What follows belongs to an exercise in optimizing a design on an open flow for small area; a production flow would make more cautious choices. Only simulation tests tie the RTL to the original design; equivalence was not proved. The series may have gaps, and a smaller design here may also do less where the tests do not look.

$ cat design/flow/config.mk
export PLATFORM = sky130hd
export DESIGN_NAME = DDRControlModule
export DESIGN_NICKNAME = DDRControlModule
export VERILOG_FILES = /design/flow/design.v
export SDC_FILE = /design/flow/constraint.sdc
export NUM_CORES = 4
export LEC_CHECK = 0
export CAP_MARGIN = 20
export CORE_AREA = 5 5 315 315
export DIE_AREA = 0 0 320 320
export SLEW_MARGIN = 20
$ cat design/flow/constraint.sdc
create_clock -name core_clock -period 7.0 [get_ports {clk}]
set_input_delay 1.4000 -clock core_clock [delete_from_list [all_inputs] [get_ports {clk}]]
set_output_delay 1.4000 -clock core_clock [all_outputs]
set_load 0.01 [all_outputs]
$ cat design/flow/design.v
module DDRControlModule(input clk, input reset,
    input  io_init_calib_complete,
    input  io_mig_data_valid,
    input  io_mig_rdy,
    input  io_mig_wdf_rdy,
    input [127:0] io_data_from_mig,
    input  io_ram_en,
    input  io_ram_write,
    input [29:0] io_ram_addr,
    input [255:0] io_data_to_ram,
    output[2:0] io_cmd_to_mig,
    output io_app_en,
    output io_ram_rdy,
    output io_app_wdf_wren,
    output io_app_wdf_end,
    output[26:0] io_addr_to_mig,
    output[127:0] io_data_to_mig,
    output[255:0] io_data_to_cpu,
    output[4:0] io_state_to_cpu
);
  reg [4:0] state;
  wire[4:0] T283;
  wire[4:0] T0;
  wire[4:0] T1;
  wire[4:0] T2;
  wire[4:0] T3;
  wire[4:0] T4;
  wire[4:0] T5;
  wire[4:0] T6;
  wire[4:0] T7;
  wire[4:0] T8;
  wire[4:0] T9;
  wire[4:0] T10;
  wire[4:0] T11;
  wire[4:0] T12;
  wire[4:0] T13;
  wire[4:0] T14;
  wire[4:0] T15;
  wire[4:0] T16;
  wire[4:0] T17;
  wire[4:0] T18;
  wire[4:0] T19;
  wire[4:0] T20;
  wire[4:0] T21;
  wire[4:0] T22;
  wire[4:0] T23;
  wire[4:0] T24;
  wire[4:0] T25;
  wire[4:0] T26;
  wire[4:0] T27;
  wire[4:0] T28;
  wire T29;
  wire T30;
  wire T31;
  wire T32;
  wire T33;
  wire not_move;
  wire T34;
  wire T35;
  reg  ram_write_old;
  wire T284;
  wire T36;
  wire T37;
  wire T38;
  wire[22:0] T39;
  wire[22:0] T285;
  reg [21:0] ram_addr_old;
  wire[21:0] T286;
  wire[22:0] T287;
  wire[22:0] T40;
  wire[22:0] T288;
  wire[22:0] T41;
  wire T42;
  wire T43;
  wire T44;
  wire T45;
  wire T46;
  wire T47;
  wire T48;
  wire T49;
  wire T50;
  wire T51;
  wire T52;
  wire T53;
  wire T54;
  wire T55;
  wire T56;
  reg [5:0] counter;
  wire[5:0] T289;
  wire[5:0] T57;
  wire[5:0] T58;
  wire[5:0] T59;
  wire[5:0] T60;
  wire[5:0] T61;
  wire[5:0] T62;
  wire[5:0] T63;
  wire[5:0] T64;
  wire[5:0] T65;
  wire[5:0] T66;
  wire[5:0] T67;
  wire[5:0] T68;
  wire[5:0] T69;
  wire[5:0] T70;
  wire[5:0] T71;
  wire[5:0] T72;
  wire[5:0] T73;
  wire[5:0] T74;
  wire[5:0] T75;
  wire[5:0] T76;
  wire[5:0] T77;
  wire[5:0] T78;
  wire[5:0] T79;
  wire[5:0] T80;
  wire[5:0] T81;
  wire[5:0] T82;
  wire[5:0] T83;
  wire[5:0] T84;
  wire[5:0] T85;
  wire[5:0] T86;
  wire[5:0] T87;
  wire[5:0] T88;
  wire[5:0] T89;
  wire[5:0] T90;
  wire[5:0] T91;
  wire[5:0] T92;
  wire[5:0] T93;
  wire[5:0] T94;
  wire T95;
  wire T96;
  wire[5:0] T97;
  wire T98;
  wire T99;
  wire[5:0] T100;
  wire T101;
  wire T102;
  wire[5:0] T103;
  wire T104;
  wire T105;
  wire[5:0] T106;
  wire T107;
  wire T108;
  wire[5:0] T109;
  wire T110;
  wire T111;
  wire[5:0] T112;
  wire T113;
  wire T114;
  wire[5:0] T115;
  wire T116;
  wire T117;
  wire[5:0] T118;
  wire T119;
  wire T120;
  wire[5:0] T121;
  wire T122;
  wire T123;
  wire[5:0] T124;
  wire T125;
  wire T126;
  wire T127;
  wire T128;
  wire T129;
  wire T130;
  wire T131;
  wire T132;
  wire T133;
  wire T134;
  wire T135;
  wire T136;
  wire T137;
  wire T138;
  wire[127:0] T139;
  wire T140;
  wire T141;
  wire T142;
  wire T143;
  wire T144;
  wire T145;
  wire T146;
  wire T147;
  wire T148;
  wire T149;
  wire T150;
  wire T151;
  wire T152;
  wire T153;
  wire T154;
  wire T155;
  wire T156;
  wire T157;
  wire T158;
  wire T159;
  wire T160;
  wire[127:0] T161;
  wire T162;
  wire T163;
  wire T164;
  wire T165;
  wire T166;
  wire T167;
  wire T168;
  wire T169;
  wire T170;
  wire T171;
  wire T172;
  wire T173;
  wire T174;
  wire T175;
  wire T176;
  wire T177;
  wire T178;
  wire T179;
  wire T180;
  wire T181;
  wire T182;
  wire T183;
  wire[127:0] T184;
  reg [127:0] buffer_old;
  wire[127:0] T290;
  wire[128:0] T291;
  wire[128:0] T185;
  wire[128:0] T186;
  wire[128:0] T292;
  wire[128:0] T187;
  wire[128:0] T293;
  wire[127:0] T188;
  wire[127:0] T189;
  wire[128:0] T190;
  wire[128:0] T191;
  wire[128:0] T192;
  wire[128:0] T294;
  wire[128:0] T193;
  wire[128:0] T295;
  wire[127:0] T194;
  wire[127:0] T195;
  wire[128:0] T196;
  wire[128:0] T197;
  wire[128:0] T198;
  wire T199;
  wire T200;
  wire T201;
  wire T202;
  wire T203;
  wire T204;
  wire T205;
  wire T206;
  wire T207;
  wire T208;
  wire T209;
  wire T210;
  wire T211;
  wire T212;
  wire T213;
  wire T214;
  wire T215;
  wire T216;
  wire T217;
  wire T218;
  wire T219;
  wire T220;
  wire[127:0] T221;
  wire T222;
  wire T223;
  wire T224;
  wire T225;
  wire T226;
  wire T227;
  reg [255:0] buffer;
  wire[255:0] T296;
  wire[256:0] T297;
  wire[256:0] T228;
  wire[256:0] T298;
  wire[255:0] T229;
  wire[255:0] T230;
  wire[255:0] T299;
  wire[127:0] T231;
  wire[127:0] T232;
  wire[255:0] T233;
  wire[255:0] T300;
  wire[128:0] T234;
  wire[128:0] T235;
  wire[126:0] T301;
  wire T302;
  wire[256:0] T236;
  wire[256:0] T303;
  wire[255:0] T237;
  wire[127:0] T238;
  wire[256:0] T239;
  wire[256:0] T240;
  wire[256:0] T241;
  wire[256:0] T304;
  wire[127:0] T242;
  wire[127:0] T243;
  wire[127:0] T244;
  wire[127:0] T245;
  wire[26:0] T305;
  wire[27:0] T246;
  wire[27:0] T247;
  wire[27:0] T248;
  wire[27:0] T249;
  wire[27:0] T250;
  wire[27:0] T251;
  wire[27:0] T252;
  wire[27:0] T253;
  wire[27:0] T254;
  wire[22:0] T255;
  wire[27:0] T256;
  wire[22:0] T257;
  wire[27:0] T258;
  wire[22:0] T259;
  wire[27:0] T260;
  wire[22:0] T261;
  wire[27:0] T262;
  wire[22:0] T263;
  wire[27:0] T264;
  wire[22:0] T265;
  wire[27:0] T266;
  wire[22:0] T267;
  wire[27:0] T268;
  wire[22:0] T269;
  wire T270;
  wire T271;
  wire T272;
  wire T273;
  wire T274;
  wire T275;
  wire T276;
  wire T277;
  wire T278;
  wire T279;
  wire T280;
  wire[2:0] T306;
  wire T281;
  wire T282;
  assign io_state_to_cpu = state;
  assign T283 = reset ? 5'h0 : T0;
  assign T0 = T226 ? 5'h0 : T1;
  assign T1 = T222 ? 5'hf : T2;
  assign T2 = T219 ? 5'hd : T3;
  assign T3 = T216 ? 5'h11 : T4;
  assign T4 = T213 ? 5'h10 : T5;
  assign T5 = T209 ? 5'hd : T6;
  assign T6 = T206 ? 5'hf : T7;
  assign T7 = T203 ? 5'he : T8;
  assign T8 = T199 ? 5'hb : T9;
  assign T9 = T182 ? 5'h9 : T10;
  assign T10 = T179 ? 5'hd : T11;
  assign T11 = T176 ? 5'hc : T12;
  assign T12 = T172 ? 5'h9 : T13;
  assign T13 = T169 ? 5'hb : T14;
  assign T14 = T166 ? 5'ha : T15;
  assign T15 = T162 ? 5'h7 : T16;
  assign T16 = T159 ? 5'h3 : T17;
  assign T17 = T154 ? 5'h11 : T18;
  assign T18 = T151 ? 5'h8 : T19;
  assign T19 = T148 ? 5'h7 : T20;
  assign T20 = T144 ? 5'h4 : T21;
  assign T21 = T140 ? 5'h5 : T22;
  assign T22 = T137 ? 5'h1 : T23;
  assign T23 = T132 ? 5'h3 : T24;
  assign T24 = T129 ? 5'h6 : T25;
  assign T25 = T54 ? 5'h5 : T26;
  assign T26 = T50 ? 5'h2 : T27;
  assign T27 = T48 ? 5'h1 : T28;
  assign T28 = T29 ? 5'h9 : state;
  assign T29 = T32 & T30;
  assign T30 = io_ram_en & T31;
  assign T31 = ~ io_ram_write;
  assign T32 = T46 & T33;
  assign T33 = ~ not_move;
  assign not_move = T43 | T34;
  assign T34 = T37 & T35;
  assign T35 = ram_write_old == io_ram_write;
  assign T284 = reset ? 1'h0 : T36;
  assign T36 = T226 ? io_ram_write : ram_write_old;
  assign T37 = T42 & T38;
  assign T38 = T285 == T39;
  assign T39 = io_ram_addr[25:3];
  assign T285 = {1'h0, ram_addr_old};
  assign T286 = T287[21:0];
  assign T287 = reset ? 23'h0 : T40;
  assign T40 = T226 ? T41 : T288;
  assign T288 = {1'h0, ram_addr_old};
  assign T41 = io_ram_addr[25:3];
  assign T42 = state == 5'h0;
  assign T43 = T45 & T44;
  assign T44 = io_ram_en == 1'h0;
  assign T45 = state == 5'h0;
  assign T46 = io_init_calib_complete & T47;
  assign T47 = state == 5'h0;
  assign T48 = T32 & T49;
  assign T49 = io_ram_en & io_ram_write;
  assign T50 = T52 & T51;
  assign T51 = io_mig_rdy & io_mig_wdf_rdy;
  assign T52 = io_init_calib_complete & T53;
  assign T53 = state == 5'h1;
  assign T54 = T127 & T55;
  assign T55 = io_mig_rdy & T56;
  assign T56 = 6'h3 <= counter;
  assign T289 = reset ? 6'h0 : T57;
  assign T57 = T222 ? 6'h0 : T58;
  assign T58 = T125 ? T124 : T59;
  assign T59 = T213 ? 6'h0 : T60;
  assign T60 = T122 ? T121 : T61;
  assign T61 = T209 ? 6'h0 : T62;
  assign T62 = T206 ? 6'h0 : T63;
  assign T63 = T119 ? T118 : T64;
  assign T64 = T203 ? 6'h0 : T65;
  assign T65 = T116 ? T115 : T66;
  assign T66 = T199 ? 6'h0 : T67;
  assign T67 = T179 ? 6'h0 : T68;
  assign T68 = T113 ? T112 : T69;
  assign T69 = T176 ? 6'h0 : T70;
  assign T70 = T110 ? T109 : T71;
  assign T71 = T172 ? 6'h0 : T72;
  assign T72 = T169 ? 6'h0 : T73;
  assign T73 = T107 ? T106 : T74;
  assign T74 = T166 ? 6'h0 : T75;
  assign T75 = T104 ? T103 : T76;
  assign T76 = T162 ? 6'h0 : T77;
  assign T77 = T154 ? 6'h0 : T78;
  assign T78 = T151 ? 6'h0 : T79;
  assign T79 = T101 ? T100 : T80;
  assign T80 = T148 ? 6'h0 : T81;
  assign T81 = T98 ? T97 : T82;
  assign T82 = T144 ? 6'h0 : T83;
  assign T83 = T140 ? 6'h0 : T84;
  assign T84 = T132 ? 6'h0 : T85;
  assign T85 = T129 ? 6'h0 : T86;
  assign T86 = T95 ? T94 : T87;
  assign T87 = T54 ? 6'h0 : T88;
  assign T88 = T127 ? T93 : T89;
  assign T89 = T50 ? 6'h0 : T90;
  assign T90 = T32 ? 6'h0 : T91;
  assign T91 = io_init_calib_complete ? T92 : counter;
  assign T92 = counter + 6'h1;
  assign T93 = counter + 6'h1;
  assign T94 = counter + 6'h1;
  assign T95 = io_init_calib_complete & T96;
  assign T96 = state == 5'h5;
  assign T97 = counter + 6'h1;
  assign T98 = io_init_calib_complete & T99;
  assign T99 = state == 5'h4;
  assign T100 = counter + 6'h1;
  assign T101 = io_init_calib_complete & T102;
  assign T102 = state == 5'h7;
  assign T103 = counter + 6'h1;
  assign T104 = io_init_calib_complete & T105;
  assign T105 = state == 5'h9;
  assign T106 = counter + 6'h1;
  assign T107 = io_init_calib_complete & T108;
  assign T108 = state == 5'ha;
  assign T109 = counter + 6'h1;
  assign T110 = io_init_calib_complete & T111;
  assign T111 = state == 5'hb;
  assign T112 = counter + 6'h1;
  assign T113 = io_init_calib_complete & T114;
  assign T114 = state == 5'hc;
  assign T115 = counter + 6'h1;
  assign T116 = io_init_calib_complete & T117;
  assign T117 = state == 5'hd;
  assign T118 = counter + 6'h1;
  assign T119 = io_init_calib_complete & T120;
  assign T120 = state == 5'he;
  assign T121 = counter + 6'h1;
  assign T122 = io_init_calib_complete & T123;
  assign T123 = state == 5'hf;
  assign T124 = counter + 6'h1;
  assign T125 = io_init_calib_complete & T126;
  assign T126 = state == 5'h10;
  assign T127 = io_init_calib_complete & T128;
  assign T128 = state == 5'h2;
  assign T129 = T95 & T130;
  assign T130 = io_mig_rdy & T131;
  assign T131 = 6'h1 <= counter;
  assign T132 = T135 & T133;
  assign T133 = io_mig_data_valid & T134;
  assign T134 = 6'h4 <= counter;
  assign T135 = io_init_calib_complete & T136;
  assign T136 = state == 5'h6;
  assign T137 = T132 & T138;
  assign T138 = io_data_from_mig != T139;
  assign T139 = io_data_to_ram[127:0];
  assign T140 = T135 & T141;
  assign T141 = T143 & T142;
  assign T142 = 6'h3c <= counter;
  assign T143 = ~ io_mig_data_valid;
  assign T144 = T146 & T145;
  assign T145 = io_mig_rdy & io_mig_wdf_rdy;
  assign T146 = io_init_calib_complete & T147;
  assign T147 = state == 5'h3;
  assign T148 = T98 & T149;
  assign T149 = io_mig_rdy & T150;
  assign T150 = 6'h3 <= counter;
  assign T151 = T101 & T152;
  assign T152 = io_mig_rdy & T153;
  assign T153 = 6'h1 <= counter;
  assign T154 = T157 & T155;
  assign T155 = io_mig_data_valid & T156;
  assign T156 = 6'h4 <= counter;
  assign T157 = io_init_calib_complete & T158;
  assign T158 = state == 5'h8;
  assign T159 = T154 & T160;
  assign T160 = io_data_from_mig != T161;
  assign T161 = io_data_to_ram[255:128];
  assign T162 = T157 & T163;
  assign T163 = T165 & T164;
  assign T164 = 6'h3c <= counter;
  assign T165 = ~ io_mig_data_valid;
  assign T166 = T104 & T167;
  assign T167 = io_mig_rdy & T168;
  assign T168 = 6'h1 <= counter;
  assign T169 = T107 & T170;
  assign T170 = io_mig_data_valid & T171;
  assign T171 = 6'h4 <= counter;
  assign T172 = T107 & T173;
  assign T173 = T175 & T174;
  assign T174 = 6'h3c <= counter;
  assign T175 = ~ io_mig_data_valid;
  assign T176 = T110 & T177;
  assign T177 = io_mig_rdy & T178;
  assign T178 = 6'h1 <= counter;
  assign T179 = T113 & T180;
  assign T180 = io_mig_data_valid & T181;
  assign T181 = 6'h4 <= counter;
  assign T182 = T179 & T183;
  assign T183 = io_data_from_mig != T184;
  assign T184 = buffer_old;
  assign T290 = T291[127:0];
  assign T291 = reset ? 129'h0 : T185;
  assign T185 = T206 ? T193 : T186;
  assign T186 = T169 ? T187 : T292;
  assign T292 = {1'h0, buffer_old};
  assign T187 = T190 | T293;
  assign T293 = {1'h0, T188};
  assign T188 = T189 << 1'h0;
  assign T189 = io_data_from_mig & 128'hffffffffffffffffffffffffffffffff;
  assign T190 = T294 & T191;
  assign T191 = ~ T192;
  assign T192 = 129'hffffffffffffffffffffffffffffffff;
  assign T294 = {1'h0, buffer_old};
  assign T193 = T196 | T295;
  assign T295 = {1'h0, T194};
  assign T194 = T195 << 1'h0;
  assign T195 = io_data_from_mig & 128'hffffffffffffffffffffffffffffffff;
  assign T196 = T186 & T197;
  assign T197 = ~ T198;
  assign T198 = 129'hffffffffffffffffffffffffffffffff;
  assign T199 = T113 & T200;
  assign T200 = T202 & T201;
  assign T201 = 6'h3c <= counter;
  assign T202 = ~ io_mig_data_valid;
  assign T203 = T116 & T204;
  assign T204 = io_mig_rdy & T205;
  assign T205 = 6'h1 <= counter;
  assign T206 = T119 & T207;
  assign T207 = io_mig_data_valid & T208;
  assign T208 = 6'h4 <= counter;
  assign T209 = T119 & T210;
  assign T210 = T212 & T211;
  assign T211 = 6'h3c <= counter;
  assign T212 = ~ io_mig_data_valid;
  assign T213 = T122 & T214;
  assign T214 = io_mig_rdy & T215;
  assign T215 = 6'h1 <= counter;
  assign T216 = T125 & T217;
  assign T217 = io_mig_data_valid & T218;
  assign T218 = 6'h4 <= counter;
  assign T219 = T216 & T220;
  assign T220 = io_data_from_mig != T221;
  assign T221 = buffer_old;
  assign T222 = T125 & T223;
  assign T223 = T225 & T224;
  assign T224 = 6'h3c <= counter;
  assign T225 = ~ io_mig_data_valid;
  assign T226 = io_init_calib_complete & T227;
  assign T227 = state == 5'h11;
  assign io_data_to_cpu = buffer;
  assign T296 = T297[255:0];
  assign T297 = reset ? 257'h0 : T228;
  assign T228 = T216 ? T236 : T298;
  assign T298 = {1'h0, T229};
  assign T229 = T179 ? T230 : buffer;
  assign T230 = T233 | T299;
  assign T299 = {128'h0, T231};
  assign T231 = T232 << 1'h0;
  assign T232 = io_data_from_mig & 128'hffffffffffffffffffffffffffffffff;
  assign T233 = buffer & T300;
  assign T300 = {T301, T234};
  assign T234 = ~ T235;
  assign T235 = 129'hffffffffffffffffffffffffffffffff;
  assign T301 = T302 ? 127'h7fffffffffffffffffffffffffffffff : 127'h0;
  assign T302 = T234[128];
  assign T236 = T239 | T303;
  assign T303 = {1'h0, T237};
  assign T237 = T238 << 8'h80;
  assign T238 = io_data_from_mig & 128'hffffffffffffffffffffffffffffffff;
  assign T239 = T304 & T240;
  assign T240 = ~ T241;
  assign T241 = 257'hffffffffffffffffffffffffffffffff00000000000000000000000000000000;
  assign T304 = {1'h0, T229};
  assign io_data_to_mig = T242;
  assign T242 = T146 ? T245 : T243;
  assign T243 = T52 ? T244 : 128'h0;
  assign T244 = io_data_to_ram[127:0];
  assign T245 = io_data_to_ram[255:128];
  assign io_addr_to_mig = T305;
  assign T305 = T246[26:0];
  assign T246 = T122 ? T268 : T247;
  assign T247 = T116 ? T266 : T248;
  assign T248 = T110 ? T264 : T249;
  assign T249 = T104 ? T262 : T250;
  assign T250 = T101 ? T260 : T251;
  assign T251 = T146 ? T258 : T252;
  assign T252 = T95 ? T256 : T253;
  assign T253 = T52 ? T254 : 28'h0;
  assign T254 = {T255, 5'h0};
  assign T255 = io_ram_addr[25:3];
  assign T256 = {T257, 5'h0};
  assign T257 = io_ram_addr[25:3];
  assign T258 = {T259, 5'h10};
  assign T259 = io_ram_addr[25:3];
  assign T260 = {T261, 5'h10};
  assign T261 = io_ram_addr[25:3];
  assign T262 = {T263, 5'h0};
  assign T263 = io_ram_addr[25:3];
  assign T264 = {T265, 5'h0};
  assign T265 = io_ram_addr[25:3];
  assign T266 = {T267, 5'h10};
  assign T267 = io_ram_addr[25:3];
  assign T268 = {T269, 5'h10};
  assign T269 = io_ram_addr[25:3];
  assign io_app_wdf_end = T270;
  assign T270 = T146 ? 1'h1 : T52;
  assign io_app_wdf_wren = T271;
  assign T271 = T146 ? 1'h1 : T52;
  assign io_ram_rdy = T272;
  assign T272 = not_move | T273;
  assign T273 = state == 5'h11;
  assign io_app_en = T274;
  assign T274 = T122 ? 1'h1 : T275;
  assign T275 = T116 ? 1'h1 : T276;
  assign T276 = T110 ? 1'h1 : T277;
  assign T277 = T104 ? 1'h1 : T278;
  assign T278 = T101 ? 1'h1 : T279;
  assign T279 = T146 ? 1'h1 : T280;
  assign T280 = T95 ? 1'h1 : T52;
  assign io_cmd_to_mig = T306;
  assign T306 = {2'h0, T281};
  assign T281 = T146 ? 1'h0 : T282;
  assign T282 = T52 == 1'h0;
  always @(posedge clk) begin
    if(reset) begin
      state <= 5'h0;
    end else if(T226) begin
      state <= 5'h0;
    end else if(T222) begin
      state <= 5'hf;
    end else if(T219) begin
      state <= 5'hd;
    end else if(T216) begin
      state <= 5'h11;
    end else if(T213) begin
      state <= 5'h10;
    end else if(T209) begin
      state <= 5'hd;
    end else if(T206) begin
      state <= 5'hf;
    end else if(T203) begin
      state <= 5'he;
    end else if(T199) begin
      state <= 5'hb;
    end else if(T182) begin
      state <= 5'h9;
    end else if(T179) begin
      state <= 5'hd;
    end else if(T176) begin
      state <= 5'hc;
    end else if(T172) begin
      state <= 5'h9;
    end else if(T169) begin
      state <= 5'hb;
    end else if(T166) begin
      state <= 5'ha;
    end else if(T162) begin
      state <= 5'h7;
    end else if(T159) begin
      state <= 5'h3;
    end else if(T154) begin
      state <= 5'h11;
    end else if(T151) begin
      state <= 5'h8;
    end else if(T148) begin
      state <= 5'h7;
    end else if(T144) begin
      state <= 5'h4;
    end else if(T140) begin
      state <= 5'h5;
    end else if(T137) begin
      state <= 5'h1;
    end else if(T132) begin
      state <= 5'h3;
    end else if(T129) begin
      state <= 5'h6;
    end else if(T54) begin
      state <= 5'h5;
    end else if(T50) begin
      state <= 5'h2;
    end else if(T48) begin
      state <= 5'h1;
    end else if(T29) begin
      state <= 5'h9;
    end
    if(reset) begin
      ram_write_old <= 1'h0;
    end else if(T226) begin
      ram_write_old <= io_ram_write;
    end
    ram_addr_old <= T286;
    if(reset) begin
      counter <= 6'h0;
    end else if(T222) begin
      counter <= 6'h0;
    end else if(T125) begin
      counter <= T124;
    end else if(T213) begin
      counter <= 6'h0;
    end else if(T122) begin
      counter <= T121;
    end else if(T209) begin
      counter <= 6'h0;
    end else if(T206) begin
      counter <= 6'h0;
    end else if(T119) begin
      counter <= T118;
    end else if(T203) begin
      counter <= 6'h0;
    end else if(T116) begin
      counter <= T115;
    end else if(T199) begin
      counter <= 6'h0;
    end else if(T179) begin
      counter <= 6'h0;
    end else if(T113) begin
      counter <= T112;
    end else if(T176) begin
      counter <= 6'h0;
    end else if(T110) begin
      counter <= T109;
    end else if(T172) begin
      counter <= 6'h0;
    end else if(T169) begin
      counter <= 6'h0;
    end else if(T107) begin
      counter <= T106;
    end else if(T166) begin
      counter <= 6'h0;
    end else if(T104) begin
      counter <= T103;
    end else if(T162) begin
      counter <= 6'h0;
    end else if(T154) begin
      counter <= 6'h0;
    end else if(T151) begin
      counter <= 6'h0;
    end else if(T101) begin
      counter <= T100;
    end else if(T148) begin
      counter <= 6'h0;
    end else if(T98) begin
      counter <= T97;
    end else if(T144) begin
      counter <= 6'h0;
    end else if(T140) begin
      counter <= 6'h0;
    end else if(T132) begin
      counter <= 6'h0;
    end else if(T129) begin
      counter <= 6'h0;
    end else if(T95) begin
      counter <= T94;
    end else if(T54) begin
      counter <= 6'h0;
    end else if(T127) begin
      counter <= T93;
    end else if(T50) begin
      counter <= 6'h0;
    end else if(T32) begin
      counter <= 6'h0;
    end else if(io_init_calib_complete) begin
      counter <= T92;
    end
    buffer_old <= T290;
    buffer <= T296;
  end
endmodule
$ cat design/flow/run.sh
#!/bin/bash
# synth_recipe.tcl (not shown) runs the flow's synth.tcl, then flattens the netlist and writes it again
# the make line also repeats each setting of config.mk as NAME=value (left out here)
make -C /OpenROAD-flow-scripts/flow DESIGN_CONFIG=/design/flow/config.mk WORK_HOME=/design/flow/orfs CLKGATE_MAP_FILE= SYNTH_SCRIPT=/design/flow/synth_recipe.tcl finish
Run 1, met1 routing:
Supply wires on this layer in gray.
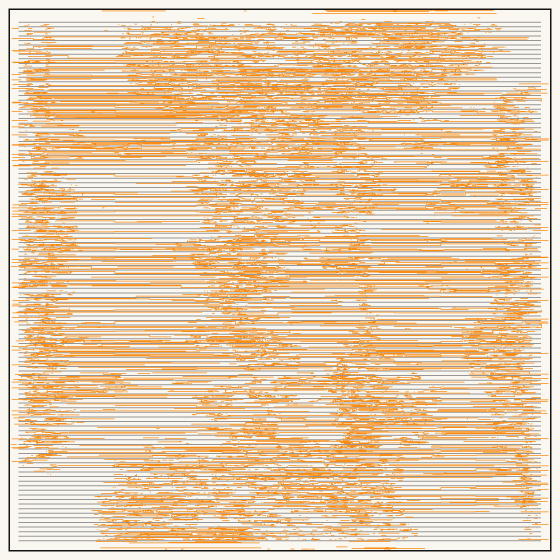
wire length on this layer = 63.8 mm
main direction = horizontal
Post-Route WL: 145.9 mm
met1 Usage GRT: 0.3646

Run 1, M2 wires:
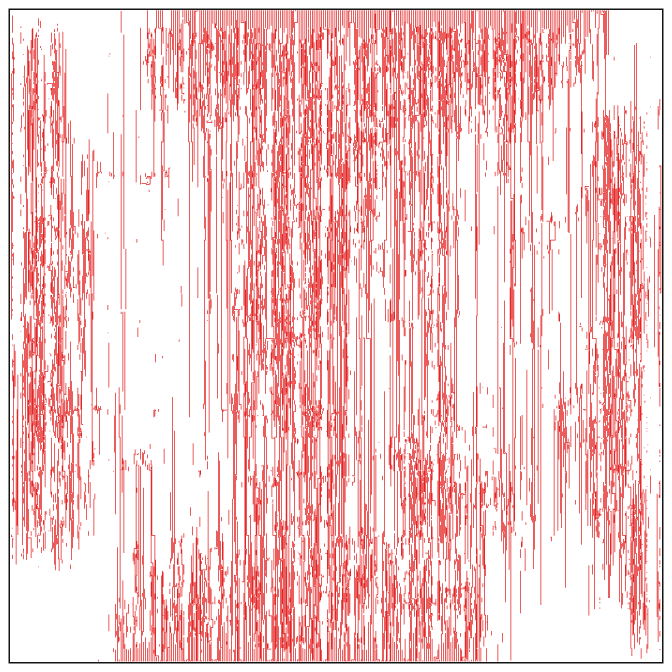
wire length on this layer = 65.6 mm
main direction = vertical
nets with wire on the layer = 3165
share of all routed wire = 45%
met2 usage: 0.4264
via count: 23.22k

==> impl_metrics.env, run 1 <==
export IMPL_fin_ws_ns=1.160
export IMPL_finalHoldViolations=0
export IMPL_yosys_area_top_type="dfxtp_1"
export IMPL_first_global_vias=21830
export IMPL_synth_mux_area_frac=0.0009322
export IMPL_dp_cells=4677
export IMPL_ys_ff_latch=418
export IMPL_drive_above_1_share=0.05438
export IMPL_vias_per_cell=4.848
export IMPL_synth_edf_count=0
export IMPL_cts_tree="yes"
export IMPL_setup_viol=0
export IMPL_max_clock_freq_mhz=171.2
export IMPL_drt_iter0_markers=2299
export IMPL_cts_root_buffer="clkbuf_16"
export IMPL_critPathKind="input pin to primary output"
export IMPL_antenna_found_initial=23
export IMPL_fin_util=0.3454
export IMPL_first_pass_iters=5
export IMPL_synth_fa_ha_area_frac=0.001165
export IMPL_crit_chain="clkdlybuf4s50_1 > buf_4 > nor4b_1 > and2_4 > buf_4 > a22o_1 > clkdlybuf4s50_1"
export IMPL_hpwl_mm=116.1
export IMPL_synth_simple_area_share=0.2150
export IMPL_grt_pass1_wl_mm=190.8
export IMPL_ys_warn_count=1
export IMPL_path_clk_slew_ns=0.06
export IMPL_ant_nets=0
export IMPL_place_worst_setup_slack_ns=1.189
export IMPL_holdWs_ns=0.4527
export IMPL_synth_top_family_by_area="simple AND/OR/NAND/NOR gates"
export IMPL_synth_flop_cell="dfxtp_1"
export IMPL_period_share=0.8343
export IMPL_gp_congestion=0.9055
export IMPL_cts_setup_buffers=0
export IMPL_hold_buffers=0
export IMPL_fin_crit_ns=5.840
export IMPL_crit_arrival_ns=4.44
export IMPL_die_x_um=320
export IMPL_wl_per_cell_um=30.46
export IMPL_synth_most_common_cell="nand2_1"
export IMPL_dieArea_mm2=0.1024
export IMPL_yosysSeqAreaShare=0.3897
export IMPL_track_usage=0.2683
export IMPL_overflow=0
export IMPL_cts_resized_gates=0
export IMPL_nets=3891
export IMPL_max_slew_margin=0.2204
export IMPL_rsz0062_at_grt="false"
export IMPL_status="timing/DRC/antenna clean"
export IMPL_ios=845
export IMPL_cp_slowest_cell="and2_4"
export IMPL_synth_common_cells="nand2_1, a21oi_1, dfxtp_1"
export IMPL_rows=113
export IMPL_avgSynthCellArea_um2=7.621
export IMPL_grt_max_degree=169
export IMPL_cts_buffer_depth=3
export IMPL_min_path_type="flop to flop"
export IMPL_finalMaxSlewViolations=0
export IMPL_cts_max_level=2
export IMPL_die_h_um=320
export IMPL_place_area_mm2=0.03086
export IMPL_maxCapViolCount=0
export IMPL_clock_skew_ns=0.03503
export IMPL_max_stage_delay_ns=0.79
export IMPL_initial_core_util=0.2257
export IMPL_worstMarginPinSlew_ns=1.159
export IMPL_async_flop_share=0
export IMPL_cts_sinks=418
export IMPL_end_kind="primary output"
export IMPL_port_buffers=831
export IMPL_area_growth_pct=53.02
export IMPL_fin_setup_tns_ns=0
export IMPL_synth_top_cell_area_share=0.3897
export IMPL_start_kind="input pin"
export IMPL_ys_types=63
export IMPL_yosys_area_share_xor_xnor=0.1660
export IMPL_cts_buffers=53
export IMPL_netlist_area_mm2=0.02148
export IMPL_required_ns=5.60
export IMPL_drc=0
export IMPL_synth_compound_gate_area_share=0.1681
export IMPL_fin_cells=4789
export IMPL_synthCells=2818
export IMPL_insertion_delay_ns=0.66
export IMPL_fin_area_mm2=0.03286
export IMPL_core_mm2=0.09515
export IMPL_synth_top_cells_by_area="dfxtp_1, nand2_1, a21oi_1"
export IMPL_crit_path_max_fanout=39
Run 1, metal 3:
Scale bar: 100 um.
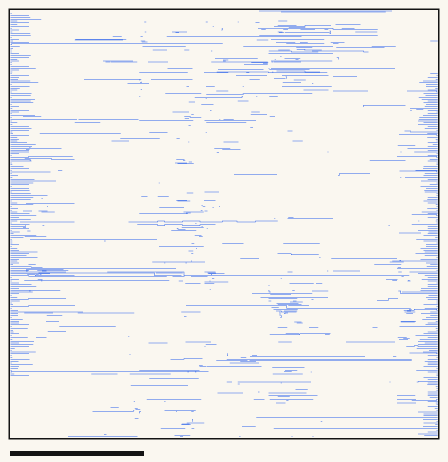
longest straight run = 168 um
wire length on this layer = 11100 um
share of all routed wire = 7.6%

## run 1: sequential cells by signal, summed over array words and instances, names as in the netlist
| name | count |
|---|---|
| buffer | 256 |
| buffer_old | 128 |
| counter | 6 |
| ram_addr_old | 22 |
| ram_write_old | 1 |
| state | 5 |
## run 1: worst max-delay path: cells and delay by family
family	cells	cell delay [ns]
and+or+nand+nor	2	1.27
AOI/OAI and AO/OA	1	0.16
buffers and inverters	4	1.53
## run 1: cell families (layout without fill, tap and decap cells)
group,count (synthesis),in the layout
compound gates,593,593
fa+ha+maj,2,2
other cells,1,18
xor+xnor,407,407
simple gates,1073,1073
mux,2,2
flops,418,418
buf+inv,322,1011
## run 1: cells in the final DEF (no fill, tap or decap), types with 62 or more instances in the layout
master	n
nand2_1	832
clkdlybuf4s50_1	830
a21oi_1	420
dfxtp_1	418
xor2_1	231
xnor2_1	176
a22o_1	129
nor4_1	69
nand4_1	63
buf_4	62
## run 1: cell type report
cell class	instances	area, um2
multi-input cells	2083	11930
inverters	10	37.54
well taps	1265	1583
diodes	12	30.03
fillers	9930	62290
clock inverters	26	440.4
repair buffers	901	8934
flip-flops and latches	418	8368
clock buffers	74	1535
## run 1: per-layer routing
metal	part of all wire	up-vias	global-route usage
met5	0.000089	-	0
met4	0.036	2	0.09052
met3	0.076	176	0.05407
met2	0.45	1113	0.4264
met1	0.44	11300	0.3646
li1	-	10620	-
## run 1: final timing paths
| kind | start | cells past startpoint | to | slack (ns) |
|---|---|---|---|---|
| max | io_init_calib_complete | 7 | io_data_to_mig[103] | 1.16 |
| min | buffer[6] | 2 | buffer[6] | 0.45 |
| max reg2reg | counter[2] | 6 | buffer_old[7] | 3.75 |
| min reg2reg | buffer[6] | 2 | buffer[6] | 0.45 |
Run 1, M4 wires:
Scale bar: 100 um. Supply wires on this layer in gray. Cells faint in the background.
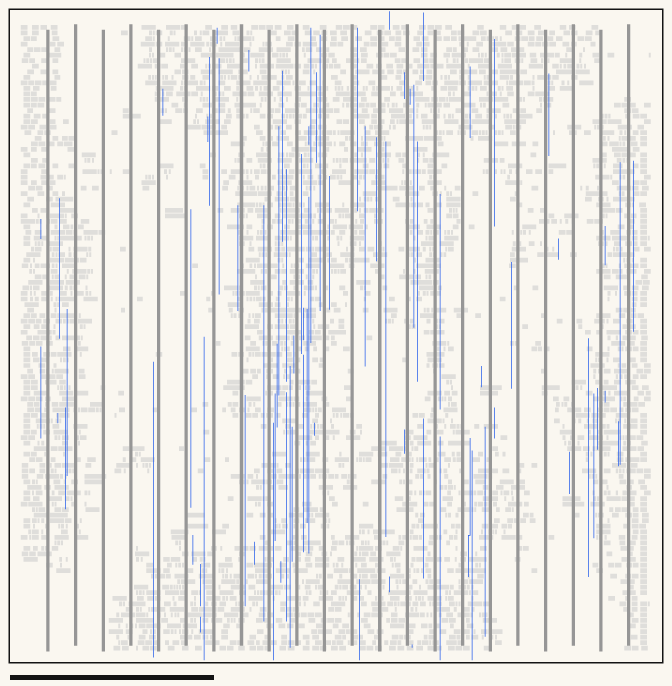

==> run 2: a larger rewrite; changed files in full <==
==> design/flow/design.v <==
module DDRControlModule(input clk, input reset,
    input  io_init_calib_complete,
    input  io_mig_data_valid,
    input  io_mig_rdy,
    input  io_mig_wdf_rdy,
    input [127:0] io_data_from_mig,
    input  io_ram_en,
    input  io_ram_write,
    input [29:0] io_ram_addr,
    input [255:0] io_data_to_ram,
    output[2:0] io_cmd_to_mig,
    output io_app_en,
    output io_ram_rdy,
    output io_app_wdf_wren,
    output io_app_wdf_end,
    output[26:0] io_addr_to_mig,
    output[127:0] io_data_to_mig,
    output[255:0] io_data_to_cpu,
    output[4:0] io_state_to_cpu
);
  reg  [4:0]   state;
  reg  [5:0]   counter;
  reg          ram_write_old;
  reg  [21:0]  ram_addr_old;
  reg  [127:0] lo;
  reg  [127:0] hi;
  wire c = io_init_calib_complete;
  wire v = io_mig_data_valid;
  wire s0  = state == 5'd0;
  wire s16 = state[4] & ~state[0];
  wire s17 = state[4] & state[0];
  wire lowst = ~state[4];
  wire [3:0] sl = state[3:0];
  wire ge1  = counter != 6'd0;
  wire ge3  = counter >= 6'd3;
  wire ge4  = counter >= 6'd4;
  wire ge60 = counter >= 6'd60;
  wire hit  = ~io_ram_addr[25] & (ram_addr_old == io_ram_addr[24:3]) &
              (ram_write_old == io_ram_write);
  wire move = io_ram_en & ~hit;
  wire rsel = state[4] | (state[3] & state[2]);
  wire hsel = state[3] | (state[1] & ~state[2]);
  wire [127:0] op = rsel ? hi : (hsel ? io_data_to_ram[255:128] : io_data_to_ram[127:0]);
  wire mismatch = io_data_from_mig != op;
  wire rb_done = v & ge4;
  wire rb_to   = ~v & ge60;
  reg [4:0] nstate;
  reg       clr;
  always @(*) begin
    nstate = state;
    clr = 1'b0;
    if (s17) begin
      nstate = 5'd0;
    end else if (s16) begin
      if (rb_done) nstate = mismatch ? 5'd13 : 5'd17;
      else if (rb_to) begin nstate = 5'd15; clr = 1'b1; end
    end else begin
      case (sl)
        4'd0:  if (move) begin nstate = io_ram_write ? 5'd1 : 5'd9; clr = 1'b1; end
        4'd1:  if (io_mig_rdy & io_mig_wdf_rdy) begin nstate = 5'd2; clr = 1'b1; end
        4'd2:  if (io_mig_rdy & ge3) begin nstate = 5'd5; clr = 1'b1; end
        4'd3:  if (io_mig_rdy & io_mig_wdf_rdy) begin nstate = 5'd4; clr = 1'b1; end
        4'd4:  if (io_mig_rdy & ge3) begin nstate = 5'd7; clr = 1'b1; end
        4'd5:  if (io_mig_rdy & ge1) begin nstate = 5'd6; clr = 1'b1; end
        4'd6:  if (rb_done) begin nstate = mismatch ? 5'd1 : 5'd3; clr = 1'b1; end
               else if (rb_to) begin nstate = 5'd5; clr = 1'b1; end
        4'd7:  if (io_mig_rdy & ge1) begin nstate = 5'd8; clr = 1'b1; end
        4'd8:  if (rb_done) begin nstate = mismatch ? 5'd3 : 5'd17; clr = 1'b1; end
               else if (rb_to) begin nstate = 5'd7; clr = 1'b1; end
        4'd9:  if (io_mig_rdy & ge1) begin nstate = 5'd10; clr = 1'b1; end
        4'd10: if (rb_done) begin nstate = 5'd11; clr = 1'b1; end
               else if (rb_to) begin nstate = 5'd9; clr = 1'b1; end
        4'd11: if (io_mig_rdy & ge1) begin nstate = 5'd12; clr = 1'b1; end
        4'd12: if (rb_done) begin nstate = mismatch ? 5'd9 : 5'd13; clr = 1'b1; end
               else if (rb_to) begin nstate = 5'd11; clr = 1'b1; end
        4'd13: if (io_mig_rdy & ge1) begin nstate = 5'd14; clr = 1'b1; end
        4'd14: if (rb_done) begin nstate = 5'd15; clr = 1'b1; end
               else if (rb_to) begin nstate = 5'd13; clr = 1'b1; end
        default: if (io_mig_rdy & ge1) begin nstate = 5'd16; clr = 1'b1; end
      endcase
    end
  end
  wire hi_we = c & lowst & ((sl == 4'd10) | (sl == 4'd14)) & rb_done;
  wire lo_we = c & lowst & (sl == 4'd12) & rb_done;
  wire done_we = c & s17;
  always @(posedge clk) begin
    if (reset) state <= 5'd0;
    else if (c) state <= nstate;
    if (c) counter <= clr ? 6'd0 : counter + 6'd1;
    if (reset) begin
      ram_write_old <= 1'b0;
      ram_addr_old <= 22'd0;
    end else if (done_we) begin
      ram_write_old <= io_ram_write;
      ram_addr_old <= io_ram_addr[24:3];
    end
    if (reset) hi <= 128'd0;
    else if (hi_we) hi <= io_data_from_mig;
    if (reset) lo <= 128'd0;
    else if (lo_we) lo <= hi;
  end
  wire iss = c & state[0] & lowst;
  wire wr  = iss & ~state[3] & ~state[2];
  assign io_state_to_cpu = state;
  assign io_ram_rdy      = (s0 & (~io_ram_en | hit)) | s17;
  assign io_app_en       = iss;
  assign io_app_wdf_wren = wr;
  assign io_app_wdf_end  = wr;
  assign io_cmd_to_mig   = {2'b00, state[3] | state[2]};
  assign io_addr_to_mig  = {io_ram_addr[24:3], state[3] ? state[2] : state[1], 4'h0};
  assign io_data_to_mig  = op;
  assign io_data_to_cpu  = {hi, lo};
endmodule
Run 2, M4 wires:
Scale bar: 100 um. Supply wires on this layer in gray. Cells faint in the background.
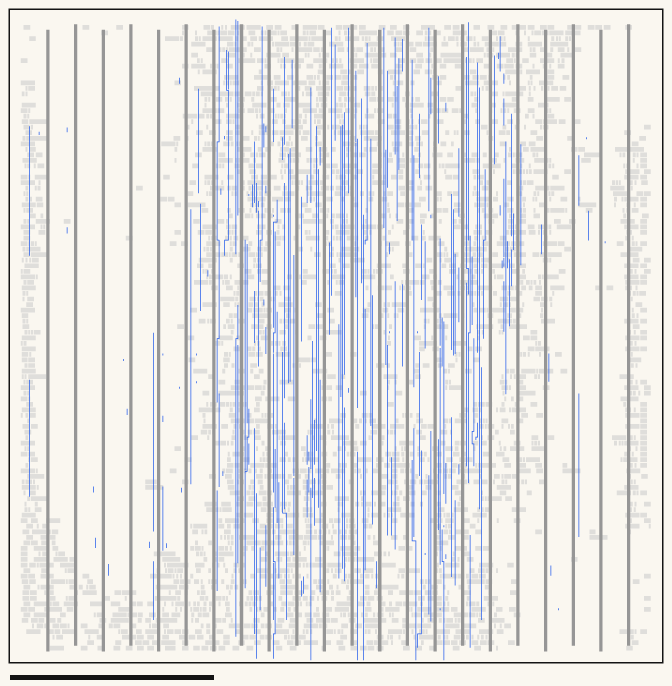
wire length on this layer = 10800 um
nets with wire on the layer = 169
Post-Route WL: 171.8 mm
via count: 24.27k

==> run 2 against run 1 <==
Compared with the run above:
- synthesized area shrank 18%
- core utilization shrank 4.5 points
- cell area shrank 13%
- global-route usage grew 4.7 points
- critical path depth shrank 2
- synthesized cell count shrank 12%
- first-iteration DRC count grew 33%
- worst setup slack gained 0.087 ns
- non-clock buffer count shrank 14
- highest routed layer unchanged
==> impl_metrics.env, run 2 <==
export IMPL_ant_nets=0
export IMPL_yosysSeqAreaShare=0.3344
export IMPL_first_global_vias=22650
export IMPL_hpwl_mm=141.5
export IMPL_cts_sinks=290
export IMPL_area_growth_pct=62.66
export IMPL_final_common_cell="clkdlybuf4s50_1"
export IMPL_gp_congestion=0.9976
export IMPL_setup_viol=0
export IMPL_core_mm2=0.09515
export IMPL_yosys_area_top_type="dfxtp_1"
export IMPL_path_clk_slew_ns=0.06
export IMPL_synth_most_common_cell="nand2_1"
export IMPL_seq_area_mm2=0.005868
export IMPL_met2_usage=0.4791
export IMPL_die_h_um=320
export IMPL_cts_tree="yes"
export IMPL_reg_top3="hi x128, lo x128, ram_addr_old x22"
export IMPL_crit_arrival_ns=4.35
export IMPL_rsz0062_at_grt="false"
export IMPL_n_fill_cell=10350
export IMPL_insertion_delay_ns=0.64
export IMPL_initial_core_util=0.1844
export IMPL_end_kind="primary output"
export IMPL_crit_chain="nand2b_4 > nand2_1 > o22ai_1 > nor2_1 > clkdlybuf4s50_1"
export IMPL_cts_buffers=44
export IMPL_netlist_area_mm2=0.01754
export IMPL_ys_types=89
export IMPL_crit_path_max_fanout=35
export IMPL_fin_util=0.2999
export IMPL_synth_top_cell_area_share=0.3241
export IMPL_met3_usage=0.1660
export IMPL_finalMaxSlewViolations=0
export IMPL_top_usage_layer="met2"
export IMPL_drt_iter0_markers=3065
export IMPL_port_buffers=831
export IMPL_finalHoldViolations=0
export IMPL_use_met1=0.3589
export IMPL_start_kind="flop"
export IMPL_dieArea_mm2=0.1024
export IMPL_fin_crit_ns=5.753
export IMPL_min_path_type="flop to flop"
export IMPL_first_pass_iters=7
export IMPL_cts_resized_gates=0
export IMPL_antenna_found_initial=120
export IMPL_drive_above_1_share=0.05454
export IMPL_track_usage=0.3157
export IMPL_final_cell_mix="clkdlybuf4s50_1, nand2_1, a21oi_1, dfxtp_1, nor2_1"
export IMPL_nets=3616
export IMPL_cts_setup_buffers=0
export IMPL_rows=113
export IMPL_grt_pass1_wl_mm=219.5
export IMPL_critPathKind="flop to primary output"
export IMPL_vias_per_cell=5.322
export IMPL_max_clock_freq_mhz=173.8
export IMPL_async_flop_share=0
export IMPL_maxCapViolCount=0
export IMPL_avgSynthCellArea_um2=7.114
export IMPL_synth_top_cells_by_area="dfxtp_1, nand2_1, a21oi_1"
export IMPL_cts_root_buffer="clkbuf_16"
export IMPL_synth_edf_count=6
export IMPL_period_share=0.8218
export IMPL_max_slew_margin=0.2040
export IMPL_synthCells=2466
export IMPL_grt_max_degree=168
export IMPL_fin_setup_tns_ns=0
export IMPL_synth_common_cells="nand2_1, a21oi_1, dfxtp_1"
export IMPL_required_ns=5.60
export IMPL_hold_buffers=0
export IMPL_cp_slowest_cell="dfxtp_1"
export IMPL_cts_buffer_depth=3
export IMPL_multi_input_area_mm2=0.01013
export IMPL_clock_skew_ns=0.03613
export IMPL_max_stage_delay_ns=0.90
export IMPL_wl_per_cell_um=37.68
export IMPL_die_x_um=320
export IMPL_drc=0
export IMPL_ios=845
export IMPL_ys_ff_latch=290
export IMPL_overflow=0
export IMPL_status="timing/DRC/antenna clean"
export IMPL_ys_warn_count=1
export IMPL_synth_flop_cell="dfxtp_1"
export IMPL_worstMarginPinSlew_ns=1.186
export IMPL_cts_max_level=2
Run 2, M2 wires:
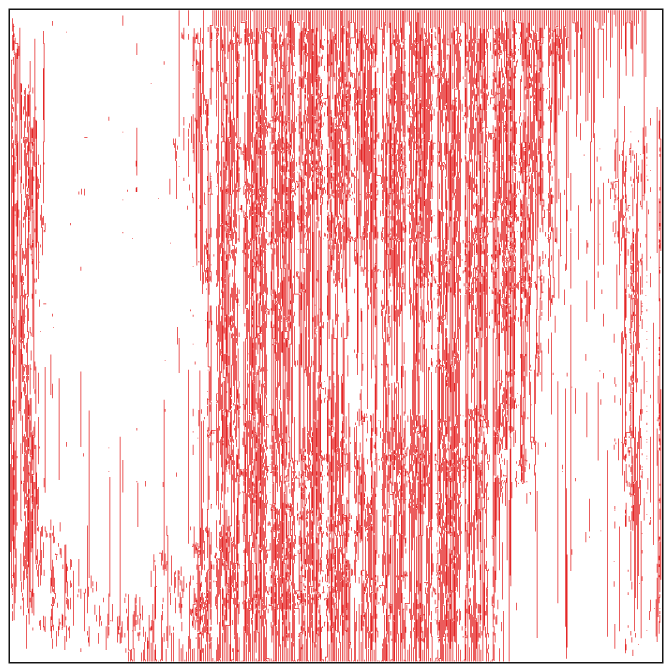
share of all routed wire = 43%
wire length on this layer = 73.2 mm
longest straight run = 148 um
main direction = vertical
nets with wire on the layer = 3084

## run 2: cell count changes after synthesis, moves of 118 or more
| cell | delta |
|---|---|
| xnor2_1 | -163 |
| a22o_1 | -122 |
| clkbuf_1 | -179 |
| nor2_1 | +127 |
| xor2_1 | -215 |
| dfxtp_1 | -134 |
| inv_1 | +118 |
| nand2_1 | -232 |
## run 2: path summary, 6_finish.rpt
kind / from / end / slack [ns] / depth (start not counted)
hold / removal: lo[56] / lo[56] / 0.45 / 2
hold reg to reg: lo[56] / lo[56] / 0.45 / 2
setup / recovery: state[1] / io_data_to_mig[86] / 1.25 / 5
setup reg to reg: state[1] / state[2] / 1.91 / 10
## run 2: layer usage
metal	wire, um	up-vias	share of wire
li1	-	10330	-
met2	73220	1707	0.43
met4	10840	74	0.063
met3	23430	437	0.14
met1	63820	11720	0.37
met5	498	-	0.0029
## run 2: final cells by class
cell class                 count  share of cell area
multi-input combinational   1840              0.3549
clock inverter                25            0.009778
antenna                       68            0.005963
sequential                   290              0.2056
clock buffer                  56             0.04262
inverter                     129             0.01706
timing repair buffer         887              0.3086
tap                         1265             0.05547
## run 2: logic make-up (layout without fill, tap and decap cells)
group | after synthesis | count (layout) | synth area share
DFF | 290 | 290 | 0.3344
and+or+nand+nor | 1029 | 1029 | 0.2579
buffers and inverters | 341 | 1097 | 0.09357
muxes | 30 | 30 | 0.01712
xor gates and xnor gates | 29 | 29 | 0.01448
other | 1 | 74 | 0.0002138
AOI/OAI and AO/OA | 744 | 744 | 0.2809
adders and majority gates | 2 | 2 | 0.001426
## run 2: worst max-delay path, delay by kind of cell, from the launching register on
family	cells	cell delay, ns
buffers and inverters	1	0.68
flip-flops	1	0.90
AND/OR/NAND/NOR	3	1.90
AO/OA/AOI/OAI	1	0.21
## run 2: through the flow
stage | std cells | worst slack, ns | area (um2) | hold WS [ns]
floorplan | 2471 | 3.194 | 17560 | 0.4805
detailed placement | 4411 | 1.711 | 26870 | 0.4459
CTS | 4492 | 1.341 | 28370 | 0.4535
global route | 4523 | 1.139 | 28440 | 0.4679
finish | 4560 | 1.247 | 28540 | 0.4509
global placement | 4411 | 1.724 | 26870 | 0.4412
Run 2, met1 routing:
Supply wires on this layer in gray.
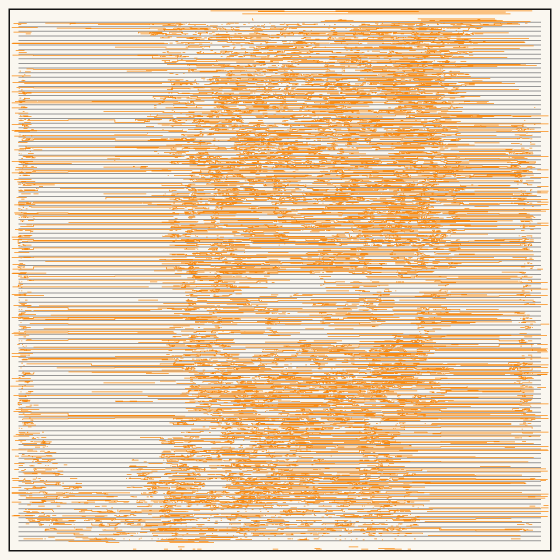

## Run 3: what changed since run 2
--- a/design/flow/design.v
+++ b/design/flow/design.v
@@ -42,4 +42,6 @@
   wire hsel = state[3] | (state[1] & ~state[2]);
-  wire [127:0] op = rsel ? hi : (hsel ? io_data_to_ram[255:128] : io_data_to_ram[127:0]);
-  wire mismatch = io_data_from_mig != op;
+  wire sa = ~rsel & ~hsel;
+  wire sb = ~rsel & hsel;
+  wire [127:0] op, x, hd, ld;
+  wire mismatch = |x;
   wire rb_done = v & ge4;
@@ -85,2 +87,16 @@
   wire done_we = c & s17;
+  wire he1 = ~reset & hi_we;
+  wire he0 = ~reset & ~hi_we;
+  wire le1 = ~reset & lo_we;
+  wire le0 = ~reset & ~lo_we;
+  genvar i;
+  generate
+    for (i = 0; i < 128; i = i + 1) begin : g_bit
+      DDRSel3 u_sel(.a(io_data_to_ram[i]), .b(io_data_to_ram[128 + i]), .c(hi[i]),
+                    .sa(sa), .sb(sb), .sc(rsel), .y(op[i]));
+      DDRXor  u_x(.a(io_data_from_mig[i]), .b(op[i]), .y(x[i]));
+      DDRHold u_h(.d(io_data_from_mig[i]), .q(hi[i]), .e1(he1), .e0(he0), .y(hd[i]));
+      DDRHold u_l(.d(hi[i]), .q(lo[i]), .e1(le1), .e0(le0), .y(ld[i]));
+    end
+  endgenerate
   always @(posedge clk) begin
@@ -96,6 +112,4 @@
     end
-    if (reset) hi <= 128'd0;
-    else if (hi_we) hi <= io_data_from_mig;
-    if (reset) lo <= 128'd0;
-    else if (lo_we) lo <= hi;
+    hi <= hd;
+    lo <= ld;
   end
@@ -113 +127,10 @@
 endmodule
+module DDRSel3(input a, input b, input c, input sa, input sb, input sc, output y);
+  assign y = (sa & a) | (sb & b) | (sc & c);
+endmodule
+module DDRXor(input a, input b, output y);
+  assign y = a ^ b;
+endmodule
+module DDRHold(input d, input q, input e1, input e0, output y);
+  assign y = (e1 & d) | (e0 & q);
+endmodule
--- a/design/flow/config.mk
+++ b/design/flow/config.mk
@@ -8,4 +8,7 @@
 export CAP_MARGIN = 20
-export CORE_AREA = 5 5 315 315
-export DIE_AREA = 0 0 320 320
+export CORE_AREA = 5 5 245 245
+export CTS_BUF_LIST = sky130_fd_sc_hd__clkbuf_8
+export CTS_CLUSTER_SIZE = 40
+export DIE_AREA = 0 0 250 250
 export SLEW_MARGIN = 20
+export SYNTH_HIERARCHICAL = 1
Run 3, met1 routing:
Supply wires on this layer in gray.
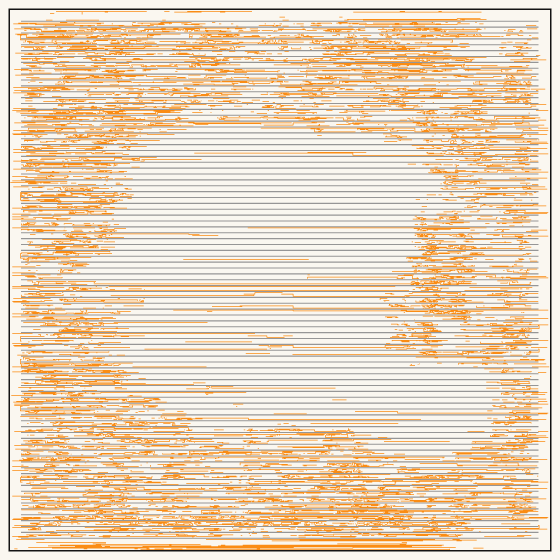
nets with wire on the layer = 2320
share of all routed wire = 40%
main direction = horizontal
met1 Usage GRT: 0.2819
Post-Route WL: 76.97 mm
via count: 14.83k

Run 3, metal 3:
Scale bar: 100 um.
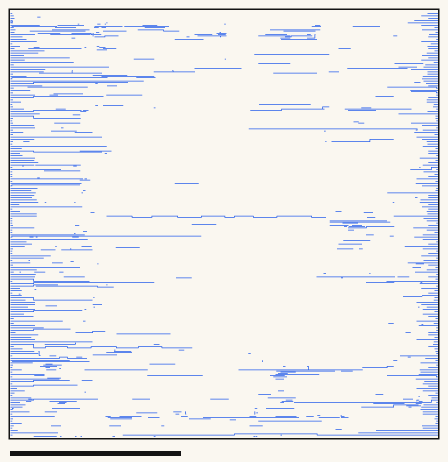
share of all routed wire = 9.7%
main direction = horizontal
longest straight run = 110 um
wire length on this layer = 7460 um
GR met3 Demand/Resource: 0.07399

==> run 3 against run 2 <==
Compared with the run above:
- via count fell by 39%
- largest cell class is now buffers
- cell area shrank 18%
- still clean
- die area fell by 39%
- core utilization is 11 points higher
- non-clock buffer count shrank 38
- synthesized area shrank 26%
- clock skew down 0.012 ns
- highest routed layer unchanged
- cell count fell by 36%
==> impl_metrics.env, run 3 <==
export IMPL_status="timing/DRC/antenna clean"
export IMPL_gp_congestion=0.9300
export IMPL_n_fill_cell=5591
export IMPL_die_x_um=250
export IMPL_cts_setup_buffers=0
export IMPL_track_usage=0.2284
export IMPL_path_clk_slew_ns=0.06
export IMPL_drc=0
export IMPL_ys_warn_count=7
export IMPL_hold_buffers=0
export IMPL_cts_tree="yes"
export IMPL_worstMarginPinSlew_ns=0.8986
export IMPL_area_growth_pct=80.32
export IMPL_critPathKind="flop to primary output"
export IMPL_grt_max_degree=129
export IMPL_cts_root_buffer="clkbuf_8"
export IMPL_ant_nets=0
export IMPL_port_buffers=831
export IMPL_drive_above_1_share=0.05135
export IMPL_crit_path_start="state[2]"
export IMPL_async_flop_share=0
export IMPL_initial_core_util=0.2255
export IMPL_avgSynthCellArea_um2=10.34
export IMPL_hpwl_mm=58.98
export IMPL_final_common_cell="clkdlybuf4s50_1"
export IMPL_cts_buffers=52
export IMPL_required_ns=5.60
export IMPL_wl_per_cell_um=26.33
export IMPL_synthCells=1251
export IMPL_reg_top3="hi x128, lo x128, ram_addr_old x22"
export IMPL_setup_viol=0
export IMPL_crit_path_max_fanout=52
export IMPL_cts_sinks=290
export IMPL_min_to="lo[88]"
export IMPL_synth_edf_count=6
export IMPL_seq_area_mm2=0.005866
export IMPL_overflow=0
export IMPL_max_slew_margin=0.3992
export IMPL_ios=845
export IMPL_antenna_found_initial=27
export IMPL_cts_buffer_depth=3
export IMPL_synth_top_cell_area_share=0.4396
export IMPL_synth_top_cells_by_area="dfxtp_1, a22o_1, xor2_1"
export IMPL_insertion_delay_ns=0.62
export IMPL_finalHoldViolations=0
export IMPL_clock_skew_ns=0.02434
export IMPL_dieArea_mm2=0.06250
export IMPL_cts_max_level=2
export IMPL_nets=2531
export IMPL_crit_arrival_ns=4.03
export IMPL_vias_per_cell=5.072
export IMPL_yosysSeqAreaShare=0.4535
export IMPL_ys_types=56
export IMPL_multi_input_area_mm2=0.006355
export IMPL_rrSetupSlack_ns=1.70
export IMPL_hold_depth=1
export IMPL_rsz0062_at_grt="false"
export IMPL_fin_crit_ns=5.434
export IMPL_r2r_end="state[2]"
export IMPL_min_path_type="flop to flop"
export IMPL_netlist_area_mm2=0.01293
export IMPL_grt_pass1_wl_mm=108.6
export IMPL_die_h_um=250
export IMPL_end_kind="primary output"
export IMPL_reg2reg_from="state[1]"
export IMPL_start_kind="flop"
export IMPL_worstHoldStart="lo[88]"
export IMPL_maxCapViolCount=0
export IMPL_first_global_vias=15030
export IMPL_cts_resized_gates=0
export IMPL_period_share=0.7763
export IMPL_max_clock_freq_mhz=184.0
export IMPL_ys_ff_latch=290
export IMPL_synth_common_cells="dfxtp_1, a22o_1, xor2_1"
export IMPL_reg2reg_depth=14
export IMPL_yosys_area_top_type="dfxtp_1"
export IMPL_drt_iter0_markers=1713
export IMPL_fin_setup_tns_ns=0
export IMPL_finalMaxSlewViolations=0
export IMPL_place_area_mm2=0.02220
export IMPL_synth_most_common_cell="dfxtp_1"
export IMPL_core_mm2=0.05737
export IMPL_first_pass_iters=10
export IMPL_fin_area_mm2=0.02332
export IMPL_rows=88
export IMPL_synth_flop_cell="dfxtp_1"
export IMPL_final_cell_mix="clkdlybuf4s50_1, dfxtp_1, a22o_1, xor2_1, inv_1"
## run 3: cell count changes after synthesis, sizes merged, moves of 57 or more
| cell | delta |
|---|---|
| nor2 | -144 |
| nand2 | -550 |
| buf | -72 |
| xor2 | +133 |
| a222oi | +115 |
| clkbuf | -88 |
| a21oi | -268 |
| nand3 | -57 |
| a22o | +250 |
| o21ai | -60 |
## run 3: metrics by stage
stage	utilization	instances	hold WS (ns)	setup slack, ns
2_1_floorplan	-	1256	0.4481	-0.5912
3_3_place_gp	0.3869	2818	0.4515	1.486
3_5_place_dp	0.3869	2818	0.4517	1.388
4_1_cts	0.4059	2907	0.4696	1.627
5_1_grt	0.4064	2920	0.4840	1.244
6_report	0.4066	2923	0.4661	1.566
## run 3: per-module statistics from Yosys (local to each module, per instance)
module,cell area [um2],times used
DDRControlModule,7809,1
DDRSel3,13.76,128
DDRHold,8.758,256
DDRXor,8.758,128
## run 3: worst max path at each step
| stage | to |
|---|---|
| finish | io_data_to_mig[76] |
| global route | state[2] |
| CTS | io_data_to_mig[78] |
| detailed placement | state[2] |
| global placement | state[2] |
| floorplan | lo[0] |
## run 3: cell type report
cell class                      count  area share
Tap cell                          765     0.04104
Clock buffer                       68     0.04013
Antenna cell                       16    0.001717
Timing Repair Buffer              849      0.3651
Inverter                          134     0.02157
Clock inverter                     21    0.006438
Multi-Input combinational cell    780      0.2725
Sequential cell                   290      0.2515
## run 3: cell families (layout without fill, tap and decap cells)
logic type	after synthesis	after routing	synth area share
other cells	1	22	0.0002899
flops	290	290	0.4535
fa+ha+maj	2	2	0.001934
simple gates	156	156	0.06298
xor+xnor	156	156	0.1056
buf+inv	186	1072	0.06356
mux	1	1	0.0007739
compound gates	459	459	0.3113
## run 3: metal layers
layer | vias to the layer above | GRT usage | wire length, um
li1 | 6668 | - | -
met1 | 7152 | 0.2819 | 30630
met2 | 862 | 0.3781 | 36340
met3 | 135 | 0.07399 | 7462
met4 | 8 | 0.07532 | 2474
met5 | - | 0 | 67
## run 3: critical path, cell delays in order, from the launching register on
cell	delay, ns
dfxtp_1	0.88
nand2_1	0.39
nand2b_4	0.59
buf_12	0.32
buf_4	0.29
a222oi_1	0.12
inv_1	0.19
clkdlybuf4s50_1	0.57
Run 3, M4 wires:
Scale bar: 100 um. Supply wires on this layer in gray. Cells faint in the background.
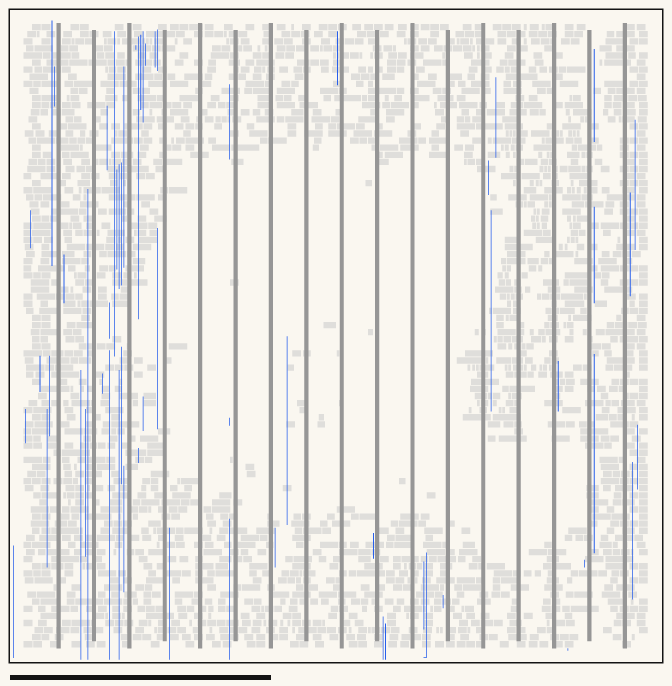

## Run 4: what changed since run 3
--- a/design/flow/config.mk
+++ b/design/flow/config.mk
@@ -8,6 +8,4 @@
 export CAP_MARGIN = 20
-export CORE_AREA = 5 5 245 245
-export CTS_BUF_LIST = sky130_fd_sc_hd__clkbuf_8
-export CTS_CLUSTER_SIZE = 40
-export DIE_AREA = 0 0 250 250
+export CORE_AREA = 5 5 315 315
+export DIE_AREA = 0 0 320 320
 export SLEW_MARGIN = 20
Run 4, M4 wires:
Scale bar: 100 um. Supply wires on this layer in gray. Cells faint in the background.
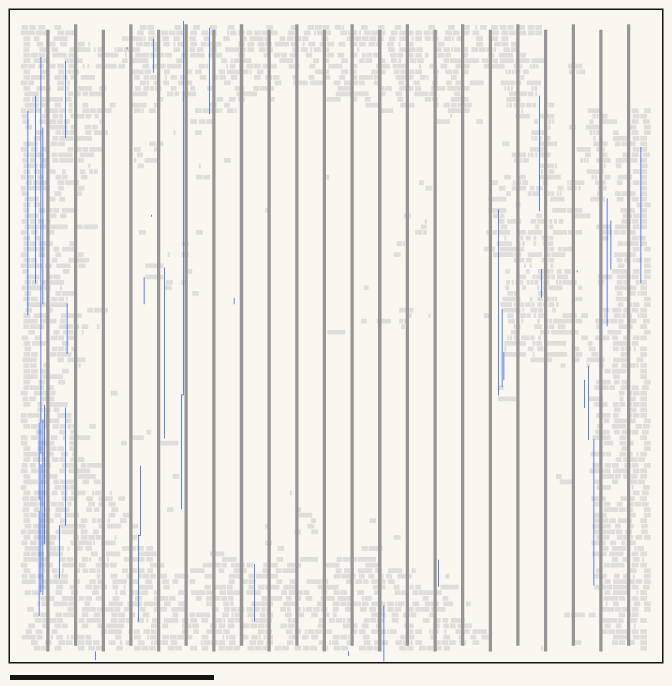
main direction = vertical
nets with wire on the layer = 28
wire length on this layer = 1960 um

==> run 4 against run 3 <==
Compared with the run above:
- still clean
- first-iteration DRC count is 19% lower
- sequential share of layout area is 0.98 points lower
- clock skew is 0.0010 ns higher
- critical path depth is 6 higher
- count of clock-buffer cells in the layout is 12 lower
- non-clock buffer count is 19 higher
- worst hold slack worse by 0.0013 ns
- synthesized area stayed put
- register-to-register slack worse by 0.29 ns
- fmax is 2.7% lower
- critical path type is now flop to flop
==> impl_metrics.env, run 4 <==
export IMPL_min_path_type="flop to flop"
export IMPL_antenna_found_initial=24
export IMPL_multi_input_area_mm2=0.006355
export IMPL_die_h_um=320
export IMPL_yosys_area_top_type="dfxtp_1"
export IMPL_first_global_vias=14970
export IMPL_crit_arrival_ns=6.03
export IMPL_critPathKind="flop to flop"
export IMPL_max_clock_freq_mhz=179.0
export IMPL_cts_setup_buffers=0
export IMPL_ios=845
export IMPL_yosysSeqAreaShare=0.4535
export IMPL_cp_slowest_cell="a222oi_1"
export IMPL_synth_top_cells_by_area="dfxtp_1, a22o_1, xor2_1"
export IMPL_n_fill_cell=10170
export IMPL_wl_per_cell_um=25.52
export IMPL_rsz0062_at_grt="false"
export IMPL_crit_path_max_fanout=49
export IMPL_area_growth_pct=87.63
export IMPL_wl_met1_mm=35.68
export IMPL_reg_top3="hi x128, lo x128, ram_addr_old x22"
export IMPL_drt_iter0_markers=1381
export IMPL_rows=113
export IMPL_cts_max_level=2
export IMPL_period_share=0.7980
export IMPL_drive_above_1_share=0.05056
export IMPL_max_stage_delay_ns=0.85
export IMPL_first_pass_iters=8
export IMPL_ys_warn_count=7
export IMPL_synth_most_common_cell="dfxtp_1"
export IMPL_critical_path_top_delay_family="simple AND/OR/NAND/NOR gates"
export IMPL_hpwl_mm=69.75
export IMPL_wl_met3_mm=8.486
export IMPL_path_buf_inv=3
export IMPL_synth_top_cell_area_share=0.4396
export IMPL_gp_congestion=0.8710
export IMPL_vias_per_cell=4.280
export IMPL_cts_buffers=37
export IMPL_core_mm2=0.09515
export IMPL_netlist_area_mm2=0.01293
export IMPL_max_slew_margin=0.3287
export IMPL_track_usage=0.1584
export IMPL_status="timing/DRC/antenna clean"
export IMPL_place_area_mm2=0.02295
export IMPL_fin_crit_ns=5.586
export IMPL_finalMaxSlewViolations=0
export IMPL_nets=2535
export IMPL_hold_buffers=0
export IMPL_port_buffers=831
export IMPL_grt_pass1_wl_mm=117.9
export IMPL_seq_area_mm2=0.005866
export IMPL_ant_nets=0
export IMPL_dieArea_mm2=0.1024
export IMPL_synth_flop_cell="dfxtp_1"
export IMPL_synthCells=1251
export IMPL_maxCapViolCount=0
export IMPL_drc=0
export IMPL_final_common_cell="clkdlybuf4s50_1"
export IMPL_worstMarginPinSlew_ns=1.007
export IMPL_die_x_um=320
export IMPL_cts_tree="yes"
export IMPL_overflow=0
export IMPL_crit_chain="inv_1 > nor2_1 > nor3_4 > buf_4 > a222oi_1 > inv_1 > xor2_1 > nor4_1 > nand4_1 > nor4_1 > nand3_1 > or3_1 > a311oi_1"
export IMPL_holdWs_ns=0.4648
export IMPL_final_cell_mix="clkdlybuf4s50_1, dfxtp_1, a22o_1, xor2_1, inv_1"
export IMPL_start_kind="flop"
export IMPL_dp_cells=3337
export IMPL_synth_common_cells="dfxtp_1, a22o_1, xor2_1"
export IMPL_fin_util=0.2550
export IMPL_path_clk_slew_ns=0.07
export IMPL_avgSynthCellArea_um2=10.34
export IMPL_synth_edf_count=6
export IMPL_setup_viol=0
export IMPL_fin_area_mm2=0.02427
export IMPL_highest_layer="met5"
export IMPL_async_flop_share=0
export IMPL_required_ns=7.45
export IMPL_insertion_delay_ns=0.56
export IMPL_grt_max_degree=80
export IMPL_end_kind="flop"
export IMPL_ys_ff_latch=290
export IMPL_cts_buffer_depth=3
export IMPL_initial_core_util=0.1359
export IMPL_cts_sinks=290
export IMPL_clock_skew_ns=0.02535
export IMPL_cts_root_buffer="clkbuf_16"
export IMPL_wl_met2_mm=40.68
export IMPL_fin_cells=3409
export IMPL_finalHoldViolations=0
export IMPL_cts_resized_gates=0
export IMPL_ys_types=56
Run 4, metal 3:
Scale bar: 100 um.
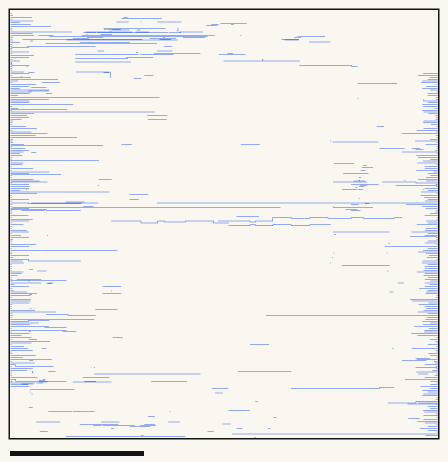
nets with wire on the layer = 527
share of all routed wire = 9.8%
GR met3 Demand/Resource: 0.05944
Post-Route WL: 87.00 mm
via count: 14.59k

## run 4: final timing paths
path	cells past startpoint	start	slack, ns	end
setup / recovery	13	state[1]	1.41	state[2]
hold / removal	2	ram_addr_old[13]	0.46	ram_addr_old[13]
setup reg to reg	13	state[1]	1.41	state[2]
hold reg to reg	2	ram_addr_old[13]	0.46	ram_addr_old[13]
## run 4: logic make-up (layout without fill, tap and decap cells)
group           Yosys count  after routing  synth area share
compound gates          459            459            0.3113
flops                   290            290            0.4535
buf+inv                 186           1066           0.06356
xor+xnor                156            156            0.1056
simple gates            156            156           0.06298
fa+ha+maj                 2              2          0.001934
other cells               1             14         0.0002899
mux                       1              1         0.0007739
## run 4: metal layers
| metal | vias to the layer above | global-route usage |
|---|---|---|
| li1 | 6655 | - |
| met1 | 7062 | 0.1937 |
| met2 | 767 | 0.2628 |
| met3 | 92 | 0.05944 |
| met4 | 14 | 0.04012 |
| met5 | - | 0.007870 |
## run 4: modules after synthesis, one instance, submodules excluded
| module | flops+latches | area [um2] | times used | cells inside |
|---|---|---|---|---|
| DDRControlModule | 290 | 7809 | 1 | 611 |
| DDRSel3 | 0 | 13.76 | 128 | 2 |
| DDRHold | 0 | 8.758 | 256 | 1 |
| DDRXor | 0 | 8.758 | 128 | 1 |
## run 4: worst min-delay path, stage by stage (launching register included)
cell     delay, ns
dfxtp_1       0.31
nand2_1       0.05
a21oi_1       0.05
## run 4: area by class of cell
| cell class | count | share of cell area |
|---|---|---|
| diodes | 8 | 0.0008250 |
| clock buffers | 56 | 0.04743 |
| clock inverters | 8 | 0.005929 |
| inverters | 134 | 0.02073 |
| multi-input cells | 780 | 0.2619 |
| flip-flops and latches | 290 | 0.2417 |
| well taps | 1265 | 0.06522 |
| repair buffers | 868 | 0.3563 |
## run 4: metrics by stage
stage                     setup WS (ns)  setup TNS [ns]
after floorplan                 -0.5912          -75.68
after global placement            1.427               0
after detailed placement          1.458               0
after CTS                         1.431               0
after global routing              1.245               0
final                             1.414               0
Run 4, CTS result over the die:
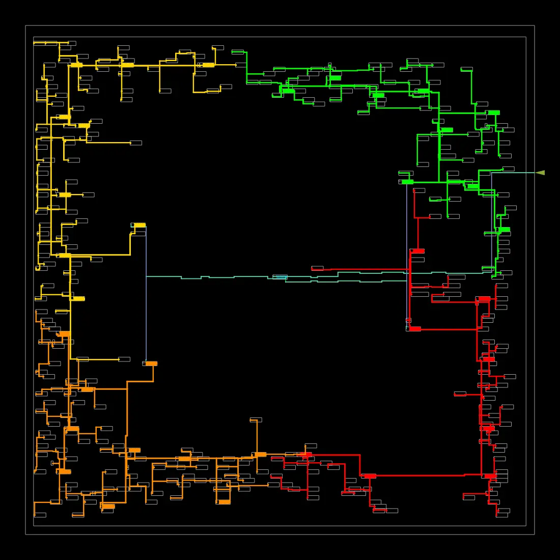

## Run 5: what changed since run 4
==> design/flow/flow/run.sh (new file) <==
#!/bin/bash
set -euo pipefail
export BUFFER_PORTS_ARGS="-buffer_cell sky130_fd_sc_hd__buf_1"
export CTS_ARGS="-sink_clustering_enable -repair_clock_nets -sink_clustering_size 30 -sink_clustering_max_diameter 80 -buf_list sky130_fd_sc_hd__clkbuf_16 -dont_use_dummy_load"
bash standard.sh finish > flow_make.log 2>&1
==> design/flow/standard.sh (new file) <==
#!/bin/bash
# synth_recipe.tcl (not shown) runs the flow's synth.tcl, then flattens the netlist and writes it again
# the make line also repeats each setting of config.mk as NAME=value (left out here)
make -C /OpenROAD-flow-scripts/flow DESIGN_CONFIG=/design/flow/config.mk WORK_HOME=/design/flow/orfs CLKGATE_MAP_FILE= SYNTH_SCRIPT=/design/flow/synth_recipe.tcl "${@:-finish}"
--- a/design/flow/config.mk
+++ b/design/flow/config.mk
@@ -8,4 +8,4 @@
 export CAP_MARGIN = 20
-export CORE_AREA = 5 5 315 315
-export DIE_AREA = 0 0 320 320
+export CORE_AREA = 5 5 245 245
+export DIE_AREA = 0 0 250 250
 export SLEW_MARGIN = 20
removed: design/flow/run.sh
Run 5, CTS result over the die:
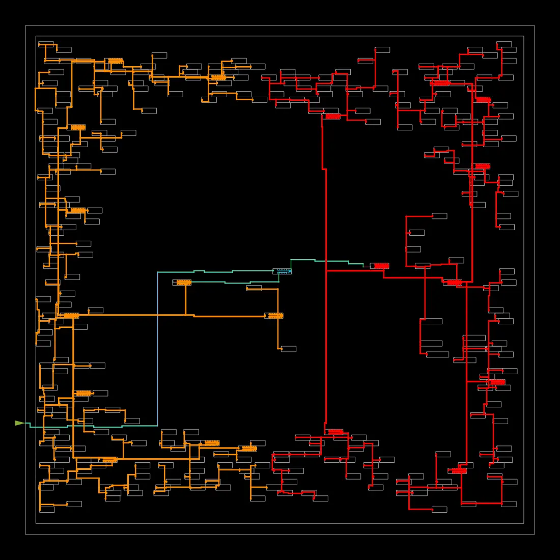
TritonCTS Buffers: 21
Sink Count: 290
CTS H-Tree Depth: 1
Seq cells: 290
CTS Root Buffer Type: clkbuf_16

==> run 5 against run 4 <==
Compared with the run above:
- worst hold slack better by 0.00074 ns
- register-to-register slack better by 0.74 ns
- flip-flop and latch count stayed put
- cell count is 16% lower
- routed wire length is 20% lower
- core utilization is 5.1 points higher
- count of clock-buffer cells in the layout is 35 lower
- fmax is 15% higher
- still clean
- first-iteration DRC count is 26% higher
==> impl_metrics.env, run 5 <==
export IMPL_reg2reg_from="state[3]"
export IMPL_holdWs_ns=0.4655
export IMPL_min_to="ram_write_old"
export IMPL_rows=88
export IMPL_overflow=0
export IMPL_initial_core_util=0.2255
export IMPL_crit_arrival_ns=5.27
export IMPL_critPathKind="flop to flop"
export IMPL_rsz0062_at_grt="false"
export IMPL_reg_top3="hi x128, lo x128, ram_addr_old x22"
export IMPL_drt_iter0_markers=1746
export IMPL_multi_input_area_mm2=0.006355
export IMPL_netlist_area_mm2=0.01293
export IMPL_end_kind="flop"
export IMPL_final_common_cell="buf_1"
export IMPL_max_clock_freq_mhz=206.4
export IMPL_synth_top_cells_by_area="dfxtp_1, a22o_1, xor2_1"
export IMPL_ys_ff_latch=290
export IMPL_async_flop_share=0
export IMPL_core_mm2=0.05737
export IMPL_yosysSeqAreaShare=0.4535
export IMPL_max_stage_delay_ns=0.79
export IMPL_cp_slowest_cell="buf_4"
export IMPL_r2r_end="state[2]"
export IMPL_fin_crit_ns=4.846
export IMPL_yosys_area_top_type="dfxtp_1"
export IMPL_n_fill_cell=6216
export IMPL_die_x_um=250
export IMPL_wl_per_cell_um=24.41
export IMPL_worstMarginPinSlew_ns=1.103
export IMPL_cp_common_cell="buf_4"
export IMPL_gp_congestion=0.9595
export IMPL_insertion_delay_ns=0.56
export IMPL_crit_chain="buf_4 > nor3_4 > buf_4 > buf_4 > a222oi_1 > inv_1 > xor2_1 > nor4_1 > nand4_1 > nor4_1 > nand3_1 > or3_1 > a311oi_1"
export IMPL_synth_top_cell_area_share=0.4396
export IMPL_fin_ws_ns=2.154
export IMPL_path_clk_slew_ns=0.07
export IMPL_synthCells=1251
export IMPL_max_slew_margin=0.2646
export IMPL_grt_pass1_wl_mm=97.17
export IMPL_synth_edf_count=6
export IMPL_status="timing/DRC/antenna clean"
export IMPL_port_buffers=831
export IMPL_final_cell_mix="buf_1, dfxtp_1, a22o_1, xor2_1, inv_1"
export IMPL_area_growth_pct=35.88
export IMPL_min_path_type="flop to flop"
export IMPL_dieArea_mm2=0.06250
export IMPL_ios=845
export IMPL_antenna_found_initial=39
export IMPL_crit_path_max_fanout=72
export IMPL_worstHoldStart="ram_write_old"
export IMPL_cts_setup_buffers=0
export IMPL_setup_viol=0
export IMPL_finalMaxSlewViolations=0
export IMPL_cts_tree="yes"
export IMPL_fin_util=0.3064
export IMPL_hpwl_mm=53.89
export IMPL_ant_nets=0
export IMPL_period_share=0.6923
Run 5, metal 3:
Scale bar: 100 um.
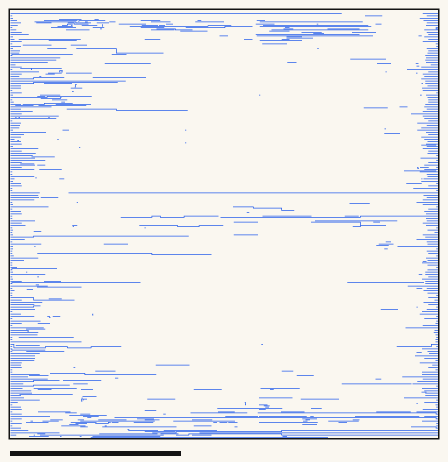
nets with wire on the layer = 527
wire length on this layer = 8140 um
main direction = horizontal
via count: 14.60k
Post-Route WL: 69.80 mm

## run 5: kinds of logic (layout without fill, tap and decap cells)
logic type | Yosys count | in the layout | share of synthesized area
other | 1 | 25 | 0.0002899
AND/OR/NAND/NOR | 156 | 156 | 0.06298
multiplexers | 1 | 1 | 0.0007739
flip-flops | 290 | 290 | 0.4535
buffers and inverters | 186 | 1005 | 0.06356
XOR/XNOR | 156 | 156 | 0.1056
adder cells (fa/ha/maj) | 2 | 2 | 0.001934
AO/OA/AOI/OAI | 459 | 459 | 0.3113
## run 5: cell type report
cell class,instances,area share
antenna,19,0.002705
clock buffer,21,0.02990
inverter,134,0.02862
multi-input combinational,780,0.3616
sequential,290,0.3338
tap,765,0.05446
timing repair buffer,850,0.1889
## run 5: critical path, delay by kind of cell (launching register included)
family          cells  cell delay (ns)
buf+inv             4             1.57
simple gates        6             2.36
flops               1             0.30
xor+xnor            1             0.08
compound gates      2             0.42
## run 5: worst max path at each step
stage | from | end | slack, ns | depth (start not counted)
final | state[3] | state[2] | 2.15 | 13
after global routing | state[2] | state[2] | 1.83 | 12
after CTS | state[3] | state[2] | 1.43 | 13
after detailed placement | state[3] | state[2] | 1.46 | 13
after global placement | state[3] | state[2] | 1.54 | 13
after floorplan | io_mig_data_valid | lo[0] | -0.59 | 4
## run 5: modules after synthesis, one instance, submodules excluded
module	copies in the design	area, um2	cells inside	flops+latches
DDRControlModule	1	7809	611	290
DDRSel3	128	13.76	2	0
DDRHold	256	8.758	1	0
DDRXor	128	8.758	1	0
## run 5: through the flow
stage	TNS (ns)	instance area [um2]	cells
final	0	17570	2859
after floorplan	-75.68	12970	1256
after global routing	0	17560	2855
after CTS	0	17510	2839
after global placement	0	16990	2818
after detailed placement	0	16990	2818
## run 5: routing by layer
layer	vias up	track usage	routed length (um)
li1	6557	-	-
met2	883	0.3206	32000
met5	-	0	66
met4	10	0.08405	2641
met3	101	0.07409	8139
met1	7050	0.2525	26960
Run 5, M4 wires:
Scale bar: 100 um. Supply wires on this layer in gray. Cells faint in the background.
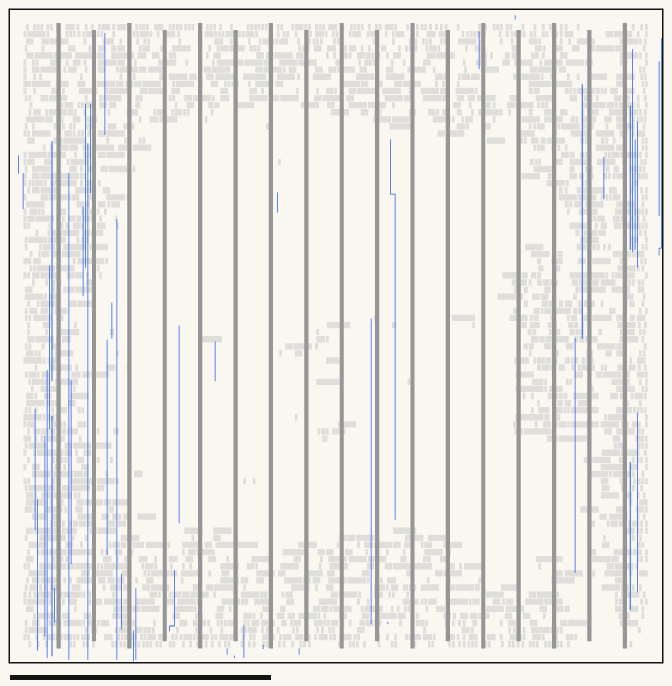

## Run 6: what changed since run 5
==> design/flow/flow/run.sh (replaced) <==
#!/bin/bash
set -euo pipefail
export BUFFER_PORTS_ARGS="-buffer_cell sky130_fd_sc_hd__buf_1"
export CTS_ARGS="-sink_clustering_enable -repair_clock_nets -sink_clustering_size 16 -sink_clustering_max_diameter 60 -buf_list sky130_fd_sc_hd__clkbuf_8 -dont_use_dummy_load"
bash standard.sh finish > flow_make.log 2>&1
Run 6, M4 wires:
Scale bar: 100 um. Supply wires on this layer in gray. Cells faint in the background.
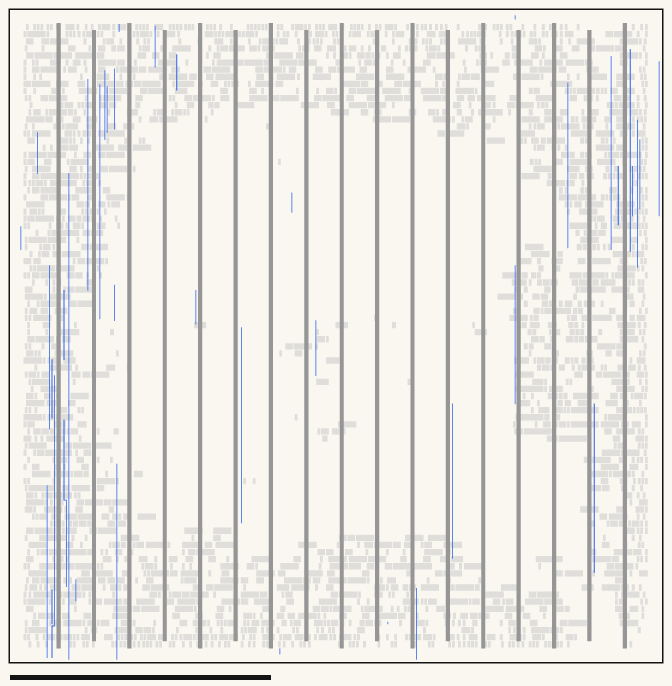
main direction = vertical
share of all routed wire = 2.4%
wire length on this layer = 1660 um
nets with wire on the layer = 29

Run 6, M2 wires:
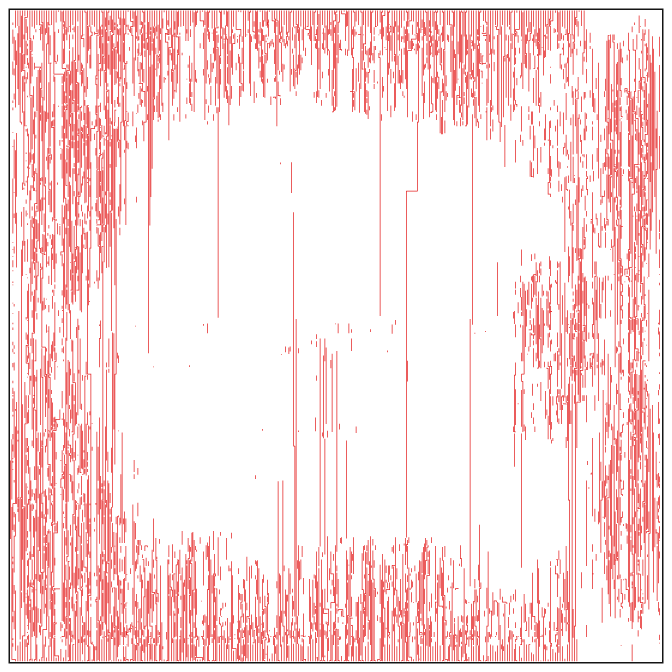
longest straight run = 133 um
main direction = vertical
wire length on this layer = 32.9 mm
nets with wire on the layer = 2204
share of all routed wire = 47%
met2 usage: 0.3319
via count: 14.59k
Post-Route WL: 69.95 mm

==> run 6 against run 5 <==
Compared with the run above:
- register-to-register slack about the same
- synthesized area is the same
- synthesized cell count unchanged
- non-clock buffer count unchanged
- highest routed layer unchanged
- cell count rose by 0.14%
- still clean
- worst setup slack improved by 0.011 ns
==> impl_metrics.env, run 6 <==
export IMPL_cts_buffer_depth=3
export IMPL_overflow=0
export IMPL_reg_top3="hi x128, lo x128, ram_addr_old x22"
export IMPL_start_kind="flop"
export IMPL_die_h_um=250
export IMPL_maxCapViolCount=0
export IMPL_max_clock_freq_mhz=206.8
export IMPL_ys_ff_latch=290
export IMPL_fin_util=0.3038
export IMPL_avgSynthCellArea_um2=10.34
export IMPL_synth_simple_area_share=0.06298
export IMPL_min_to="lo[3]"
export IMPL_path_buf_inv=4
export IMPL_critPathKind="flop to flop"
export IMPL_period_share=0.6908
export IMPL_synth_most_common_cell="dfxtp_1"
export IMPL_wl_per_cell_um=24.43
export IMPL_cts_tree="yes"
export IMPL_synth_flop_cell="dfxtp_1"
export IMPL_setup_viol=0
export IMPL_cts_sinks=290
export IMPL_ant_nets=0
export IMPL_reg2reg_depth=13
export IMPL_reg2reg_from="state[3]"
export IMPL_first_global_vias=13930
export IMPL_initial_core_util=0.2255
export IMPL_cts_buffers=28
export IMPL_synth_mux_area_frac=0.0007739
export IMPL_worstHoldStart="lo[3]"
export IMPL_cts_setup_buffers=0
export IMPL_holdWs_ns=0.4692
export IMPL_insertion_delay_ns=0.65
export IMPL_die_x_um=250
export IMPL_antenna_found_initial=34
export IMPL_hold_depth=1
export IMPL_crit_arrival_ns=5.33
export IMPL_dieArea_mm2=0.06250
export IMPL_place_worst_setup_slack_ns=1.459
export IMPL_cts_resized_gates=0
export IMPL_vias_per_cell=5.095
export IMPL_finalMaxSlewViolations=0
export IMPL_port_buffers=831
export IMPL_rsz0062_at_grt="false"
export IMPL_min_path_type="flop to flop"
export IMPL_grt_max_degree=129
export IMPL_worstMarginPinSlew_ns=0.9827
export IMPL_fin_ws_ns=2.165
export IMPL_crit_path_max_fanout=72
export IMPL_hpwl_mm=53.89
export IMPL_gp_congestion=0.9595
export IMPL_drt_iter0_markers=1633
export IMPL_fin_crit_ns=4.835
export IMPL_synth_common_cells="dfxtp_1, a22o_1, xor2_1"
export IMPL_synth_edf_count=6
export IMPL_ys_warn_count=7
export IMPL_yosys_area_share_xor_xnor=0.1056
export IMPL_fin_cells=2863
export IMPL_finalHoldViolations=0
export IMPL_rrSetupSlack_ns=2.16
export IMPL_drive_above_1_share=0.02978
export IMPL_ios=845
export IMPL_multi_input_area_mm2=0.006355
export IMPL_final_common_cell="buf_1"
export IMPL_clock_skew_ns=0.08762
export IMPL_synth_top_cell_area_share=0.4396
export IMPL_drc=0
export IMPL_max_stage_delay_ns=0.79
export IMPL_max_slew_margin=0.3448
export IMPL_status="timing/DRC/antenna clean"
export IMPL_grt_pass1_wl_mm=97.67
export IMPL_rows=88
export IMPL_critical_path_top_delay_family="simple AND/OR/NAND/NOR gates"
export IMPL_cp_common_cell="buf_4"
export IMPL_yosys_area_top_type="dfxtp_1"
export IMPL_synth_top_family_by_area="compound AO/OA/AOI/OAI gates"
export IMPL_synth_fa_ha_area_frac=0.001935
export IMPL_cp_slowest_cell="buf_4"
export IMPL_hold_buffers=0
export IMPL_first_pass_iters=9
export IMPL_nets=2508
export IMPL_path_clk_slew_ns=0.05
export IMPL_seq_area_mm2=0.005866
export IMPL_track_usage=0.2035
export IMPL_area_growth_pct=34.74
export IMPL_required_ns=7.49
export IMPL_ys_types=56
export IMPL_netlist_area_mm2=0.01293
export IMPL_n_fill_cell=6224
export IMPL_synthCells=1251
export IMPL_async_flop_share=0
export IMPL_cts_max_level=1
export IMPL_synth_compound_gate_area_share=0.3113
export IMPL_dp_cells=2818
export IMPL_yosysSeqAreaShare=0.4535
export IMPL_synth_top_cells_by_area="dfxtp_1, a22o_1, xor2_1"
export IMPL_cts_root_buffer="clkbuf_8"
export IMPL_r2r_end="state[2]"
export IMPL_final_cell_mix="buf_1, dfxtp_1, a22o_1, xor2_1, inv_1"
export IMPL_crit_chain="buf_4 > nor3_4 > buf_4 > buf_4 > a222oi_1 > inv_1 > xor2_1 > nor4_1 > nand4_1 > nor4_1 > nand3_1 > or3_1 > a311oi_1"
export IMPL_core_mm2=0.05737
export IMPL_end_kind="flop"
## run 6: cell count changes in the layout (fill, tap and decap cells not counted), sizes merged
cell | before | now
clkbuf | 22 | 29
diode | 19 | 16
## run 6: through the flow
stage | setup TNS, ns | cell area [um2]
global placement | 0 | 16990
global route | 0 | 17420
detailed placement | 0 | 16990
CTS | 0 | 17370
floorplan | -75.68 | 12970
finish | 0 | 17430
## run 6: final cells by class
class | instances | area share
sequential | 290 | 0.3366
timing repair buffer | 850 | 0.1906
tap | 765 | 0.05493
multi-input combinational | 780 | 0.3647
inverter | 134 | 0.02886
clock buffer | 28 | 0.02211
antenna | 16 | 0.002298
## run 6: cells by family after synthesis
group                    Yosys count
multiplexers                       1
XOR/XNOR                         156
flip-flops                       290
adder cells (fa/ha/maj)            2
other                              1
AO/OA/AOI/OAI                    459
buffers and inverters            186
AND/OR/NAND/NOR                  156
## run 6: modules after synthesis, one instance, submodules excluded
module            copies in the design  area [um2]  flip-flops and latches  cells
DDRSel3                            128       13.76                       0      2
DDRHold                            256       8.758                       0      1
DDRXor                             128       8.758                       0      1
DDRControlModule                     1        7809                     290    611
## run 6: worst max-delay path by stage
stage | startpoint | to | depth (start not counted)
6_report | state[3] | state[2] | 13
2_1_floorplan | io_mig_data_valid | lo[0] | 4
5_1_grt | state[3] | state[2] | 13
3_5_place_dp | state[3] | state[2] | 13
4_1_cts | state[3] | state[2] | 13
3_3_place_gp | state[3] | state[2] | 13
## run 6: routing by layer
metal  vias to the layer above  track usage  part of all wire
met2                       901       0.3319              0.47
met1                      7031       0.2636              0.40
li1                       6562            -                 -
met4                         6      0.05754             0.024
met3                        87      0.05888              0.11
met5                         -            0           0.00059
## Run 7: what changed since run 6
--- a/design/flow/flow/run.sh
+++ b/design/flow/flow/run.sh
@@ -1,2 +1,6 @@
 #!/bin/bash
+# Own layout flow: the standard flow (standard.sh, unchanged synthesis) with
+#  - port buffers made of the smallest buffer cell (buf_1) instead of ORFS's default pick,
+#  - a clock tree of clkbuf_8 with sink clusters of up to 16 and no dummy loads.
+# Each ORFS step writes its own log under orfs/logs; make's output goes to flow_make.log.
 set -euo pipefail
--- a/design/flow/config.mk
+++ b/design/flow/config.mk
@@ -8,4 +8,4 @@
 export CAP_MARGIN = 20
-export CORE_AREA = 5 5 245 245
-export DIE_AREA = 0 0 250 250
+export CORE_AREA = 5 5 195 195
+export DIE_AREA = 0 0 200 200
 export SLEW_MARGIN = 20
==> run 7 against run 6 <==
Compared with the run above:
- synthesized cell count unchanged
- the flow now stops in I/O pin placement
- synthesized area unchanged
==> impl_metrics.env, run 7 <==
export IMPL_initial_core_util=0.3636
export IMPL_netlist_area_mm2=0.01293
export IMPL_error="[ERROR PPL-0024] Number of IO pins (845) exceeds maximum number of available positions (718). Increase the die perimeter from 800.00um to 1149.20um."
export IMPL_synth_top_family_by_area="compound AO/OA/AOI/OAI gates"
export IMPL_ys_types=56
export IMPL_avgSynthCellArea_um2=10.34
export IMPL_synth_fa_ha_area_frac=0.001935
export IMPL_async_flop_share=0
export IMPL_yosys_area_top_type="dfxtp_1"
export IMPL_synth_common_cells="dfxtp_1, a22o_1, xor2_1"
export IMPL_die_x_um=200
export IMPL_synth_mux_area_frac=0.0007739
export IMPL_yosysSeqAreaShare=0.4535
export IMPL_die_h_um=200
export IMPL_status="did not finish"
export IMPL_synth_simple_area_share=0.06298
export IMPL_rows=69
export IMPL_failed_stage="I/O pin placement"
export IMPL_synthCells=1251
export IMPL_ys_ff_latch=290
export IMPL_yosys_area_share_xor_xnor=0.1056
export IMPL_synth_flop_cell="dfxtp_1"
export IMPL_synth_top_cell_area_share=0.4396
export IMPL_synth_top_cells_by_area="dfxtp_1, a22o_1, xor2_1"
export IMPL_synth_edf_count=6
export IMPL_synth_compound_gate_area_share=0.3113
export IMPL_ys_warn_count=7
export IMPL_synth_most_common_cell="dfxtp_1"
run 7: cell counts after synthesis:
Identical to the previous run, type by type.
run 7: kinds of logic after synthesis:
| kind of cell | Yosys count |
|---|---|
| AND/OR/NAND/NOR | 156 |
| adder cells (fa/ha/maj) | 2 |
| multiplexers | 1 |
| other | 1 |
| buffers and inverters | 186 |
| flip-flops | 290 |
| AO/OA/AOI/OAI | 459 |
| XOR/XNOR | 156 |
run 7: modules after synthesis, one instance, submodules excluded:
module            cells  flip-flops and latches  area, um2
DDRHold               1                       0      8.758
DDRSel3               2                       0      13.76
DDRControlModule    611                     290       7809
DDRXor                1                       0      8.758
## Run 8: what changed since run 7
--- a/design/flow/config.mk
+++ b/design/flow/config.mk
@@ -8,4 +8,4 @@
 export CAP_MARGIN = 20
-export CORE_AREA = 5 5 195 195
-export DIE_AREA = 0 0 200 200
+export CORE_AREA = 5 5 235 235
+export DIE_AREA = 0 0 240 240
 export SLEW_MARGIN = 20
Run 8, metal 3:
Scale bar: 50 um.
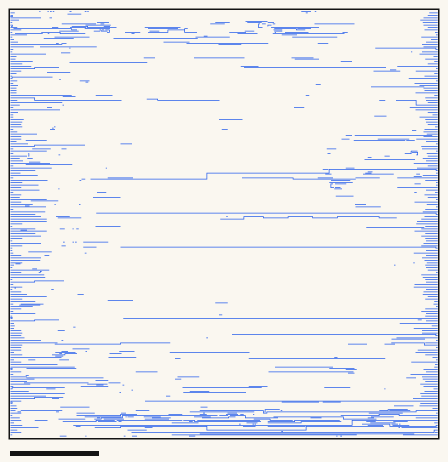
longest straight run = 190 um
share of all routed wire = 12%
wire length on this layer = 8520 um
nets with wire on the layer = 531
GR met3 Demand/Resource: 0.05448
Post-Route WL: 71.48 mm
via count: 14.99k

Run 8, met1 routing:
Supply wires on this layer in gray.
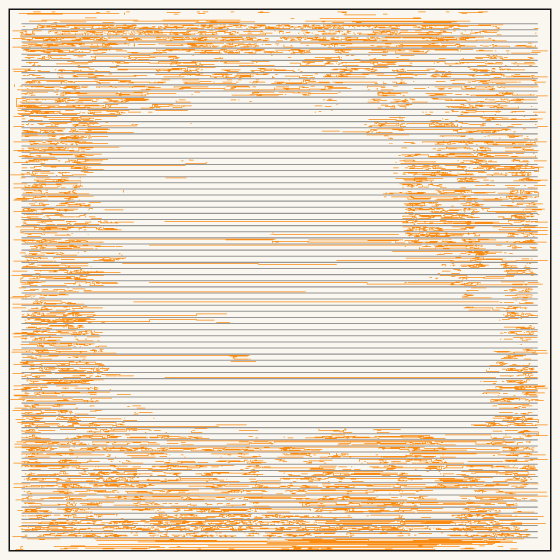
nets with wire on the layer = 2248
longest straight run = 162 um
main direction = horizontal
wire length on this layer = 26.8 mm

==> run 8 against run 7 <==
Compared with the run above:
- the run now finishes clean
- synthesized area did not move
- synthesized cell count did not move
==> impl_metrics.env, run 8 <==
export IMPL_critPathKind="flop to flop"
export IMPL_async_flop_share=0
export IMPL_synth_most_common_cell="dfxtp_1"
export IMPL_synth_edf_count=6
export IMPL_synthCells=1251
export IMPL_rsz0062_at_grt="false"
export IMPL_vias_per_cell=5.362
export IMPL_first_pass_iters=9
export IMPL_holdWs_ns=0.4640
export IMPL_status="timing/DRC/antenna clean"
export IMPL_reg_top3="hi x128, lo x128, ram_addr_old x22"
export IMPL_period_share=0.7622
export IMPL_final_cell_mix="buf_1, dfxtp_1, a22o_1, xor2_1, inv_1"
export IMPL_yosysSeqAreaShare=0.4535
export IMPL_first_global_vias=14100
export IMPL_drc=0
export IMPL_start_kind="flop"
export IMPL_avgSynthCellArea_um2=10.34
export IMPL_max_clock_freq_mhz=187.4
export IMPL_initial_core_util=0.2466
export IMPL_port_buffers=831
export IMPL_crit_path_max_fanout=51
export IMPL_min_path_type="flop to flop"
export IMPL_grt_pass1_wl_mm=97.35
export IMPL_die_h_um=240
export IMPL_antenna_found_initial=44
export IMPL_dp_cells=2739
export IMPL_worstHoldStart="lo[14]"
export IMPL_fin_crit_ns=5.335
export IMPL_final_common_cell="buf_1"
export IMPL_cts_root_buffer="clkbuf_8"
export IMPL_cts_tree="yes"
export IMPL_maxCapViolCount=0
export IMPL_n_fill_cell=5650
export IMPL_rows=84
export IMPL_required_ns=7.50
export IMPL_ys_ff_latch=290
export IMPL_ys_warn_count=7
export IMPL_dieArea_mm2=0.05760
export IMPL_ios=845
export IMPL_ys_types=56
export IMPL_drt_iter0_markers=1836
export IMPL_synth_top_cells_by_area="dfxtp_1, a22o_1, xor2_1"
export IMPL_synth_flop_cell="dfxtp_1"
export IMPL_top_usage_layer="met2"
export IMPL_gp_congestion=1.042
export IMPL_cts_setup_buffers=0
export IMPL_clock_skew_ns=0.07426
export IMPL_synth_top_cell_area_share=0.4396
export IMPL_insertion_delay_ns=0.65
export IMPL_crit_chain="nand2_1 > nand2b_4 > buf_12 > a222oi_1 > inv_1 > xor2_1 > nor4_1 > nand4_1 > nor3_1 > nand3_1 > or3_1 > a311oi_1"
export IMPL_synth_common_cells="dfxtp_1, a22o_1, xor2_1"
export IMPL_cts_sinks=290
export IMPL_nets=2505
export IMPL_fin_cells=2795
export IMPL_crit_path_start="state[2]"
export IMPL_area_growth_pct=33.89
export IMPL_ant_nets=0
export IMPL_finalHoldViolations=0
export IMPL_hpwl_mm=56.48
export IMPL_end_kind="flop"
export IMPL_met2_usage=0.3730
export IMPL_worstMarginPinSlew_ns=0.9611
export IMPL_use_met1=0.2900
export IMPL_hold_buffers=0
export IMPL_yosys_area_top_type="dfxtp_1"
export IMPL_cts_buffer_depth=3
export IMPL_reg2reg_from="state[2]"
export IMPL_cts_resized_gates=0
export IMPL_cts_buffers=28
export IMPL_max_slew_margin=0.3584
export IMPL_track_usage=0.2238
export IMPL_drive_above_1_share=0.02790
export IMPL_cts_max_level=1
export IMPL_max_stage_delay_ns=0.89
export IMPL_wl_per_cell_um=25.57
export IMPL_path_clk_slew_ns=0.06
export IMPL_crit_arrival_ns=5.84
export IMPL_overflow=0
export IMPL_cp_slowest_cell="dfxtp_1"
export IMPL_setup_viol=0
export IMPL_grt_max_degree=129
export IMPL_die_x_um=240
export IMPL_finalMaxSlewViolations=0
export IMPL_netlist_area_mm2=0.01293
export IMPL_core_mm2=0.05245
export IMPL_fin_setup_tns_ns=0
run 8: cell counts after synthesis:
No cell type changed its count.
run 8: area by class of cell:
type,count,area (um2),share of cell area
multi-input cells,780,6355,0.3670
flip-flops and latches,290,5866,0.3387
repair buffers,847,3277,0.1892
well taps,688,860.8,0.04971
inverters,134,503.0,0.02905
clock buffers,28,385.4,0.02225
diodes,28,70.07,0.004046
run 8: cell families after synthesis:
family                     synth area share
DFF                                  0.4535
xor gates and xnor gates             0.1056
other                             0.0002899
buffers and inverters               0.06356
adders and majority gates          0.001934
AOI/OAI and AO/OA                    0.3113
muxes                             0.0007739
and+or+nand+nor                     0.06298
run 8: final timing paths:
kind	endpoint	slack, ns	cells past startpoint
setup / recovery	state[2]	1.66	12
hold / removal	lo[14]	0.46	1
setup reg to reg	state[2]	1.66	12
hold reg to reg	lo[14]	0.46	1
run 8: worst max-delay path, delay by kind of cell (launching register included):
| kind | cells | cell delay [ns] |
|---|---|---|
| AO/OA/AOI/OAI | 2 | 0.38 |
| XOR/XNOR | 1 | 0.08 |
| buffers and inverters | 2 | 0.47 |
| flip-flops | 1 | 0.89 |
| AND/OR/NAND/NOR | 7 | 3.27 |
run 8: routing by layer:
layer	wire length [um]	vias up	part of all wire
met1	26770	7329	0.37
li1	-	6573	-
met5	89	-	0.0012
met2	34020	946	0.48
met4	2085	12	0.029
met3	8523	128	0.12
run 8: metrics by stage:
step | utilization | setup WS, ns | cell area (um2)
after global routing | 0.3293 | 1.458 | 17270
after global placement | 0.3215 | 1.820 | 16860
after detailed placement | 0.3215 | 1.707 | 16860
final | 0.3302 | 1.665 | 17320
after CTS | 0.3288 | 1.698 | 17250
after floorplan | - | -0.5912 | 12970
run 8: Yosys stat by module, one instance, submodules excluded:
module | cell area (um2) | times used | cells | flops+latches
DDRHold | 8.758 | 256 | 1 | 0
DDRControlModule | 7809 | 1 | 611 | 290
DDRXor | 8.758 | 128 | 1 | 0
DDRSel3 | 13.76 | 128 | 2 | 0
## Run 9: what changed since run 8
--- a/design/flow/config.mk
+++ b/design/flow/config.mk
@@ -7,6 +7,6 @@
 export LEC_CHECK = 0
-export CAP_MARGIN = 20
+export CAP_MARGIN = 0
 export CORE_AREA = 5 5 235 235
 export DIE_AREA = 0 0 240 240
-export SLEW_MARGIN = 20
+export SLEW_MARGIN = 0
 export SYNTH_HIERARCHICAL = 1
Run 9, M2 wires:
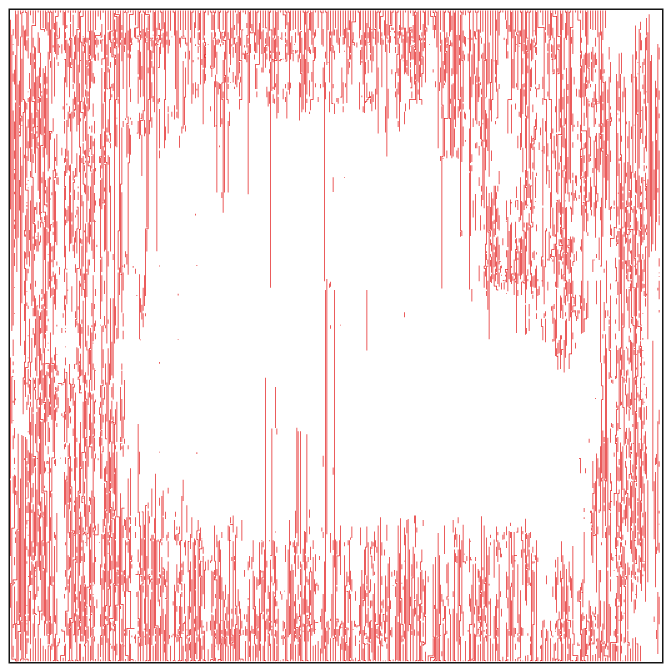
main direction = vertical
longest straight run = 118 um
nets with wire on the layer = 2264
share of all routed wire = 48%
wire length on this layer = 34.0 mm

Run 9, CTS result over the die:
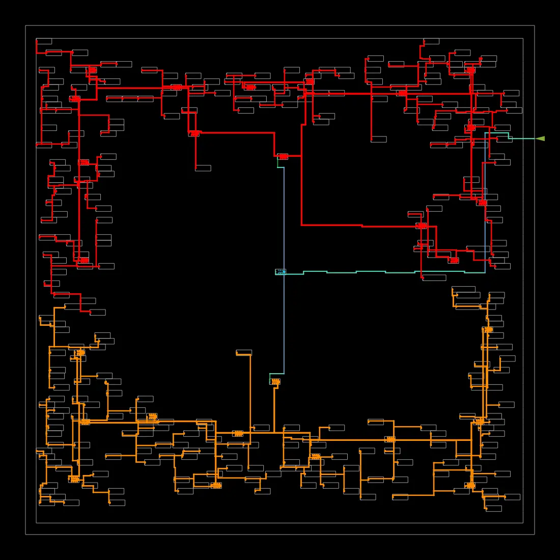
TritonCTS Buffers: 28
CTS Root Buffer Type: clkbuf_8

==> run 9 against run 8 <==
Compared with the run above:
- worst setup slack unchanged
- via count unchanged
- register-to-register slack about the same
- clock skew unchanged
- synthesized area unchanged
- die area unchanged
- critical endpoint unchanged
==> impl_metrics.env, run 9 <==
export IMPL_worstMarginPinSlew_ns=0.9611
export IMPL_gp_congestion=1.042
export IMPL_period_share=0.7622
export IMPL_insertion_delay_ns=0.65
export IMPL_fin_crit_ns=5.335
export IMPL_hpwl_mm=56.48
export IMPL_synth_most_common_cell="dfxtp_1"
export IMPL_cts_tree="yes"
export IMPL_die_h_um=240
export IMPL_grt_max_degree=129
export IMPL_max_stage_delay_ns=0.89
export IMPL_met3_usage=0.05448
export IMPL_cts_setup_buffers=0
export IMPL_cts_buffer_depth=3
export IMPL_ys_warn_count=7
export IMPL_antenna_found_initial=44
export IMPL_final_cell_mix="buf_1, dfxtp_1, a22o_1, xor2_1, inv_1"
export IMPL_ys_types=56
export IMPL_place_area_mm2=0.01686
export IMPL_fin_setup_tns_ns=0
export IMPL_clock_skew_ns=0.07426
export IMPL_max_clock_freq_mhz=187.4
export IMPL_fin_cells=2795
export IMPL_cts_resized_gates=0
export IMPL_drc=0
export IMPL_first_pass_iters=9
export IMPL_area_growth_pct=33.89
export IMPL_wl_per_cell_um=25.57
export IMPL_track_usage=0.2238
export IMPL_crit_path_max_fanout=51
export IMPL_start_kind="flop"
export IMPL_wirelength_mm=71.48
export IMPL_cts_max_level=1
export IMPL_reg_top3="hi x128, lo x128, ram_addr_old x22"
export IMPL_critPathKind="flop to flop"
export IMPL_yosys_area_top_type="dfxtp_1"
export IMPL_drt_iter0_markers=1836
export IMPL_initial_core_util=0.2466
export IMPL_yosysSeqAreaShare=0.4535
export IMPL_port_buffers=831
export IMPL_grt_pass1_wl_mm=97.35
export IMPL_fin_area_mm2=0.01732
export IMPL_rsz0062_at_grt="false"
export IMPL_rows=84
export IMPL_nets=2505
export IMPL_vias=14990
export IMPL_finalHoldViolations=0
export IMPL_setup_viol=0
export IMPL_netlist_area_mm2=0.01293
export IMPL_synth_edf_count=6
export IMPL_async_flop_share=0
export IMPL_required_ns=7.50
export IMPL_ios=845
export IMPL_synth_top_cells_by_area="dfxtp_1, a22o_1, xor2_1"
export IMPL_dieArea_mm2=0.05760
export IMPL_status="timing/DRC/antenna clean"
export IMPL_hold_buffers=0
export IMPL_max_slew_margin=0.3584
export IMPL_first_global_vias=14100
export IMPL_maxCapViolCount=0
export IMPL_finalMaxSlewViolations=0
export IMPL_cts_sinks=290
export IMPL_avgSynthCellArea_um2=10.34
export IMPL_top_usage_layer="met2"
export IMPL_synthCells=1251
export IMPL_crit_chain="nand2_1 > nand2b_4 > buf_12 > a222oi_1 > inv_1 > xor2_1 > nor4_1 > nand4_1 > nor3_1 > nand3_1 > or3_1 > a311oi_1"
export IMPL_ant_nets=0
export IMPL_min_path_type="flop to flop"
export IMPL_crit_arrival_ns=5.84
export IMPL_synth_top_cell_area_share=0.4396
export IMPL_reg2reg_from="state[2]"
export IMPL_drive_above_1_share=0.02790
export IMPL_worstHoldStart="lo[14]"
export IMPL_overflow=0
export IMPL_cp_slowest_cell="dfxtp_1"
export IMPL_die_x_um=240
export IMPL_ys_ff_latch=290
export IMPL_final_common_cell="buf_1"
export IMPL_core_mm2=0.05245
export IMPL_synth_flop_cell="dfxtp_1"
export IMPL_synth_common_cells="dfxtp_1, a22o_1, xor2_1"
export IMPL_use_met1=0.2900
export IMPL_crit_path_start="state[2]"
export IMPL_path_clk_slew_ns=0.06
export IMPL_end_kind="flop"
export IMPL_vias_per_cell=5.362
export IMPL_met2_usage=0.3730
export IMPL_dp_cells=2739
## run 9: cell counts in the layout (fill, tap and decap cells not counted)
No cell type changed its count.
## run 9: through the flow
| stage | utilization | setup slack, ns | hold slack (ns) |
|---|---|---|---|
| CTS | 0.3288 | 1.698 | 0.4702 |
| floorplan | - | -0.5912 | 0.4481 |
| global route | 0.3293 | 1.458 | 0.4826 |
| finish | 0.3302 | 1.665 | 0.4640 |
| detailed placement | 0.3215 | 1.707 | 0.4531 |
| global placement | 0.3215 | 1.820 | 0.4509 |
## run 9: per-module statistics from Yosys (local to each module, per instance)
module,cells inside,flops+latches
DDRControlModule,611,290
DDRSel3,2,0
DDRHold,1,0
DDRXor,1,0
## run 9: final timing paths
check / slack, ns / cells after the start / endpoint
setup reg to reg: 1.66 / 12 / state[2]
hold reg to reg: 0.46 / 1 / lo[14]
setup / recovery: 1.66 / 12 / state[2]
hold / removal: 0.46 / 1 / lo[14]
## run 9: per-layer routing
metal / vias up / wire length, um
li1: 6573 / -
met1: 7329 / 26770
met2: 946 / 34020
met3: 128 / 8523
met4: 12 / 2085
met5: - / 89
## run 9: layout make-up
cell class,count,area [um2]
Antenna cell,28,70.07
Clock buffer,28,385.4
Fill cell,5650,35130
Inverter,134,503.0
Multi-Input combinational cell,780,6355
Sequential cell,290,5866
Tap cell,688,860.8
Timing Repair Buffer,847,3277
## run 9: worst max-delay path: cells and delay by family (launching register included)
| family | cells | cell delay, ns |
|---|---|---|
| flip-flops | 1 | 0.89 |
| AND/OR/NAND/NOR | 7 | 3.27 |
| buffers and inverters | 2 | 0.47 |
| XOR/XNOR | 1 | 0.08 |
| AO/OA/AOI/OAI | 2 | 0.38 |
## run 9: cell families (layout without fill, tap and decap cells)
| group | Yosys count | after routing | synth area share |
|---|---|---|---|
| XOR/XNOR | 156 | 156 | 0.1056 |
| adder cells (fa/ha/maj) | 2 | 2 | 0.001934 |
| multiplexers | 1 | 1 | 0.0007739 |
| AO/OA/AOI/OAI | 459 | 459 | 0.3113 |
| flip-flops | 290 | 290 | 0.4535 |
| buffers and inverters | 186 | 1009 | 0.06356 |
| other | 1 | 34 | 0.0002899 |
| AND/OR/NAND/NOR | 156 | 156 | 0.06298 |
Run 9, M4 wires:
Scale bar: 50 um. Supply wires on this layer in gray. Cells faint in the background.
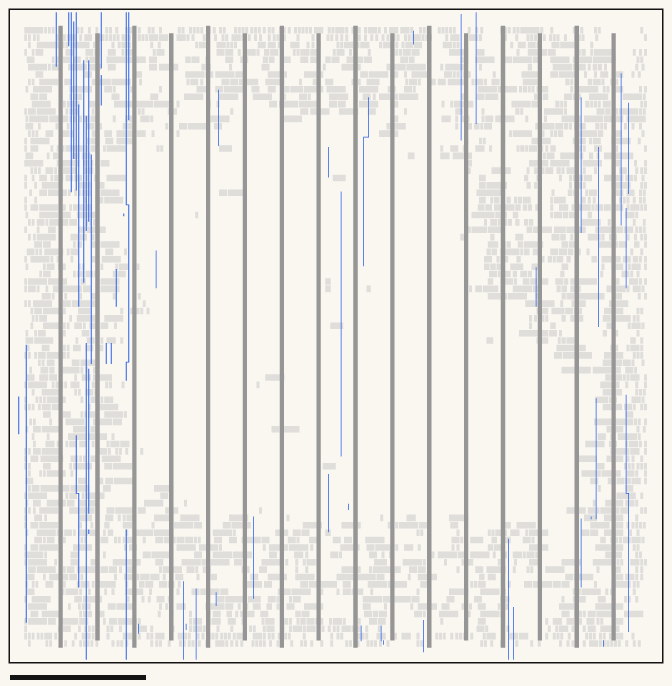

## Run 10: what changed since run 9
--- a/design/flow/config.mk
+++ b/design/flow/config.mk
@@ -7,6 +7,7 @@
 export LEC_CHECK = 0
-export CAP_MARGIN = 0
-export CORE_AREA = 5 5 235 235
-export DIE_AREA = 0 0 240 240
-export SLEW_MARGIN = 0
+export CAP_MARGIN = 20
+export CORE_AREA = 5 5 245 245
+export DIE_AREA = 0 0 250 250
+export PLACE_DENSITY = 0.85
+export SLEW_MARGIN = 20
 export SYNTH_HIERARCHICAL = 1
Run 10, M4 wires:
Scale bar: 100 um. Supply wires on this layer in gray. Cells faint in the background.
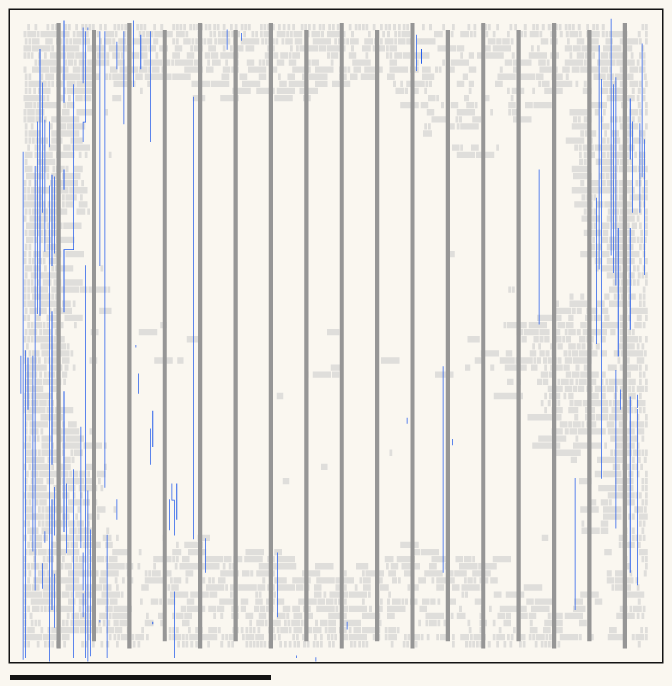
nets with wire on the layer = 76
longest straight run = 195 um
main direction = vertical
wire length on this layer = 3960 um
share of all routed wire = 5.5%

==> run 10 against run 9 <==
Compared with the run above:
- first-iteration DRC count rose by 27%
- via count increased by 0.90%
- register-to-register slack worse by 0.26 ns
- still clean
- clock skew down 0.019 ns
- critical path type unchanged
- fmax decreased by 4.7%
- highest routed layer unchanged
- cell area rose by 0.74%
- routed wire length barely moved
- worst setup slack lost 0.26 ns
- sequential share of layout area decreased by 0.25 points
- global-route usage fell by 1.7 points
==> impl_metrics.env, run 10 <==
export IMPL_highest_layer="met5"
export IMPL_rows=88
export IMPL_ys_ff_latch=290
export IMPL_rrSetupSlack_ns=1.40
export IMPL_overflow=0
export IMPL_synth_most_common_cell="dfxtp_1"
export IMPL_reg2reg_from="state[2]"
export IMPL_hpwl_mm=55.69
export IMPL_fin_crit_ns=5.599
export IMPL_hold_buffers=0
export IMPL_r2r_end="state[2]"
export IMPL_cts_resized_gates=0
export IMPL_fin_setup_tns_ns=0
export IMPL_cts_tree="yes"
export IMPL_worstHoldStart="lo[101]"
export IMPL_drt_iter0_markers=2328
export IMPL_synth_edf_count=6
export IMPL_first_global_vias=14210
export IMPL_insertion_delay_ns=0.61
export IMPL_final_common_cell="buf_1"
export IMPL_wl_met3_mm=9.015
export IMPL_yosys_area_top_type="dfxtp_1"
export IMPL_setup_viol=0
export IMPL_die_x_um=250
export IMPL_ys_types=56
export IMPL_max_clock_freq_mhz=178.6
export IMPL_port_buffers=831
export IMPL_synth_flop_cell="dfxtp_1"
export IMPL_synth_top_cells_by_area="dfxtp_1, a22o_1, xor2_1"
export IMPL_rsz0062_at_grt="false"
export IMPL_drc=0
export IMPL_fin_util=0.3041
export IMPL_cts_sinks=290
export IMPL_nets=2510
export IMPL_initial_core_util=0.2255
export IMPL_synth_common_cells="dfxtp_1, a22o_1, xor2_1"
export IMPL_max_slew_margin=0.3417
export IMPL_start_kind="flop"
export IMPL_cts_root_buffer="clkbuf_8"
export IMPL_maxCapViolCount=0
export IMPL_fin_ws_ns=1.401
export IMPL_cts_buffers=27
export IMPL_antenna_found_initial=37
export IMPL_reg2reg_depth=12
export IMPL_ios=845
export IMPL_die_h_um=250
export IMPL_synthCells=1251
export IMPL_wl_met1_mm=25.79
export IMPL_place_worst_setup_slack_ns=1.571
export IMPL_synth_top_cell_area_share=0.4396
export IMPL_min_path_type="flop to flop"
export IMPL_critPathKind="flop to flop"
export IMPL_finalHoldViolations=0
export IMPL_yosysSeqAreaShare=0.4535
export IMPL_crit_path_max_fanout=55
export IMPL_worstMarginPinSlew_ns=0.9862
export IMPL_status="timing/DRC/antenna clean"
export IMPL_hold_depth=1
export IMPL_cts_max_level=1
export IMPL_end_kind="flop"
export IMPL_wl_met2_mm=32.59
export IMPL_gp_congestion=1.001
export IMPL_wl_per_cell_um=24.87
export IMPL_path_clk_slew_ns=0.07
export IMPL_finalMaxSlewViolations=0
export IMPL_first_pass_iters=10
export IMPL_core_mm2=0.05737
Run 10, metal 3:
Scale bar: 100 um.
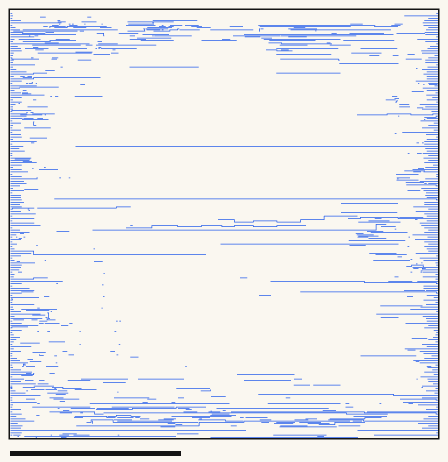
longest straight run = 223 um
wire length on this layer = 9020 um
nets with wire on the layer = 604
share of all routed wire = 13%
main direction = horizontal
via count: 15.12k
GR met3 Demand/Resource: 0.07118

-- run 10: cell families (layout without fill, tap and decap cells) --
family	Yosys count	count (layout)	synth area share
AND/OR/NAND/NOR	156	156	0.06298
buffers and inverters	186	1014	0.06356
other	1	29	0.0002899
multiplexers	1	1	0.0007739
XOR/XNOR	156	156	0.1056
adder cells (fa/ha/maj)	2	2	0.001934
AO/OA/AOI/OAI	459	459	0.3113
flip-flops	290	290	0.4535
-- run 10: worst max-delay path, stage by stage, from the launching register on --
cell,delay (ns)
dfxtp_1,0.89
nand2_1,0.38
nand2b_4,0.74
buf_4,0.51
a222oi_1,0.16
inv_1,0.16
xor2_1,0.08
nor4_1,0.41
nand4_1,0.23
nor3_1,0.77
nand3_1,0.39
or3_1,0.43
a311oi_1,0.27
-- run 10: final cells by class --
class                   instances  area, um2
inverters                     134      503.0
fillers                      6126      39920
multi-input cells             780       6355
repair buffers                853       3334
flip-flops and latches        290       5866
diodes                         23      57.56
clock buffers                  27      371.6
well taps                     765      957.2
-- run 10: per-module statistics from Yosys (local to each module, per instance) --
module            flip-flops and latches  cells inside
DDRControlModule                     290           611
DDRXor                                 0             1
DDRHold                                0             1
DDRSel3                                0             2
-- run 10: worst max path at each step --
stage | from | end | slack [ns] | depth (start not counted)
after global placement | state[2] | state[2] | 1.75 | 11
after CTS | state[2] | state[2] | 1.56 | 12
after floorplan | io_mig_data_valid | lo[0] | -0.59 | 4
final | state[2] | state[2] | 1.40 | 12
after detailed placement | state[2] | state[2] | 1.57 | 12
after global routing | state[2] | state[2] | 1.25 | 12
-- run 10: stage by stage --
stage                     cell area, um2  instances
after CTS                          17390       2849
final                              17440       2872
after detailed placement           17020       2822
after global routing               17420       2863
after global placement             17020       2822
after floorplan                    12970       1256
-- run 10: per-layer routing --
layer,vias to the layer above,global-route usage
li1,6582,-
met1,7218,0.2510
met2,1129,0.3330
met4,12,0.09340
met3,182,0.07118
met5,-,0
Run 10, met1 routing:
Supply wires on this layer in gray.
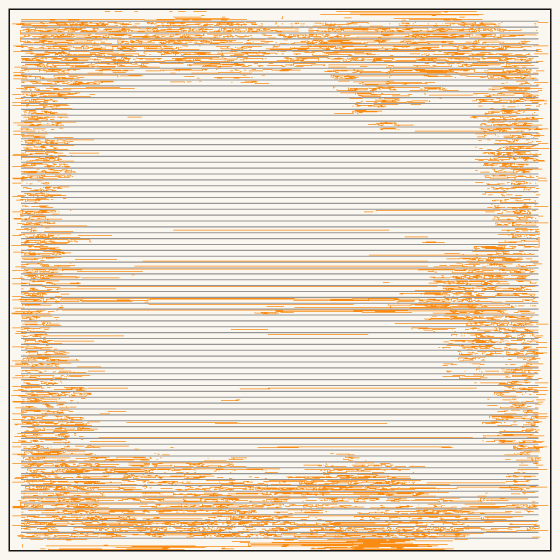

## Run 11: what changed since run 10
--- a/design/flow/config.mk
+++ b/design/flow/config.mk
@@ -10,3 +10,2 @@
 export DIE_AREA = 0 0 250 250
-export PLACE_DENSITY = 0.85
 export SLEW_MARGIN = 20
Run 11, met1 routing:
Supply wires on this layer in gray.
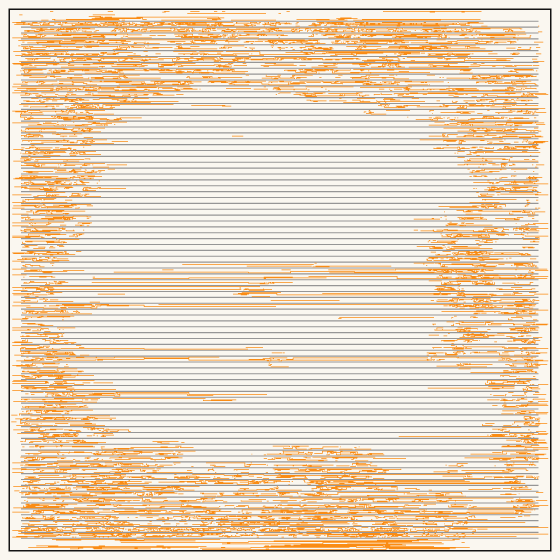
longest straight run = 141 um
share of all routed wire = 40%
nets with wire on the layer = 2231
main direction = horizontal
wire length on this layer = 27.7 mm
via count: 14.59k
met1 Usage GRT: 0.2636
Post-Route WL: 69.95 mm

==> run 11 against run 10 <==
Compared with the run above:
- clock skew increased by 0.033 ns
- non-clock buffer count decreased by 3
- core utilization about the same
- synthesized cell count unchanged
- cell count decreased by 0.31%
- routed wire length decreased by 2.1%
- first-iteration DRC count decreased by 30%
- flip-flop and latch count unchanged
- largest cell class unchanged
==> impl_metrics.env, run 11 <==
export IMPL_port_buffers=831
export IMPL_worstMarginPinSlew_ns=0.9827
export IMPL_avgSynthCellArea_um2=10.34
export IMPL_insertion_delay_ns=0.65
export IMPL_crit_path_start="state[3]"
export IMPL_fin_cells=2863
export IMPL_first_global_vias=13930
export IMPL_ys_warn_count=7
export IMPL_wl_per_cell_um=24.43
export IMPL_rsz0062_at_grt="false"
export IMPL_grt_max_degree=129
export IMPL_required_ns=7.49
export IMPL_track_usage=0.2035
export IMPL_finalHoldViolations=0
export IMPL_yosys_area_top_type="dfxtp_1"
export IMPL_synth_most_common_cell="dfxtp_1"
export IMPL_hold_buffers=0
export IMPL_end_kind="flop"
export IMPL_path_buf_inv=4
export IMPL_first_pass_iters=9
export IMPL_dieArea_mm2=0.06250
export IMPL_grt_pass1_wl_mm=97.67
export IMPL_top_usage_layer="met2"
export IMPL_period_share=0.6908
export IMPL_fin_ws_ns=2.165
export IMPL_max_clock_freq_mhz=206.8
export IMPL_cts_root_buffer="clkbuf_8"
export IMPL_die_x_um=250
export IMPL_reg_top3="hi x128, lo x128, ram_addr_old x22"
export IMPL_nets=2508
export IMPL_cp_common_cell="buf_4"
export IMPL_drive_above_1_share=0.02978
export IMPL_vias_per_cell=5.095
export IMPL_worstSetupPathDepth=13
export IMPL_path_clk_slew_ns=0.05
export IMPL_initial_core_util=0.2255
export IMPL_reg2reg_depth=13
export IMPL_async_flop_share=0
export IMPL_start_kind="flop"
export IMPL_synth_edf_count=6
export IMPL_rows=88
export IMPL_met2_usage=0.3319
export IMPL_rrSetupSlack_ns=2.16
export IMPL_cts_max_level=1
export IMPL_max_slew_margin=0.3448
export IMPL_finalMaxSlewViolations=0
export IMPL_drt_iter0_markers=1633
export IMPL_status="timing/DRC/antenna clean"
export IMPL_synth_top_cells_by_area="dfxtp_1, a22o_1, xor2_1"
export IMPL_yosysSeqAreaShare=0.4535
export IMPL_ys_types=56
export IMPL_fin_crit_ns=4.835
export IMPL_cts_buffers=28
export IMPL_n_fill_cell=6224
export IMPL_cts_setup_buffers=0
export IMPL_min_path_type="flop to flop"
export IMPL_gp_congestion=0.9595
export IMPL_dp_cells=2818
export IMPL_hpwl_mm=53.89
export IMPL_cts_sinks=290
export IMPL_setup_viol=0
export IMPL_synthCells=1251
export IMPL_place_worst_setup_slack_ns=1.459
Run 11, metal 3:
Scale bar: 100 um.
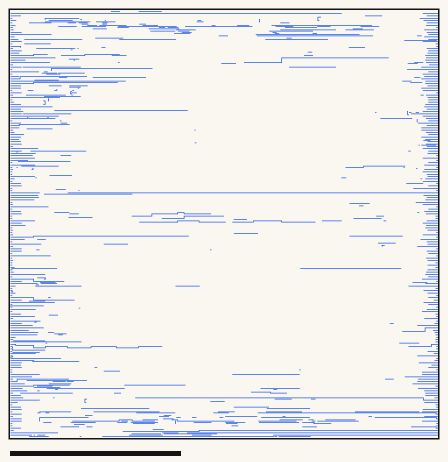
longest straight run = 216 um
share of all routed wire = 11%
GR met3 Demand/Resource: 0.05888

-- run 11: worst min path at each step --
stage / startpoint / to / slack (ns) / cells after the start
2_1_floorplan: ram_addr_old[0] / ram_addr_old[0] / 0.45 / 2
3_3_place_gp: lo[95] / lo[95] / 0.45 / 1
3_5_place_dp: lo[3] / lo[3] / 0.45 / 1
4_1_cts: lo[3] / lo[3] / 0.47 / 1
5_1_grt: lo[78] / lo[78] / 0.48 / 1
6_report: lo[3] / lo[3] / 0.47 / 1
-- run 11: cells by family after synthesis --
family,share of synthesized area
buf+inv,0.06356
simple gates,0.06298
fa+ha+maj,0.001934
compound gates,0.3113
xor+xnor,0.1056
mux,0.0007739
other cells,0.0002899
flops,0.4535
-- run 11: layout make-up --
cell class | instances | area (um2) | area share
multi-input cells | 780 | 6355 | 0.3647
flip-flops and latches | 290 | 5866 | 0.3366
repair buffers | 850 | 3321 | 0.1906
well taps | 765 | 957.2 | 0.05493
inverters | 134 | 503.0 | 0.02886
clock buffers | 28 | 385.4 | 0.02211
diodes | 16 | 40.04 | 0.002298
-- run 11: metal layers --
layer  part of all wire  wire length [um]  vias up
met5            0.00059                41        -
met2               0.47             32880      901
met1               0.40             27710     7031
met4              0.024              1664        6
met3               0.11              7650       87
li1                   -                 -     6562
-- run 11: per-stage QoR --
step | setup TNS, ns | util | instance area [um2] | hold slack, ns
2_1_floorplan | -75.68 | - | 12970 | 0.4481
3_3_place_gp | 0 | 0.2961 | 16990 | 0.4505
3_5_place_dp | 0 | 0.2961 | 16990 | 0.4515
4_1_cts | 0 | 0.3028 | 17370 | 0.4712
5_1_grt | 0 | 0.3037 | 17420 | 0.4842
6_report | 0 | 0.3038 | 17430 | 0.4692
-- run 11: per-module statistics from Yosys, one instance, submodules excluded --
module	times used	flip-flops and latches
DDRHold	256	0
DDRSel3	128	0
DDRControlModule	1	290
DDRXor	128	0

-- what the ideal ports hide --
The results above use ideal ports. As a check the final layouts listed here were re-extracted and re-timed, cells and wires unchanged. Step 1 assumes that a clkbuf_16 drives the clock port and a buf_2 every other input. Step 2 times the ports against the registers' clock, not the clock port: input delays grow and output delays shrink by t, the midpoint of the rising clock arrivals with the driver on. Three values: ideal ports, drivers, drivers and shift; two values: the first two.
run | t (ns) | slack for setup (ns) | slew at the worst register clock pin (ns) | cell pins on the clock port's net
run 1 | 0.706 | 1.160 / 1.129 / 1.129 | 0.07 / 0.07 | 1
run 2 | 0.684 | 1.247 / 1.186 / 1.585 | 0.07 / 0.07 | 1
run 3 | 0.653 | 1.566 / 1.516 / 1.591 | 0.07 / 0.07 | 1
run 4 | 0.609 | 1.414 / 1.414 / 1.414 | 0.07 / 0.07 | 1
run 5 | 0.587 | 2.154 / 2.154 / 1.975 | 0.10 / 0.10 | 1
run 6 | 0.659 | 2.165 / 2.165 / 2.076 | 0.11 / 0.11 | 1
run 8 | 0.654 | 1.665 / 1.665 / 1.665 | 0.10 / 0.10 | 1
run 9 | 0.654 | 1.665 / 1.665 / 1.665 | 0.10 / 0.10 | 1
run 10 | 0.641 | 1.401 / 1.401 / 1.401 | 0.11 / 0.11 | 1
run 11 | 0.659 | 2.165 / 2.165 / 2.076 | 0.11 / 0.11 | 1
After both steps every run listed still meets setup and hold. The setup slack of run 5, which loses most, moves by 0.000 ns with the drivers and by -0.179 ns with both steps.
